This design comes from an exercise in tuning for small area and a short achievable clock period on the open sky130 flow, not from production work.
At most, simulation tests tie the RTL to the original design; equivalence was not proved.
The series may have gaps, and a smaller design here may also do less where the tests do not look.
Only the layout flow was run in runs 2 to 4; the RTL was not checked for function there.
Treat power and IR drop as tool artefacts here; the default activity estimate runs too high for this design.

==> flow/design.v <==
module rat_round #(parameter WIDTH=32) (
        input clk,
        input rst,
        input [WIDTH-1:0] in_num,
        input [WIDTH-1:0] in_den,
        output reg [WIDTH-1:0] out_num,
        output wire [WIDTH-1:0] out_den,
        output wire rdy
    );
    reg [WIDTH-1:0] tmp_num;
    reg [WIDTH-1:0] tmp_den;
    reg [WIDTH-1:0] quo;
    reg [WIDTH-1:0] rem;
    reg [WIDTH-1:0] den_b;
    reg reg_rdy_a;
    reg reg_rdy_b;
    reg reg_rdy_c;
    wire den_is_neg;
    wire [WIDTH-1:0] round_up;
    assign den_is_neg = in_den[WIDTH-1];
    assign round_up = rem >= (den_b >> 1);
    assign rdy = reg_rdy_c;
    assign out_den = 1;
    always @(posedge clk) begin
        if (rst) begin
            out_num <= 0;
            tmp_num <= 0;
            tmp_den <= 0;
            quo <= 0;
            rem <= 0;
            den_b <= 0;
            reg_rdy_a <= 0;
            reg_rdy_b <= 0;
            reg_rdy_c <= 0;
        end else begin
            tmp_num <= (den_is_neg) ? -in_num : in_num;
            tmp_den <= (den_is_neg) ? -in_den : in_den;
            reg_rdy_a <= 1;
            quo <= tmp_num / tmp_den;
            rem <= tmp_num % tmp_den;
            den_b <= tmp_den;
            reg_rdy_b <= reg_rdy_a;
            out_num <= quo + round_up;
            reg_rdy_c <= reg_rdy_b;
        end
    end
endmodule
==> flow/run.sh <==
#!/bin/bash
# synth_recipe.tcl (not shown) runs the flow's synth.tcl, then flattens the netlist and writes it again
# the make line also repeats each setting of config.mk as NAME=value (left out here)
make -C /OpenROAD-flow-scripts/flow DESIGN_CONFIG=/design/flow/config.mk WORK_HOME=/design/flow/orfs CLKGATE_MAP_FILE= SYNTH_SCRIPT=/design/flow/synth_recipe.tcl finish
==> flow/config.mk <==
export PLATFORM = sky130hd
export DESIGN_NAME = rat_round
export DESIGN_NICKNAME = rat_round
export VERILOG_FILES = /design/flow/design.v
export SDC_FILE = /design/flow/constraint.sdc
export NUM_CORES = 4
export LEC_CHECK = 0
export CAP_MARGIN = 20
export CORE_MARGIN = 2
export CORE_UTILIZATION = 40
export SLEW_MARGIN = 20
==> flow/constraint.sdc <==
create_clock -name core_clock -period 72.0 [get_ports {clk}]
set_input_delay 14.4000 -clock core_clock [delete_from_list [all_inputs] [get_ports {clk}]]
set_output_delay 14.4000 -clock core_clock [all_outputs]
set_load 0.01 [all_outputs]
**Run 1: nets reached from selected ports**

The bar under the picture is 100 um long.
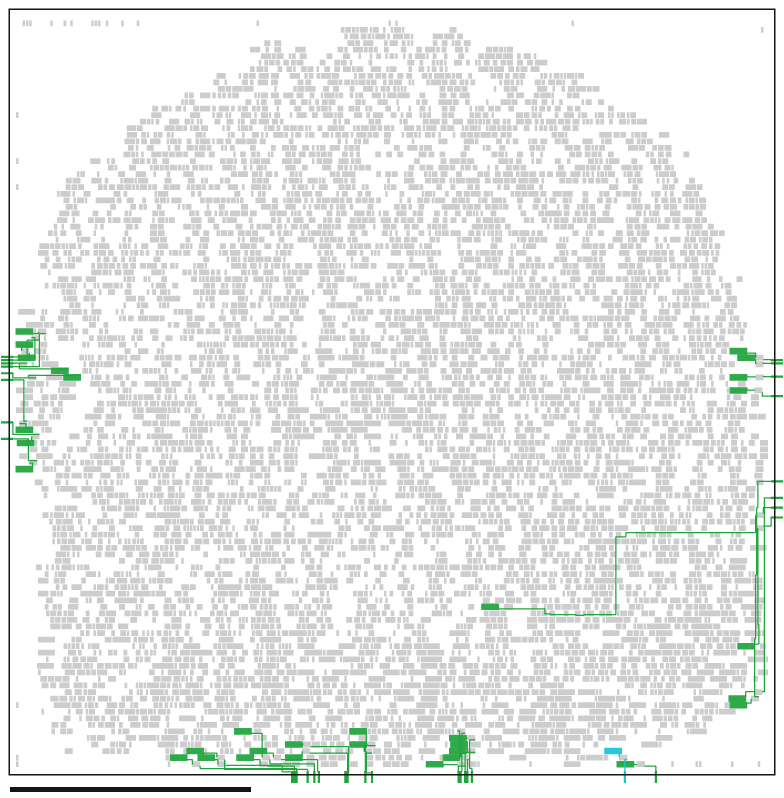
| colour | port | bits | direction | edge | end cells | wire |
|---|---|---|---|---|---|---|
| green | out_num | 32 | output | 16 south, 8 west, 8 east | 32 | 1060 um |
| cyan | rdy | 1 | output | south | 1 | 9.20 um |
I/O pin cnt: 131
number of port buffers: 98

**Run 1: IR drop over the die**

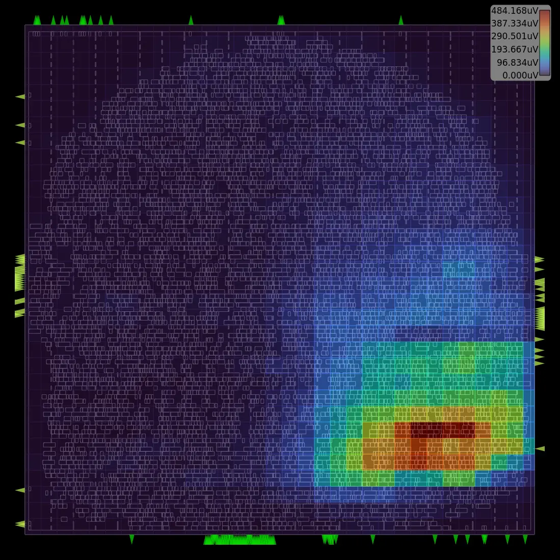

**Run 1: cell sizes after repair**

The bar under the picture is 100 um long.
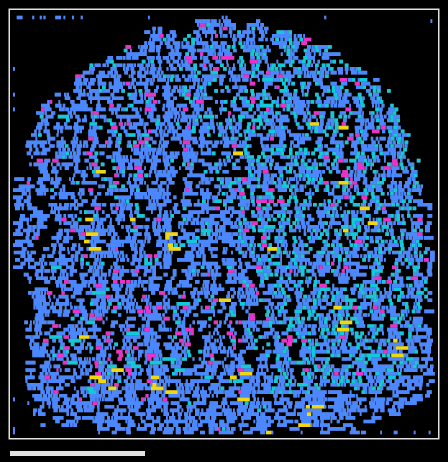
| colour | size | cells | share |
|---|---|---|---|
| blue | x1 and smaller | 5165 | 81% |
| cyan | x3 and x4 | 955 | 15% |
| magenta | x2 | 239 | 3.7% |
| yellow | x6 and larger | 42 | 0.66% |
Final Cell Area: 49200 um^2
worst setup margin: 3.53 ns
area grow syn2layout: 25.6%
Non-CTS buffers: 1018

-- run 1: cell usage in the layout (no fill, tap or decap), types with 71 or more instances in the layout --
cell type and n:
xnor2_1 219, nor3_1 164, buf_4 909, nor2_1 644, nand3_1 158, a31oi_1 73, o21a_1 133, dfxtp_1 194
a21o_1 188, xor2_1 226, a21oi_1 413, inv_1 223, nand2_1 525, o211ai_1 71, o21ai_0 295, ha_1 565
clkdlybuf4s50_1 96, or3_1 71
-- run 1: through the flow --
stage                     worst slack (ns)  instances  TNS, ns  area (um^2)
after detailed placement             -2.30       7613   -72.49        47700
after global placement               -1.97       7613   -61.24        47700
final                                 3.53       7681        0        49200
after floorplan                       3.61       5566        0        39300
after CTS                           0.0203       7652        0        48500
after global routing                -0.181       7677    -2.24        49200
-- run 1: registers in the layout (all words and copies together), names as in the netlist --
register	cells
den_b	31
tmp_num	32
out_num	32
reg_rdy_b	1
reg_rdy_a	1
quo	32
rem	32
reg_rdy_c	1
tmp_den	32
-- run 1: what timing repair did --
| item | CTS | global route |
|---|---|---|
| setup endpoints to repair | 33 | 34 |
| pin swaps | 3 | 14 |
| cloned | 0 | 1 |
| setup buffers | 7 | 24 |
| gates resized for setup | 18 | 121 |
-- run 1: how the worst min path moves through the flow --
stage	slack [ns]	startpoint	endpoint	cells past startpoint
floorplan	0.41	reg_rdy_a	reg_rdy_b	1
global placement	0.42	reg_rdy_b	reg_rdy_c	1
detailed placement	0.42	reg_rdy_b	reg_rdy_c	1
CTS	0.44	reg_rdy_b	reg_rdy_c	1
global route	0.47	reg_rdy_b	reg_rdy_c	1
finish	0.43	reg_rdy_b	reg_rdy_c	1
-- run 1: worst reg2reg max path: cells and delay by family (launching register included) --
family,cells,cell delay [ns]
flops,1,0.44
simple gates,65,14.08
compound gates,148,35.38
buf+inv,36,6.27
mux,7,2.50
fa+ha+maj,31,9.73
-- run 1: cell families after synthesis --
group | Yosys count | synth area share
buf+inv | 444 | 0.0471
fa+ha+maj | 566 | 0.181
mux | 88 | 0.0245
flops | 194 | 0.0991
xor+xnor | 445 | 0.0995
compound gates | 1781 | 0.306
simple gates | 2016 | 0.243
other cells | 2 | 0.000192
-- run 1: final cells by class --
cell class              instances  area, um^2  area share
well taps                    1276        1600      0.0324
multi-input cells            4929       34300       0.696
flip-flops and latches        194        3880      0.0789
diodes                          4        10.0    0.000203
clock inverters                14         161     0.00328
repair buffers               1018        8000       0.163
inverters                     228         856      0.0174
clock buffers                  18         439     0.00892
-- run 1: layer usage --
metal  vias up  global-route usage  part of all wire
met2      2131               0.539              0.44
met3       481              0.0544             0.082
met4         0               0.150             0.055
li1      22100                   -                 -
met5         -                   0                 0
met1     21800               0.433              0.42
==> flow_summary.ini, run 1 <==
[status]
run_status = timing/DRC/antenna clean

[cells_and_area]
drive_above_1_share = 0.193
fin_nets = 7020
final_util = 0.508
fill_cells = 9663

[clocking]
cts_hold_buf = 0
cts_buffers = 17
cts_buffer_depth = 2
clk_pin_slew_worst_paths_ns = 0.08
clk_latency_ns = 0.50
cts.sinks = 194
cts_root_buf = clkbuf_16
cts_tree = yes
htreeDepth = 4

[drt]
routedWlPerCell_um = 22.6
drc_errors = 0
via_count = 46500
vias_per_cell = 6.05
drtAntennaViolNets = 0
initialDrtViolationCount = 4602
drt_wl_total_um = 173000
dr.pass1.iters = 6

[floorplan]
rows = 114
core_um2 = 96900
die_w_um = 317
start_util = 0.405
die_h_um = 317
dieArea_um2 = 100000

[setup_path]
reg2reg_slack_ns = 3.53
crit_buf_inv = 36
path_depth = 287
cp_slowest_stage_delay_ns = 0.60
path_common_cell = ha_1
cp_max_fo = 30
start_kind = flop
path_delay_family = compound AO/OA/AOI/OAI gates
crit_required_ns = 72.37
timing.rr.start = tmp_den[14]
worstPathArrival_ns = 68.84
cp-end-kind = flop
crit_type = reg -> reg
endpoint = rem[15]
crit_start = tmp_den[14]
r2r_cells = 287
crit_slowest_cell = o311ai_1
reg2reg_to = rem[15]

[yosys]
synth_top_cell_by_area = ha_1
synth-edff-count = 0
synth_area_um2 = 39200
synthTopCellsByCount = 654 x nor2_1, 565 x ha_1, 527 x nand2_1
ys_ff_latch = 194
async_flop_share = 0
syn_avg_cell_area_um2 = 7.08
ys.flop_type = dfxtp_1
yosysUniqueCellTypes = 106
syn_inst = 5536
synth_seq_area_share = 0.0991
ys_warn_count = 1
synth_most_common_cell = nor2_1
netlist.area_leader.share = 0.180
synthTopCellsByArea = ha_1 18%, dfxtp_1 9.9%, nor2_1 6.3%, a21oi_1 5.5%, xor2_1 5.1%

[timing]
setup_viol = 0
maxSlewHeadroom = 0.232
final.setup_skew_ns = 0.0227
drv_slew = 0
tightest_slew_ns = 1.15
fin_crit_ns = 68.47
fmax_mhz = 14.6
finalCritPeriodShare = 0.951
hold_viol = 0
holdWs_ns = 0.432

[place]
routabilityCongestion = 1.06
post-dp-hpwl_um = 140000

[global_routing]
grt.overflow.total = 0
antenna_found_initial = 4
grt_pass1_vias = 42800
grt_pass1_wl_um = 257000
grt_usage = 0.333
grt_max_degree = 71

[job]
maxCapViolCount = 0

[min_path]
hp-class = reg -> reg
## Run 2: large edit since run 1, in outline
flow/design.v: 47 -> 3359 lines; modules unchanged: 0
  rat_round: edited, 47 -> 3359 lines
==> flow/flow/run.sh (new file) <==
#!/bin/bash
# Own layout flow: the standard synthesis and layout (standard.sh), except
# that the input and output ports are buffered with buf_2 cells rather than the
# clkdlybuf4s50 delay buffer that buffer_ports picks by itself.
set -euo pipefail
cd "$(dirname "$(readlink -f "$0")")/.."
bash standard.sh synth > flow_synth.log 2>&1
bash standard.sh "BUFFER_PORTS_ARGS=-buffer_cell sky130_fd_sc_hd__buf_2" finish > flow_layout.log 2>&1
==> flow/standard.sh (new file) <==
#!/bin/bash
# synth_recipe.tcl (not shown) runs the flow's synth.tcl, then flattens the netlist and writes it again
# the make line also repeats each setting of config.mk as NAME=value (left out here)
make -C /OpenROAD-flow-scripts/flow DESIGN_CONFIG=/design/flow/config.mk WORK_HOME=/design/flow/orfs CLKGATE_MAP_FILE= SYNTH_SCRIPT=/design/flow/synth_recipe.tcl "${@:-finish}"
--- a/flow/config.mk
+++ b/flow/config.mk
@@ -6,6 +6,10 @@
 export NUM_CORES = 4
 export LEC_CHECK = 0
+export ABC_AREA = 1
 export CAP_MARGIN = 20
 export CORE_MARGIN = 2
-export CORE_UTILIZATION = 40
-export SLEW_MARGIN = 20
+export CORE_UTILIZATION = 60
+export CTS_BUF_LIST = sky130_fd_sc_hd__clkbuf_4 sky130_fd_sc_hd__clkbuf_8
+export GPL_ROUTABILITY_DRIVEN = 0
+export PLACE_DENSITY = 0.85
+export SLEW_MARGIN = 80
removed: flow/run.sh
**Run 2: cell sizes after repair**

The bar under the picture is 50 um long.
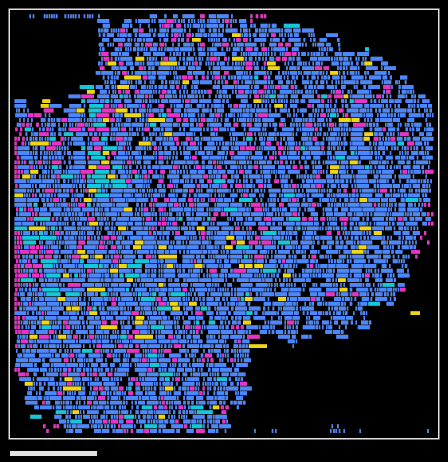
| colour | size | cells | share |
|---|---|---|---|
| magenta | x2 | 491 | 10% |
| blue | x1 and smaller | 4168 | 85% |
| cyan | x3 and x4 | 119 | 2.4% |
| yellow | x6 and larger | 103 | 2.1% |
worst setup margin: 44.23 ns
Non-CTS buffers: 187
area grow syn2layout: 12.0%
Final Cell Area: 39700 um^2

**Run 2: nets reached from selected ports**

The bar under the picture is 50 um long.
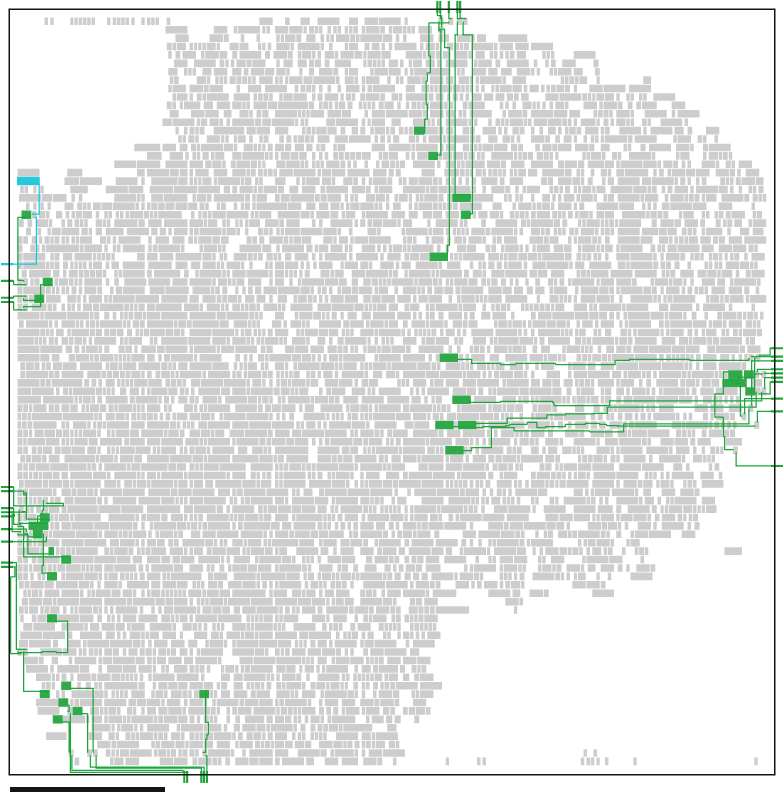
| colour | port | bits | direction | edge | end cells | wire |
|---|---|---|---|---|---|---|
| green | out_num | 32 | output | 12 west, 10 east, 5 south, 5 north | 32 | 1650 um |
| cyan | rdy | 1 | output | west | 1 | 35.8 um |

==> run 2 against run 1 <==
  * Still clean
  * Maximum frequency grew 150%
  * Count of clock-buffer cells in the layout grew 41
  * Setup slack gained 41 ns
  * Hold slack lost 0.10 ns
  * Global-route usage shrank 1.4 points
  * Critical path depth shrank 213
  * Critical path type is now reg -> out
  * Critical endpoint is now out_num[30]
  * Largest cell class unchanged
  * Highest routed layer is now met5
==> flow_summary.ini, run 2 <==
[global_routing]
grt_usage = 0.319
grt_max_degree = 57
grt_pass1_wl_um = 158000
grt.overflow.total = 0
grt_pass1_vias = 32600
antenna_found_initial = 3

[setup_path]
crit_type = reg -> out
crit_start = c_n[1]
crit_required_ns = 57.60
crit_slowest_cell = clkdlybuf4s50_1
endpoint = out_num[30]
reg2reg_slack_ns = 44.89
timing.rr.start = a_d[10]
cp_slowest_stage_delay_ns = 0.57
worstPathArrival_ns = 13.37
start_kind = flop
reg2reg_to = b_p[5]
r2r_cells = 160
cp-end-kind = output port
path_common_cell = nand2_1
cp_max_fo = 56

[cells_and_area]
largestRegisters = a_d x32, b_d x32, c_d x32
layout_common_cells = 1172 x nand2_1, 583 x inv_1, 528 x ha_1
final_common_cell = nand2_1
drive_above_1_share = 0.146
stdcell_count = 5657
fin_nets = 5698

[drt]
via_count = 33200
initialDrtViolationCount = 2535
routedWlPerCell_um = 17.7
vias_per_cell = 5.87
dr.pass1.iters = 6
drc_errors = 0
drtAntennaViolNets = 0
drt_wl_total_um = 100000

[yosys]
async_flop_share = 0
synth_seq_area_share = 0.142
syn_avg_cell_area_um2 = 7.52
synth_most_common_cell = nand2_1
syn_inst = 4715
synthTopCellsByCount = 1177 x nand2_1, 601 x inv_1, 528 x ha_1
netlist.area_leader.share = 0.186
ys_ff_latch = 251
ys.flop_type = dfxtp_1
synthTopCellsByArea = ha_1 19%, fa_1 15%, dfxtp_1 14%, nand2_1 12%, inv_1 6.4%
synth-edff-count = 0
synth_area_um2 = 35500
synth_top_cell_by_area = ha_1
ys_warn_count = 1
yosysUniqueCellTypes = 71

[floorplan]
die_h_um = 247
boundaryPins = 131
rows = 89
start_util = 0.604
die_w_um = 247
core_um2 = 58700
dieArea_um2 = 61100

[timing]
holdWs_ns = 0.328
fmax_mhz = 36.0
grt_setup_unrepaired = no
finalCritPeriodShare = 0.386
drv_slew = 0
fin_crit_ns = 27.77
final.setup_skew_ns = 0.0446
setup_tns_ns = 0
setup_viol = 0
hold_viol = 0

[clocking]
clk_pin_slew_worst_paths_ns = 0.06
cts_buffers = 43
cts_tree = yes
clk_latency_ns = 0.64
cts_resized = 0
cts_hold_buf = 0
post-cts-setup-buffer-count = 0
htreeDepth = 2
cts_root_buf = clkbuf_8
cts_buffer_depth = 3
cts.sinks = 251

[place]
dp_cells = 5564
post-dp-hpwl_um = 77700
port_buffers = 98

[status]
run_status = timing/DRC/antenna clean

[min_path]
hp-class = reg -> reg

[job]
maxCapViolCount = 0
-- run 2: cells by family (layout without fill, tap and decap cells) --
| family | Yosys count | after routing | share of synthesized area |
|---|---|---|---|
| XOR/XNOR | 311 | 311 | 0.0770 |
| buffers and inverters | 750 | 886 | 0.0883 |
| adder cells (fa/ha/maj) | 785 | 785 | 0.331 |
| AND/OR/NAND/NOR | 1877 | 1877 | 0.230 |
| other | 2 | 35 | 0.000212 |
| flip-flops | 251 | 251 | 0.142 |
| multiplexers | 15 | 15 | 0.00423 |
| AO/OA/AOI/OAI | 724 | 724 | 0.127 |
-- run 2: critical path: cells and delay by family (launching register included) --
family	cells	cell delay (ns)
AOI/OAI and AO/OA	14	1.82
xor gates and xnor gates	1	0.19
adders and majority gates	7	2.09
buffers and inverters	10	3.20
DFF	1	0.33
and+or+nand+nor	42	5.09
-- run 2: layout make-up --
type                    instances  area [um^2]
fillers                      4339        19000
multi-input cells            3744        28800
inverters                     620         2380
well taps                     773          967
repair buffers                187         1400
clock inverters                20          284
clock buffers                  59          743
flip-flops and latches        251         5120
diodes                          3         7.51
-- run 2: routing by layer --
layer  vias to the layer above  share of wire  track usage
met5                         -        0.00013            0
met4                         2          0.056        0.151
met3                       456          0.084       0.0509
met2                      1440           0.47        0.549
met1                     15600           0.39        0.388
li1                      15700              -            -
-- run 2: stage by stage --
stage / area, um^2 / utilization / setup WS, ns
after floorplan: 35600 / - / 47.41
after global placement: 36500 / 0.622 / 43.10
after detailed placement: 37900 / 0.647 / 44.91
after CTS: 39000 / 0.664 / 44.16
after global routing: 39700 / 0.677 / 43.03
final: 39700 / 0.677 / 44.23
-- run 2: worst min-delay path by stage --
| stage | cells after the start | startpoint | end | slack, ns |
|---|---|---|---|---|
| 3_5_place_dp | 0 | a_n[4] | b_n[4] | 0.31 |
| 5_1_grt | 0 | a_q[27] | b_q[27] | 0.32 |
| 3_3_place_gp | 0 | b_q[13] | c_q[13] | 0.31 |
| 2_1_floorplan | 0 | a_n[0] | b_n[0] | 0.31 |
| 6_report | 0 | a_q[27] | b_q[27] | 0.33 |
| 4_1_cts | 0 | a_n[5] | b_n[5] | 0.33 |
## Run 3: what changed since run 2
--- a/flow/design.v
+++ b/flow/design.v
@@ -146,19 +146,30 @@
     assign p26[5] = q26 ? (r26_e5 ~^ r26c_34) : x26[5];
     wire [31:26] qq26 = {qq27, q26};
-    wire [6:0] x25 = {p26, n0[25]};
-    wire r25_g0 = ~x25[0] & d0[0];
-    wire r25_e0 = ~(x25[0] ^ d0[0]);
-    wire r25_g1 = ~x25[1] & d0[1];
-    wire r25_e1 = ~(x25[1] ^ d0[1]);
-    wire r25_g2 = ~x25[2] & d0[2];
-    wire r25_e2 = ~(x25[2] ^ d0[2]);
-    wire r25_g3 = ~x25[3] & d0[3];
-    wire r25_e3 = ~(x25[3] ^ d0[3]);
-    wire r25_g4 = ~x25[4] & d0[4];
-    wire r25_e4 = ~(x25[4] ^ d0[4]);
-    wire r25_g5 = ~x25[5] & d0[5];
-    wire r25_e5 = ~(x25[5] ^ d0[5]);
-    wire r25_g6 = ~x25[6] & d0[6];
-    wire r25_e6 = ~(x25[6] ^ d0[6]);
+    reg [5:0] a_p;
+    reg [31:26] a_q;
+    reg [25:0] a_n;
+    reg [31:0] a_d;
+    always @(posedge clk) begin
+        a_p <= p26;
+        a_q <= qq26;
+        a_n <= n0[25:0];
+        a_d <= d0;
+    end
+    wire [31:0] a_nx = {6'b0, a_n};
+    wire [6:0] x25 = {a_p, a_nx[25]};
+    wire r25_g0 = ~x25[0] & a_d[0];
+    wire r25_e0 = ~(x25[0] ^ a_d[0]);
+    wire r25_g1 = ~x25[1] & a_d[1];
+    wire r25_e1 = ~(x25[1] ^ a_d[1]);
+    wire r25_g2 = ~x25[2] & a_d[2];
+    wire r25_e2 = ~(x25[2] ^ a_d[2]);
+    wire r25_g3 = ~x25[3] & a_d[3];
+    wire r25_e3 = ~(x25[3] ^ a_d[3]);
+    wire r25_g4 = ~x25[4] & a_d[4];
+    wire r25_e4 = ~(x25[4] ^ a_d[4]);
+    wire r25_g5 = ~x25[5] & a_d[5];
+    wire r25_e5 = ~(x25[5] ^ a_d[5]);
+    wire r25_g6 = ~x25[6] & a_d[6];
+    wire r25_e6 = ~(x25[6] ^ a_d[6]);
     wire r25g_35 = r25_g1 | (r25_e1 & r25_g0);
     wire r25p_36 = r25_e1 & r25_e0;
@@ -177,5 +188,5 @@
     wire r25c_49 = r25_g2 | (r25_e2 & r25g_35);
     wire r25c_50 = r25_g4 | (r25_e4 & r25bg_41);
-    wire q25 = ~r25bg_47 & ~|d0[31:7];
+    wire q25 = ~r25bg_47 & ~|a_d[31:7];
     wire [6:0] p25;
     assign p25[0] = q25 ? (r25_e0 ~^ 1'b0) : x25[0];
@@ -186,17 +197,6 @@
     assign p25[5] = q25 ? (r25_e5 ~^ r25c_50) : x25[5];
     assign p25[6] = q25 ? (r25_e6 ~^ r25bg_45) : x25[6];
-    wire [31:25] qq25 = {qq26, q25};
-    reg [6:0] a_p;
-    reg [31:25] a_q;
-    reg [24:0] a_n;
-    reg [31:0] a_d;
-    always @(posedge clk) begin
-        a_p <= p25;
-        a_q <= qq25;
-        a_n <= n0[24:0];
-        a_d <= d0;
-    end
-    wire [31:0] a_nx = {7'b0, a_n};
-    wire [7:0] x24 = {a_p, a_nx[24]};
+    wire [31:25] qq25 = {a_q, q25};
+    wire [7:0] x24 = {p25, a_nx[24]};
     wire r24_g0 = ~x24[0] & a_d[0];
     wire r24_e0 = ~(x24[0] ^ a_d[0]);
@@ -244,5 +244,5 @@
     assign p24[6] = q24 ? (r24_e6 ~^ r24bg_63) : x24[6];
     assign p24[7] = q24 ? (r24_e7 ~^ r24c_69) : x24[7];
-    wire [31:24] qq24 = {a_q, q24};
+    wire [31:24] qq24 = {qq25, q24};
     wire [8:0] x23 = {p24, a_nx[23]};
     wire r23_g0 = ~x23[0] & a_d[0];
@@ -1059,43 +1059,54 @@
     assign p14[17] = q14 ? (r14_e17 ~^ r14c_438) : x14[17];
     wire [31:14] qq14 = {qq15, q14};
-    wire [18:0] x13 = {p14, a_nx[13]};
-    wire r13_g0 = ~x13[0] & a_d[0];
-    wire r13_e0 = ~(x13[0] ^ a_d[0]);
-    wire r13_g1 = ~x13[1] & a_d[1];
-    wire r13_e1 = ~(x13[1] ^ a_d[1]);
-    wire r13_g2 = ~x13[2] & a_d[2];
-    wire r13_e2 = ~(x13[2] ^ a_d[2]);
-    wire r13_g3 = ~x13[3] & a_d[3];
-    wire r13_e3 = ~(x13[3] ^ a_d[3]);
-    wire r13_g4 = ~x13[4] & a_d[4];
-    wire r13_e4 = ~(x13[4] ^ a_d[4]);
-    wire r13_g5 = ~x13[5] & a_d[5];
-    wire r13_e5 = ~(x13[5] ^ a_d[5]);
-    wire r13_g6 = ~x13[6] & a_d[6];
-    wire r13_e6 = ~(x13[6] ^ a_d[6]);
-    wire r13_g7 = ~x13[7] & a_d[7];
-    wire r13_e7 = ~(x13[7] ^ a_d[7]);
-    wire r13_g8 = ~x13[8] & a_d[8];
-    wire r13_e8 = ~(x13[8] ^ a_d[8]);
-    wire r13_g9 = ~x13[9] & a_d[9];
-    wire r13_e9 = ~(x13[9] ^ a_d[9]);
-    wire r13_g10 = ~x13[10] & a_d[10];
-    wire r13_e10 = ~(x13[10] ^ a_d[10]);
-    wire r13_g11 = ~x13[11] & a_d[11];
-    wire r13_e11 = ~(x13[11] ^ a_d[11]);
-    wire r13_g12 = ~x13[12] & a_d[12];
-    wire r13_e12 = ~(x13[12] ^ a_d[12]);
-    wire r13_g13 = ~x13[13] & a_d[13];
-    wire r13_e13 = ~(x13[13] ^ a_d[13]);
-    wire r13_g14 = ~x13[14] & a_d[14];
-    wire r13_e14 = ~(x13[14] ^ a_d[14]);
-    wire r13_g15 = ~x13[15] & a_d[15];
-    wire r13_e15 = ~(x13[15] ^ a_d[15]);
-    wire r13_g16 = ~x13[16] & a_d[16];
-    wire r13_e16 = ~(x13[16] ^ a_d[16]);
-    wire r13_g17 = ~x13[17] & a_d[17];
-    wire r13_e17 = ~(x13[17] ^ a_d[17]);
-    wire r13_g18 = ~x13[18] & a_d[18];
-    wire r13_e18 = ~(x13[18] ^ a_d[18]);
+    reg [17:0] b_p;
+    reg [31:14] b_q;
+    reg [13:0] b_n;
+    reg [31:0] b_d;
+    always @(posedge clk) begin
+        b_p <= p14;
+        b_q <= qq14;
+        b_n <= a_nx[13:0];
+        b_d <= a_d;
+    end
+    wire [31:0] b_nx = {18'b0, b_n};
+    wire [18:0] x13 = {b_p, b_nx[13]};
+    wire r13_g0 = ~x13[0] & b_d[0];
+    wire r13_e0 = ~(x13[0] ^ b_d[0]);
+    wire r13_g1 = ~x13[1] & b_d[1];
+    wire r13_e1 = ~(x13[1] ^ b_d[1]);
+    wire r13_g2 = ~x13[2] & b_d[2];
+    wire r13_e2 = ~(x13[2] ^ b_d[2]);
+    wire r13_g3 = ~x13[3] & b_d[3];
+    wire r13_e3 = ~(x13[3] ^ b_d[3]);
+    wire r13_g4 = ~x13[4] & b_d[4];
+    wire r13_e4 = ~(x13[4] ^ b_d[4]);
+    wire r13_g5 = ~x13[5] & b_d[5];
+    wire r13_e5 = ~(x13[5] ^ b_d[5]);
+    wire r13_g6 = ~x13[6] & b_d[6];
+    wire r13_e6 = ~(x13[6] ^ b_d[6]);
+    wire r13_g7 = ~x13[7] & b_d[7];
+    wire r13_e7 = ~(x13[7] ^ b_d[7]);
+    wire r13_g8 = ~x13[8] & b_d[8];
+    wire r13_e8 = ~(x13[8] ^ b_d[8]);
+    wire r13_g9 = ~x13[9] & b_d[9];
+    wire r13_e9 = ~(x13[9] ^ b_d[9]);
+    wire r13_g10 = ~x13[10] & b_d[10];
+    wire r13_e10 = ~(x13[10] ^ b_d[10]);
+    wire r13_g11 = ~x13[11] & b_d[11];
+    wire r13_e11 = ~(x13[11] ^ b_d[11]);
+    wire r13_g12 = ~x13[12] & b_d[12];
+    wire r13_e12 = ~(x13[12] ^ b_d[12]);
+    wire r13_g13 = ~x13[13] & b_d[13];
+    wire r13_e13 = ~(x13[13] ^ b_d[13]);
+    wire r13_g14 = ~x13[14] & b_d[14];
+    wire r13_e14 = ~(x13[14] ^ b_d[14]);
+    wire r13_g15 = ~x13[15] & b_d[15];
+    wire r13_e15 = ~(x13[15] ^ b_d[15]);
+    wire r13_g16 = ~x13[16] & b_d[16];
+    wire r13_e16 = ~(x13[16] ^ b_d[16]);
+    wire r13_g17 = ~x13[17] & b_d[17];
+    wire r13_e17 = ~(x13[17] ^ b_d[17]);
+    wire r13_g18 = ~x13[18] & b_d[18];
+    wire r13_e18 = ~(x13[18] ^ b_d[18]);
     wire r13g_439 = r13_g1 | (r13_e1 & r13_g0);
     wire r13p_440 = r13_e1 & r13_e0;
@@ -1154,5 +1165,5 @@
     wire r13c_493 = r13_g14 | (r13_e14 & r13bg_479);
     wire r13c_494 = r13_g16 | (r13_e16 & r13bg_481);
-    wire q13 = ~r13bg_485 & ~|a_d[31:19];
+    wire q13 = ~r13bg_485 & ~|b_d[31:19];
     wire [18:0] p13;
     assign p13[0] = q13 ? (r13_e0 ~^ 1'b0) : x13[0];
@@ -1175,17 +1186,6 @@
     assign p13[17] = q13 ? (r13_e17 ~^ r13c_494) : x13[17];
     assign p13[18] = q13 ? (r13_e18 ~^ r13bg_483) : x13[18];
-    wire [31:13] qq13 = {qq14, q13};
-    reg [18:0] b_p;
-    reg [31:13] b_q;
-    reg [12:0] b_n;
-    reg [31:0] b_d;
-    always @(posedge clk) begin
-        b_p <= p13;
-        b_q <= qq13;
-        b_n <= a_nx[12:0];
-        b_d <= a_d;
-    end
-    wire [31:0] b_nx = {19'b0, b_n};
-    wire [19:0] x12 = {b_p, b_nx[12]};
+    wire [31:13] qq13 = {b_q, q13};
+    wire [19:0] x12 = {p13, b_nx[12]};
     wire r12_g0 = ~x12[0] & b_d[0];
     wire r12_e0 = ~(x12[0] ^ b_d[0]);
@@ -1309,5 +1309,5 @@
     assign p12[18] = q12 ? (r12_e18 ~^ r12bg_541) : x12[18];
     assign p12[19] = q12 ? (r12_e19 ~^ r12c_553) : x12[19];
-    wire [31:12] qq12 = {b_q, q12};
+    wire [31:12] qq12 = {qq13, q12};
     wire [20:0] x11 = {p12, b_nx[11]};
     wire r11_g0 = ~x11[0] & b_d[0];
@@ -2734,65 +2734,76 @@
     assign p3[28] = q3 ? (r3_e28 ~^ r3bg_1250) : x3[28];
     wire [31:3] qq3 = {qq4, q3};
-    wire [29:0] x2 = {p3, b_nx[2]};
-    wire r2_g0 = ~x2[0] & b_d[0];
-    wire r2_e0 = ~(x2[0] ^ b_d[0]);
-    wire r2_g1 = ~x2[1] & b_d[1];
-    wire r2_e1 = ~(x2[1] ^ b_d[1]);
-    wire r2_g2 = ~x2[2] & b_d[2];
-    wire r2_e2 = ~(x2[2] ^ b_d[2]);
-    wire r2_g3 = ~x2[3] & b_d[3];
-    wire r2_e3 = ~(x2[3] ^ b_d[3]);
-    wire r2_g4 = ~x2[4] & b_d[4];
-    wire r2_e4 = ~(x2[4] ^ b_d[4]);
-    wire r2_g5 = ~x2[5] & b_d[5];
-    wire r2_e5 = ~(x2[5] ^ b_d[5]);
-    wire r2_g6 = ~x2[6] & b_d[6];
-    wire r2_e6 = ~(x2[6] ^ b_d[6]);
-    wire r2_g7 = ~x2[7] & b_d[7];
-    wire r2_e7 = ~(x2[7] ^ b_d[7]);
-    wire r2_g8 = ~x2[8] & b_d[8];
-    wire r2_e8 = ~(x2[8] ^ b_d[8]);
-    wire r2_g9 = ~x2[9] & b_d[9];
-    wire r2_e9 = ~(x2[9] ^ b_d[9]);
-    wire r2_g10 = ~x2[10] & b_d[10];
-    wire r2_e10 = ~(x2[10] ^ b_d[10]);
-    wire r2_g11 = ~x2[11] & b_d[11];
-    wire r2_e11 = ~(x2[11] ^ b_d[11]);
-    wire r2_g12 = ~x2[12] & b_d[12];
-    wire r2_e12 = ~(x2[12] ^ b_d[12]);
-    wire r2_g13 = ~x2[13] & b_d[13];
-    wire r2_e13 = ~(x2[13] ^ b_d[13]);
-    wire r2_g14 = ~x2[14] & b_d[14];
-    wire r2_e14 = ~(x2[14] ^ b_d[14]);
-    wire r2_g15 = ~x2[15] & b_d[15];
-    wire r2_e15 = ~(x2[15] ^ b_d[15]);
-    wire r2_g16 = ~x2[16] & b_d[16];
-    wire r2_e16 = ~(x2[16] ^ b_d[16]);
-    wire r2_g17 = ~x2[17] & b_d[17];
-    wire r2_e17 = ~(x2[17] ^ b_d[17]);
-    wire r2_g18 = ~x2[18] & b_d[18];
-    wire r2_e18 = ~(x2[18] ^ b_d[18]);
-    wire r2_g19 = ~x2[19] & b_d[19];
-    wire r2_e19 = ~(x2[19] ^ b_d[19]);
-    wire r2_g20 = ~x2[20] & b_d[20];
-    wire r2_e20 = ~(x2[20] ^ b_d[20]);
-    wire r2_g21 = ~x2[21] & b_d[21];
-    wire r2_e21 = ~(x2[21] ^ b_d[21]);
-    wire r2_g22 = ~x2[22] & b_d[22];
-    wire r2_e22 = ~(x2[22] ^ b_d[22]);
-    wire r2_g23 = ~x2[23] & b_d[23];
-    wire r2_e23 = ~(x2[23] ^ b_d[23]);
-    wire r2_g24 = ~x2[24] & b_d[24];
-    wire r2_e24 = ~(x2[24] ^ b_d[24]);
-    wire r2_g25 = ~x2[25] & b_d[25];
-    wire r2_e25 = ~(x2[25] ^ b_d[25]);
-    wire r2_g26 = ~x2[26] & b_d[26];
-    wire r2_e26 = ~(x2[26] ^ b_d[26]);
-    wire r2_g27 = ~x2[27] & b_d[27];
-    wire r2_e27 = ~(x2[27] ^ b_d[27]);
-    wire r2_g28 = ~x2[28] & b_d[28];
-    wire r2_e28 = ~(x2[28] ^ b_d[28]);
-    wire r2_g29 = ~x2[29] & b_d[29];
-    wire r2_e29 = ~(x2[29] ^ b_d[29]);
+    reg [28:0] c_p;
+    reg [31:3] c_q;
+    reg [2:0] c_n;
+    reg [31:0] c_d;
+    always @(posedge clk) begin
+        c_p <= p3;
+        c_q <= qq3;
+        c_n <= b_nx[2:0];
+        c_d <= b_d;
+    end
+    wire [31:0] c_nx = {29'b0, c_n};
+    wire [29:0] x2 = {c_p, c_nx[2]};
+    wire r2_g0 = ~x2[0] & c_d[0];
+    wire r2_e0 = ~(x2[0] ^ c_d[0]);
+    wire r2_g1 = ~x2[1] & c_d[1];
+    wire r2_e1 = ~(x2[1] ^ c_d[1]);
+    wire r2_g2 = ~x2[2] & c_d[2];
+    wire r2_e2 = ~(x2[2] ^ c_d[2]);
+    wire r2_g3 = ~x2[3] & c_d[3];
+    wire r2_e3 = ~(x2[3] ^ c_d[3]);
+    wire r2_g4 = ~x2[4] & c_d[4];
+    wire r2_e4 = ~(x2[4] ^ c_d[4]);
+    wire r2_g5 = ~x2[5] & c_d[5];
+    wire r2_e5 = ~(x2[5] ^ c_d[5]);
+    wire r2_g6 = ~x2[6] & c_d[6];
+    wire r2_e6 = ~(x2[6] ^ c_d[6]);
+    wire r2_g7 = ~x2[7] & c_d[7];
+    wire r2_e7 = ~(x2[7] ^ c_d[7]);
+    wire r2_g8 = ~x2[8] & c_d[8];
+    wire r2_e8 = ~(x2[8] ^ c_d[8]);
+    wire r2_g9 = ~x2[9] & c_d[9];
+    wire r2_e9 = ~(x2[9] ^ c_d[9]);
+    wire r2_g10 = ~x2[10] & c_d[10];
+    wire r2_e10 = ~(x2[10] ^ c_d[10]);
+    wire r2_g11 = ~x2[11] & c_d[11];
+    wire r2_e11 = ~(x2[11] ^ c_d[11]);
+    wire r2_g12 = ~x2[12] & c_d[12];
+    wire r2_e12 = ~(x2[12] ^ c_d[12]);
+    wire r2_g13 = ~x2[13] & c_d[13];
+    wire r2_e13 = ~(x2[13] ^ c_d[13]);
+    wire r2_g14 = ~x2[14] & c_d[14];
+    wire r2_e14 = ~(x2[14] ^ c_d[14]);
+    wire r2_g15 = ~x2[15] & c_d[15];
+    wire r2_e15 = ~(x2[15] ^ c_d[15]);
+    wire r2_g16 = ~x2[16] & c_d[16];
+    wire r2_e16 = ~(x2[16] ^ c_d[16]);
+    wire r2_g17 = ~x2[17] & c_d[17];
+    wire r2_e17 = ~(x2[17] ^ c_d[17]);
+    wire r2_g18 = ~x2[18] & c_d[18];
+    wire r2_e18 = ~(x2[18] ^ c_d[18]);
+    wire r2_g19 = ~x2[19] & c_d[19];
+    wire r2_e19 = ~(x2[19] ^ c_d[19]);
+    wire r2_g20 = ~x2[20] & c_d[20];
+    wire r2_e20 = ~(x2[20] ^ c_d[20]);
+    wire r2_g21 = ~x2[21] & c_d[21];
+    wire r2_e21 = ~(x2[21] ^ c_d[21]);
+    wire r2_g22 = ~x2[22] & c_d[22];
+    wire r2_e22 = ~(x2[22] ^ c_d[22]);
+    wire r2_g23 = ~x2[23] & c_d[23];
+    wire r2_e23 = ~(x2[23] ^ c_d[23]);
+    wire r2_g24 = ~x2[24] & c_d[24];
+    wire r2_e24 = ~(x2[24] ^ c_d[24]);
+    wire r2_g25 = ~x2[25] & c_d[25];
+    wire r2_e25 = ~(x2[25] ^ c_d[25]);
+    wire r2_g26 = ~x2[26] & c_d[26];
+    wire r2_e26 = ~(x2[26] ^ c_d[26]);
+    wire r2_g27 = ~x2[27] & c_d[27];
+    wire r2_e27 = ~(x2[27] ^ c_d[27]);
+    wire r2_g28 = ~x2[28] & c_d[28];
+    wire r2_e28 = ~(x2[28] ^ c_d[28]);
+    wire r2_g29 = ~x2[29] & c_d[29];
+    wire r2_e29 = ~(x2[29] ^ c_d[29]);
     wire r2g_1267 = r2_g1 | (r2_e1 & r2_g0);
     wire r2p_1268 = r2_e1 & r2_e0;
@@ -2895,5 +2906,5 @@
     wire r2c_1365 = r2_g26 | (r2_e26 & r2bg_1347);
     wire r2c_1366 = r2_g28 | (r2_e28 & r2bg_1349);
-    wire q2 = ~r2bg_1351 & ~|b_d[31:30];
+    wire q2 = ~r2bg_1351 & ~|c_d[31:30];
     wire [29:0] p2;
     assign p2[0] = q2 ? (r2_e0 ~^ 1'b0) : x2[0];
@@ -2927,17 +2938,6 @@
     assign p2[28] = q2 ? (r2_e28 ~^ r2bg_1349) : x2[28];
     assign p2[29] = q2 ? (r2_e29 ~^ r2c_1366) : x2[29];
-    wire [31:2] qq2 = {qq3, q2};
-    reg [29:0] c_p;
-    reg [31:2] c_q;
-    reg [1:0] c_n;
-    reg [31:0] c_d;
-    always @(posedge clk) begin
-        c_p <= p2;
-        c_q <= qq2;
-        c_n <= b_nx[1:0];
-        c_d <= b_d;
-    end
-    wire [31:0] c_nx = {30'b0, c_n};
-    wire [30:0] x1 = {c_p, c_nx[1]};
+    wire [31:2] qq2 = {c_q, q2};
+    wire [30:0] x1 = {p2, c_nx[1]};
     wire r1_g0 = ~x1[0] & c_d[0];
     wire r1_e0 = ~(x1[0] ^ c_d[0]);
@@ -3143,5 +3143,5 @@
     assign p1[29] = q1 ? (r1_e29 ~^ r1c_1474) : x1[29];
     assign p1[30] = q1 ? (r1_e30 ~^ r1bg_1457) : x1[30];
-    wire [31:1] qq1 = {c_q, q1};
+    wire [31:1] qq1 = {qq2, q1};
     wire [31:0] x0 = {p1, c_nx[0]};
     wire r0_g0 = ~x0[0] & c_d[0];
@@ -3356,4 +3356,11 @@
     wire [31:0] qq0 = {qq1, q0};
     wire rnd = {p0, 1'b1} >= {1'b0, c_d};
-    assign out_num = qq0 + rnd;
+    wire [31:0] qa = qq0;
+    wire [32:0] ones;
+    assign ones[0] = 1'b1;
+    genvar gi;
+    generate for (gi = 0; gi < 32; gi = gi + 1) begin : inc
+        assign ones[gi+1] = ones[gi] & qa[gi];
+        assign out_num[gi] = qa[gi] ^ (rnd & ones[gi]);
+    end endgenerate
 endmodule
--- a/flow/config.mk
+++ b/flow/config.mk
@@ -10,6 +10,8 @@
 export CORE_MARGIN = 2
 export CORE_UTILIZATION = 60
-export CTS_BUF_LIST = sky130_fd_sc_hd__clkbuf_4 sky130_fd_sc_hd__clkbuf_8
+export CTS_BUF_LIST = sky130_fd_sc_hd__clkbuf_16
+export CTS_CLUSTER_DIAMETER = 100
+export CTS_CLUSTER_SIZE = 22
 export GPL_ROUTABILITY_DRIVEN = 0
-export PLACE_DENSITY = 0.85
-export SLEW_MARGIN = 80
+export PLACE_DENSITY = 0.75
+export SLEW_MARGIN = 70
**Run 3: nets reached from selected ports**

The bar under the picture is 50 um long.
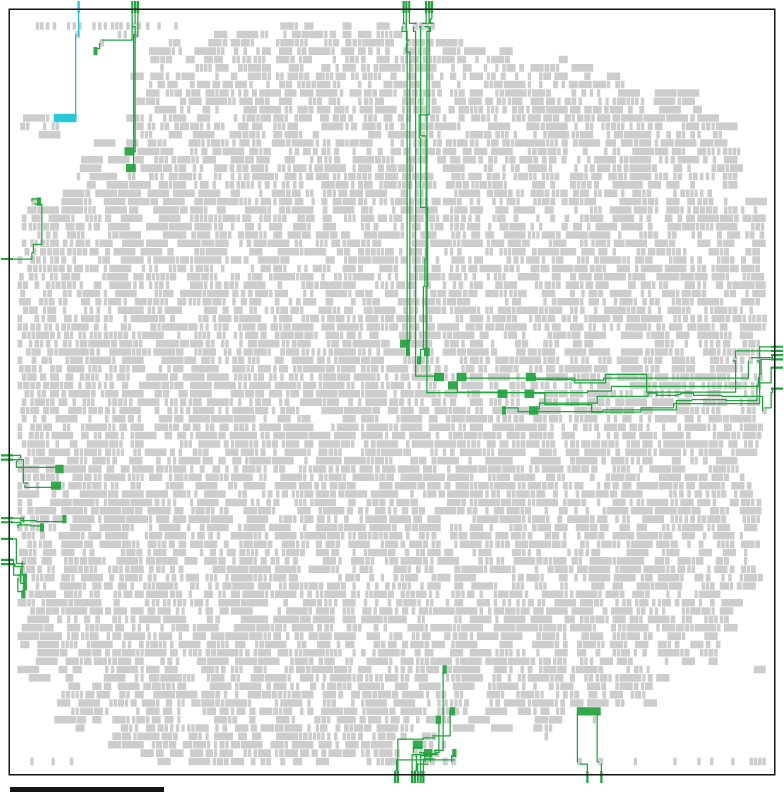
| colour | port | bits | direction | edge | end cells | wire |
|---|---|---|---|---|---|---|
| cyan | rdy | 1 | output | north | 1 | 36.1 um |
| green | out_num | 32 | output | 9 south, 9 north, 8 west, 6 east | 32 | 1850 um |

**Run 3: IR drop over the die**

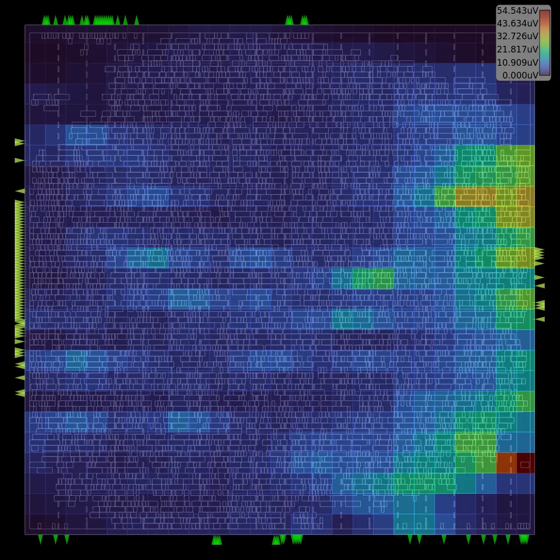

==> run 3 against run 2 <==
  * Non-clock buffer count shrank 30
  * Wire length decreased by 7.8%
  * Setup slack gained 1.0 ns
  * Register-to-register slack better by 0.67 ns
  * Sequential cell count is 3 lower
  * Count of clock-buffer cells in the layout fell by 41
  * First-iteration DRC count is 26% lower
  * Maximum frequency rose by 3.8%
  * Hold slack improved by 0.0031 ns
  * Critical path type unchanged
  * Critical endpoint is now out_num[5]
  * Largest cell class unchanged
==> flow_summary.ini, run 3 <==
[floorplan]
core_um2 = 59100
rows = 89
start_util = 0.607
boundaryPins = 131
dieArea_um2 = 61800
die_h_um = 249
die_w_um = 249

[yosys]
synth-edff-count = 0
ys_warn_count = 1
yosysUniqueCellTypes = 74
synth_seq_area_share = 0.138
syn_avg_cell_area_um2 = 7.61
synthTopCellsByCount = 1129 x nand2_1, 619 x inv_1, 527 x ha_1
ys_ff_latch = 248
synthTopCellsByArea = ha_1 18%, fa_1 14%, dfxtp_1 14%, nand2_1 12%, inv_1 6.5%
netlist.area_leader.share = 0.184
syn_inst = 4722
synth_most_common_cell = nand2_1
ys.flop_type = dfxtp_1
async_flop_share = 0
synth_area_um2 = 35900

[setup_path]
cp_slowest_stage_delay_ns = 0.42
cp-end-kind = output port
crit_required_ns = 57.60
r2r_cells = 149
worstPathArrival_ns = 12.36
cp_max_fo = 61
crit_slowest_cell = fa_1
crit_type = reg -> out
start_kind = flop

[global_routing]
grt_max_degree = 62
grt_pass1_wl_um = 151000
gr-max-usage-layer = met2
grt.overflow.total = 0
grt_usage = 0.299
grt_pass1_vias = 30100
met1_usage = 0.375
antenna_found_initial = 6
met3_usage = 0.0420
grtUsageMet2 = 0.522

[cells_and_area]
largestRegisters = a_d x32, b_d x32, c_d x32
final_common_cell = nand2_1
layout_common_cells = 1123 x nand2_1, 612 x inv_1, 527 x ha_1
fin_nets = 5647
syn_to_final_growth_pct = 5.63
fill_cells = 5294
multiInputGateArea_um2 = 28000
seq_area_um2 = 4990
drive_above_1_share = 0.121

[drt]
drc_errors = 0
initialDrtViolationCount = 1879
drt_wl_total_um = 92400
via_count = 30900
dr.pass1.iters = 20
vias_per_cell = 5.55
drtAntennaViolNets = 0
routedWlPerCell_um = 16.6

[clocking]
cts_tree = yes
cts_hold_buf = 0
cts_resized = 0
cts_root_buf = clkbuf_16
cts_buffer_depth = 3
htreeDepth = 1
clk_pin_slew_worst_paths_ns = 0.08
cts.sinks = 248
post-cts-setup-buffer-count = 0
clk_latency_ns = 0.54
cts_buffers = 17

[timing]
setup_tns_ns = 0
grt_setup_unrepaired = no
holdWs_ns = 0.331
fmax_mhz = 37.4
hold_viol = 0
drv_slew = 0
final.setup_skew_ns = 0.0218
fin_crit_ns = 26.76
setup_viol = 0
setup_slack_ns = 45.24
finalCritPeriodShare = 0.372

[place]
post-dp-hpwl_um = 76500
port_buffers = 98
post-place-ws_ns = 45.27

[min_path]
hp-class = reg -> reg
min_path_cells = 0

[status]
run_status = timing/DRC/antenna clean

[job]
maxCapViolCount = 0
[run 3: cell types whose count changed after synthesis, sizes merged, moves of 8 or more]
cell    previous run  this run
nand4             44        32
buf              105        95
xor2             149       137
nor2             191       183
inv              614       639
a211oi            24        14
o21ai            307       351
and2              20         7
a21o              45        36
clkbuf            25        35
a21oi            207       219
nand3            261       249
[run 3: final timing paths]
kind | startpoint | to | slack, ns
max | c_n[2] | out_num[5] | 45.24
min | b_q[30] | c_q[30] | 0.33
max reg2reg | a_d[0] | b_p[16] | 45.56
min reg2reg | b_q[30] | c_q[30] | 0.33
[run 3: area by class of cell]
cell class / count / share of cell area
Multi-Input combinational cell: 3730 / 0.737
Sequential cell: 248 / 0.132
Inverter: 643 / 0.0641
Timing Repair Buffer: 157 / 0.0274
Tap cell: 773 / 0.0255
Clock buffer: 18 / 0.0119
Clock inverter: 9 / 0.00221
Antenna cell: 3 / 0.000198
[run 3: cells by family (layout without fill, tap and decap cells)]
| kind of cell | count (synthesis) | count (layout) | share of synthesized area |
|---|---|---|---|
| buffers and inverters | 774 | 827 | 0.0958 |
| other | 2 | 35 | 0.000209 |
| and+or+nand+nor | 1837 | 1837 | 0.229 |
| muxes | 17 | 17 | 0.00474 |
| xor gates and xnor gates | 303 | 303 | 0.0739 |
| adders and majority gates | 784 | 784 | 0.327 |
| DFF | 248 | 248 | 0.138 |
| AOI/OAI and AO/OA | 757 | 757 | 0.131 |
[run 3: worst max-delay path, delay by kind of cell, from the launching register on]
family,cells,cell delay (ns)
AND/OR/NAND/NOR,34,4.02
AO/OA/AOI/OAI,16,3.22
buffers and inverters,16,2.62
adder cells (fa/ha/maj),5,1.53
flip-flops,1,0.33
[run 3: per-stage QoR]
step / instance area (um^2) / instances / util
2_1_floorplan: 36000 / 4752 / -
3_3_place_gp: 36800 / 5538 / 0.623
3_5_place_dp: 37200 / 5547 / 0.629
4_1_cts: 37700 / 5574 / 0.638
5_1_grt: 37900 / 5579 / 0.642
6_report: 37900 / 5581 / 0.642
[run 3: metal layers]
metal / vias to the layer above / wire length [um]
met3: 201 / 5360
met5: - / 35
li1: 15500 / -
met2: 777 / 43700
met4: 6 / 3870
met1: 14400 / 39400
## Run 4: large edit since run 3, in outline
flow/design.v: 3366 -> 3454 lines; modules unchanged: 0
  rat_round: edited, 3366 -> 3454 lines
--- a/flow/config.mk
+++ b/flow/config.mk
@@ -10,8 +10,6 @@
 export CORE_MARGIN = 2
 export CORE_UTILIZATION = 60
-export CTS_BUF_LIST = sky130_fd_sc_hd__clkbuf_16
-export CTS_CLUSTER_DIAMETER = 100
-export CTS_CLUSTER_SIZE = 22
+export CTS_BUF_LIST = sky130_fd_sc_hd__clkbuf_4 sky130_fd_sc_hd__clkbuf_8
 export GPL_ROUTABILITY_DRIVEN = 0
-export PLACE_DENSITY = 0.75
-export SLEW_MARGIN = 70
+export PLACE_DENSITY = 0.85
+export SLEW_MARGIN = 80
**Run 4: cell sizes after repair**

The bar under the picture is 50 um long.
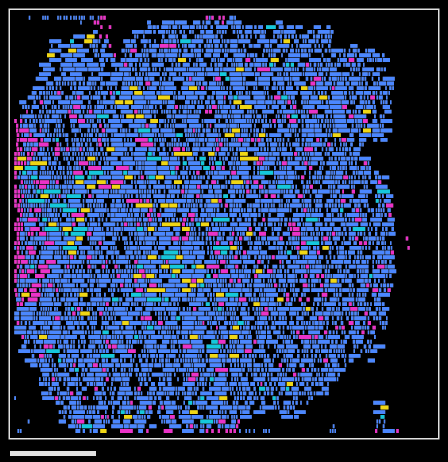
| colour | size | cells | share |
|---|---|---|---|
| magenta | x2 | 405 | 8.1% |
| blue | x1 and smaller | 4400 | 88% |
| cyan | x3 and x4 | 100 | 2.0% |
| yellow | x6 and larger | 99 | 2.0% |
Non-CTS buffers: 173
area grow syn2layout: 10.3%
worst setup margin: 40.69 ns
Final Cell Area: 39400 um^2

**Run 4: nets reached from selected ports**

The bar under the picture is 50 um long.
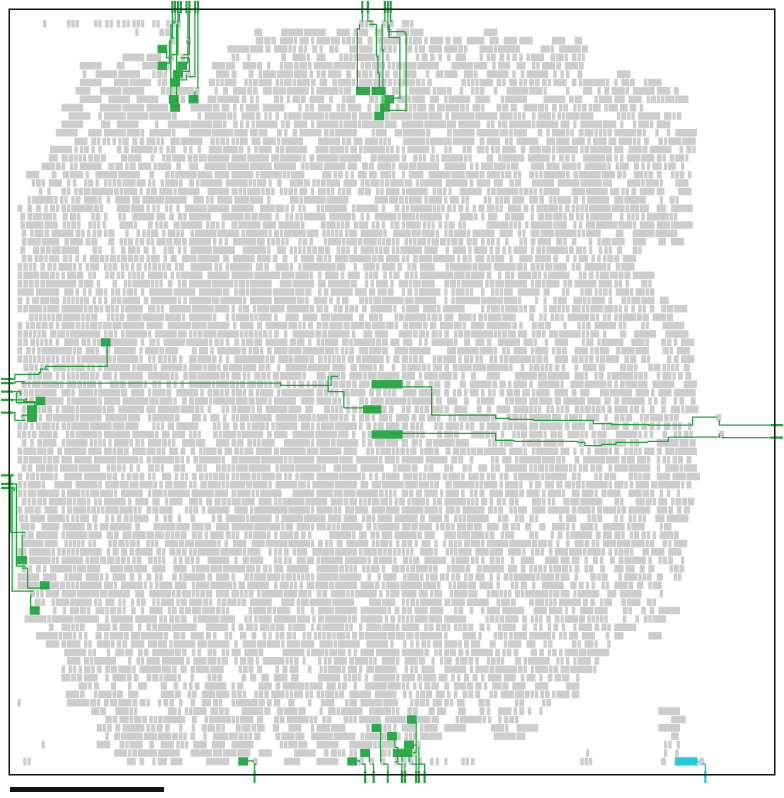
| colour | port | bits | direction | edge | end cells | wire |
|---|---|---|---|---|---|---|
| green | out_num | 32 | output | 13 north, 9 south, 8 west, 2 east | 32 | 1070 um |
| cyan | rdy | 1 | output | south | 1 | 5.40 um |

==> run 4 against run 3 <==
  * Maximum frequency is 15% lower
  * Non-clock buffer count is 16 higher
  * Final cell count is 3.5% higher
  * Synthesized cell count up 2.8%
  * First-iteration DRC count grew 54%
  * Global-route usage grew 3.2 points
  * Critical path depth increased by 120
  * Sequential cell count increased by 3
==> flow_summary.ini, run 4 <==
[yosys]
synthTopCellsByCount = 1161 x nand2_1, 651 x inv_1, 516 x ha_1
yosysUniqueCellTypes = 62
synth_area_um2 = 35700
async_flop_share = 0
ys_warn_count = 1
syn_inst = 4855
netlist.area_leader.share = 0.181
ys.flop_type = dfxtp_1
syn_avg_cell_area_um2 = 7.35
synth_seq_area_share = 0.141
synth-edff-count = 0
synth_most_common_cell = nand2_1
ys_ff_latch = 251

[cells_and_area]
drive_above_1_share = 0.121
fill_cells = 4551
fin_nets = 5824
final_common_cell = nand2_1
layout_common_cells = 1147 x nand2_1, 630 x inv_1, 516 x ha_1

[global_routing]
antenna_found_initial = 3
grt.overflow.total = 0
grt_max_degree = 41
grt_usage = 0.331

[clocking]
cts.sinks = 251
htreeDepth = 2
post-cts-setup-buffer-count = 0
cts_tree = yes
cts_buffer_depth = 3
cts_root_buf = clkbuf_8
clk_pin_slew_worst_paths_ns = 0.06
cts_hold_buf = 0
cts_buffers = 44
cts_resized = 0

[setup_path]
crit_type = reg -> reg
r2r_cells = 191
cp_max_fo = 40
cp_slowest_stage_delay_ns = 0.57
worstPathArrival_ns = 31.82
cp-end-kind = flop
start_kind = flop

[place]
port_buffers = 98
post-dp-hpwl_um = 80400

[status]
run_status = timing/DRC/antenna clean

[min_path]
hp-class = reg -> reg
min_path_cells = 0

[drt]
vias_per_cell = 5.80
drc_errors = 0
drt_wl_total_um = 101000
drtAntennaViolNets = 0

[timing]
drv_slew = 0
setup_viol = 0
fmax_mhz = 31.9
fin_crit_ns = 31.31
grt_setup_unrepaired = no
hold_viol = 0
holdWs_ns = 0.323

[floorplan]
dieArea_um2 = 61500
boundaryPins = 131
die_h_um = 248
die_w_um = 248
rows = 89
core_um2 = 58900
==> run 4: critical path: cells and delay by family, from the launching register on <==
family / cells / cell delay, ns
and+or+nand+nor: 100 / 11.48
AOI/OAI and AO/OA: 41 / 8.01
buffers and inverters: 33 / 5.75
adders and majority gates: 17 / 5.27
DFF: 1 / 0.47
==> run 4: worst paths after layout <==
| kind | startpoint | end | slack, ns |
|---|---|---|---|
| min reg2reg | b_q[27] | c_q[27] | 0.32 |
| min | b_q[27] | c_q[27] | 0.32 |
| max | b_d[0] | c_p[6] | 40.69 |
| max reg2reg | b_d[0] | c_p[6] | 40.69 |
==> run 4: cell families after synthesis <==
kind of cell | synth area share
adders and majority gates | 0.332
muxes | 0.00280
other | 0.000210
and+or+nand+nor | 0.271
buffers and inverters | 0.0897
DFF | 0.141
xor gates and xnor gates | 0.0738
AOI/OAI and AO/OA | 0.0892
==> run 4: area by class of cell <==
| type | instances | area [um^2] | share of cell area |
|---|---|---|---|
| well taps | 773 | 967 | 0.0246 |
| flip-flops and latches | 251 | 5090 | 0.129 |
| inverters | 666 | 2550 | 0.0647 |
| multi-input cells | 3836 | 28500 | 0.724 |
| repair buffers | 173 | 1260 | 0.0321 |
| diodes | 2 | 5.00 | 0.000127 |
| clock buffers | 61 | 764 | 0.0194 |
| clock inverters | 17 | 230 | 0.00585 |
==> run 4: per-stage QoR <==
stage / worst slack (ns) / util / cells / cell area [um^2]
2_1_floorplan: 46.06 / - / 4885 / 35800
3_3_place_gp: 37.76 / 0.627 / 5670 / 36900
4_1_cts: 40.99 / 0.662 / 5770 / 39000
5_1_grt: 38.46 / 0.669 / 5779 / 39400
6_report: 40.69 / 0.669 / 5779 / 39400
3_5_place_dp: 41.13 / 0.645 / 5692 / 38000
==> run 4: metal layers <==
layer  wire [um]  vias up  GRT usage
met2       46800     1493      0.554
met1       39600    15600      0.396
met5           0        -          0
met4        6520        0      0.196
met3        8320      427     0.0617
li1            -    16000          -

==> layout pictures side by side <==
Wiring by layer.
picture 1
The bar under the picture is 50 um long.
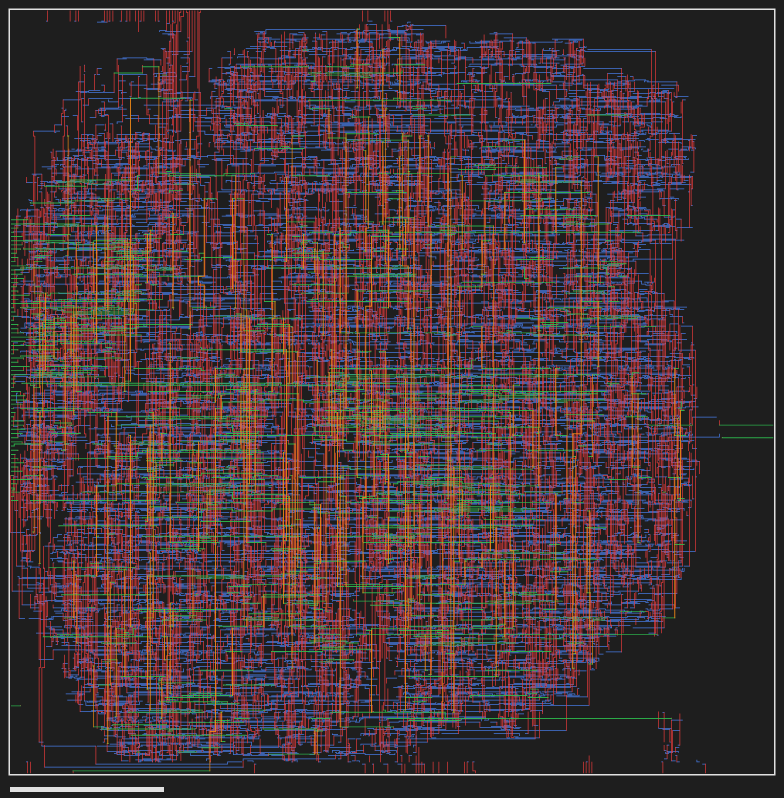
picture 2
The bar under the picture is 50 um long.
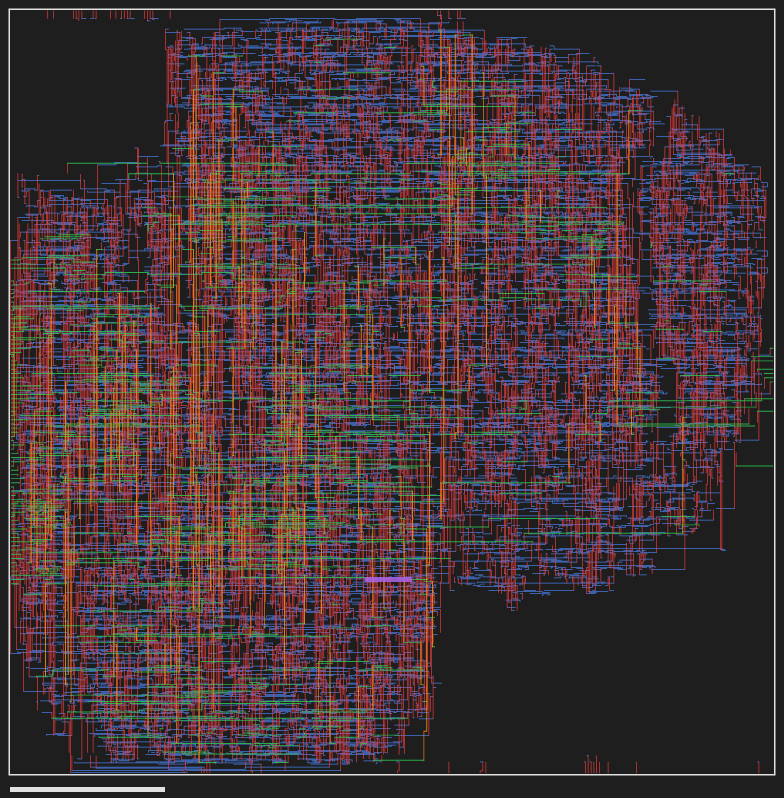
picture 3
The bar under the picture is 100 um long.
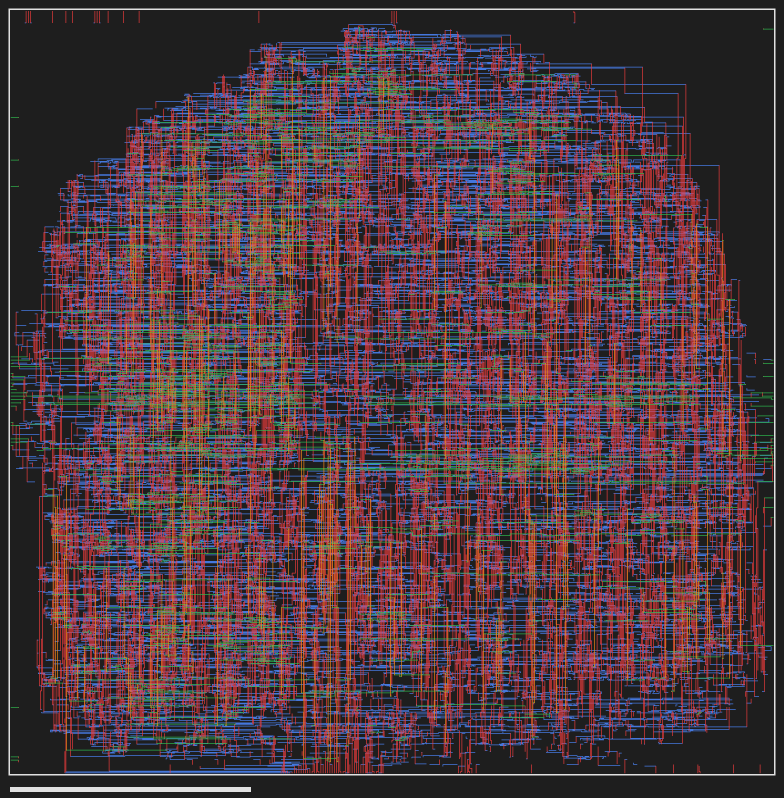
picture 4
The bar under the picture is 50 um long.
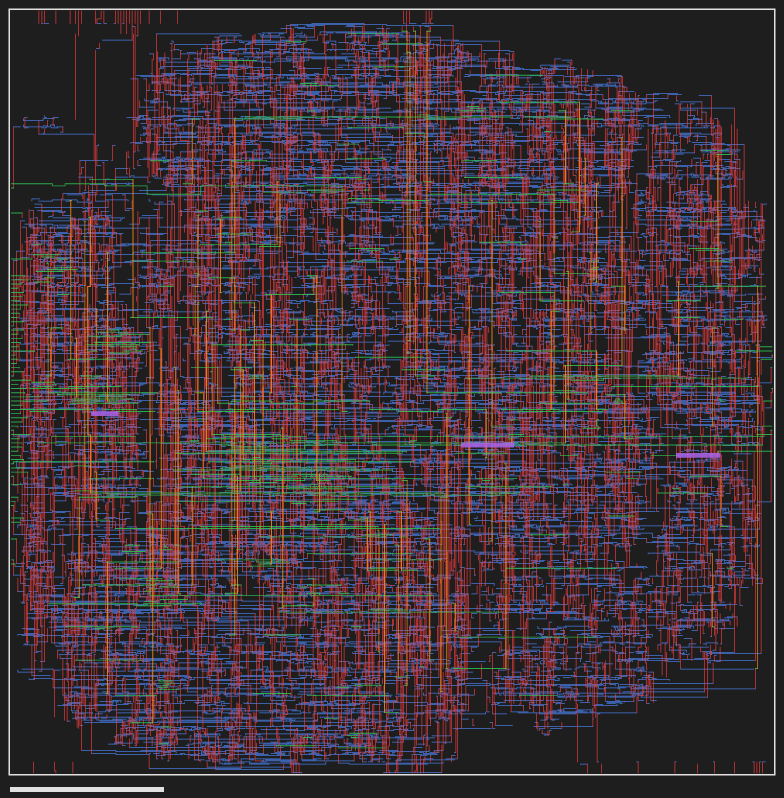
run 1 -> picture 3
run 2 -> picture 2
run 4 -> picture 1
run 3 -> picture 4

Key to picture 2:
| colour | layer | wire length |
|---|---|---|
| blue | M1 | 39.0 mm |
| orange | M4 | 5660 um |
| red | M2 | 47.1 mm |
| green | M3 | 8470 um |
| purple | M5 | 13.8 um |


==> notes/layouts.md <==
Pictures saved along the way, in no particular order.

Metal 1.
Plate I
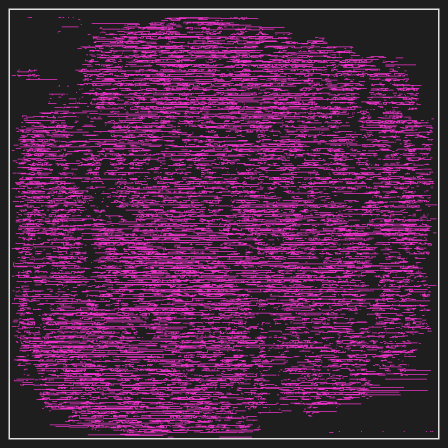
Plate II
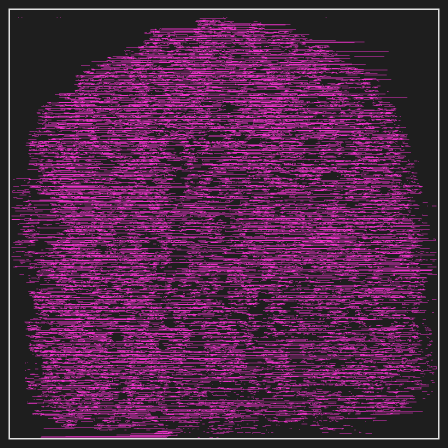
Plate III
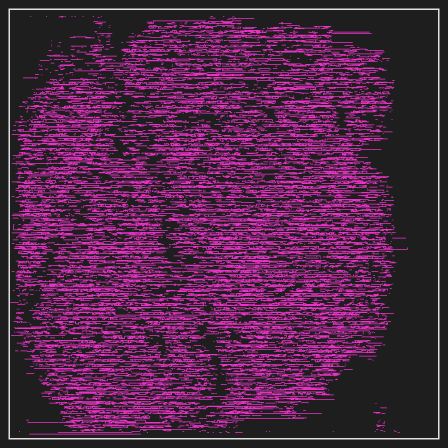
Plate IV
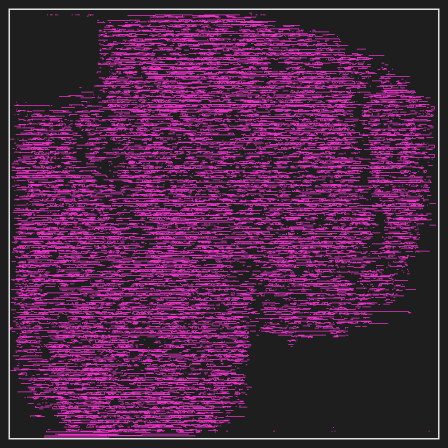
Plate II -> run 1
Plate IV -> run 2
Plate III -> run 4
Plate I -> run 3

-- static timing again, ports no longer ideal --
The flow's constraints put no driver on any port. The routed layouts listed below were extracted and timed again, unchanged, in two steps. Step 1: set_driving_cell puts a clkbuf_16 on clk and a buf_2 on each other input, an assumption about the parent block. Step 2 adds t to the input delays and takes it off the output delays; t is the mean of the earliest and latest rising clock arrival at the registers after step 1. Input paths then give back, and output paths get back, about the clock's delay inside the block. Slacks: ideal ports / drivers / drivers and shift; pairs: ideal ports / drivers.
| run | shift t [ns] | slack for setup (ns) | clock arrival spread, ns | worst register clock-pin slew, ns | worst slew at a driven data input, ns |
|---|---|---|---|---|---|
| run 1 | 0.553 | 3.532 / 3.532 / 3.532 | 0.023 / 0.024 | 0.09 / 0.09 | 0.14 |
| run 2 | 0.667 | 44.228 / 44.178 / 44.724 | 0.045 / 0.045 | 0.08 / 0.08 | 0.09 |
| run 3 | 0.583 | 45.239 / 45.184 / 45.562 | 0.023 / 0.024 | 0.10 / 0.10 | 0.12 |
| run 4 | 0.700 | 40.687 / 40.687 / 40.687 | 0.051 / 0.050 | 0.08 / 0.08 | 0.08 |
After both steps setup and hold are still met in every run listed.
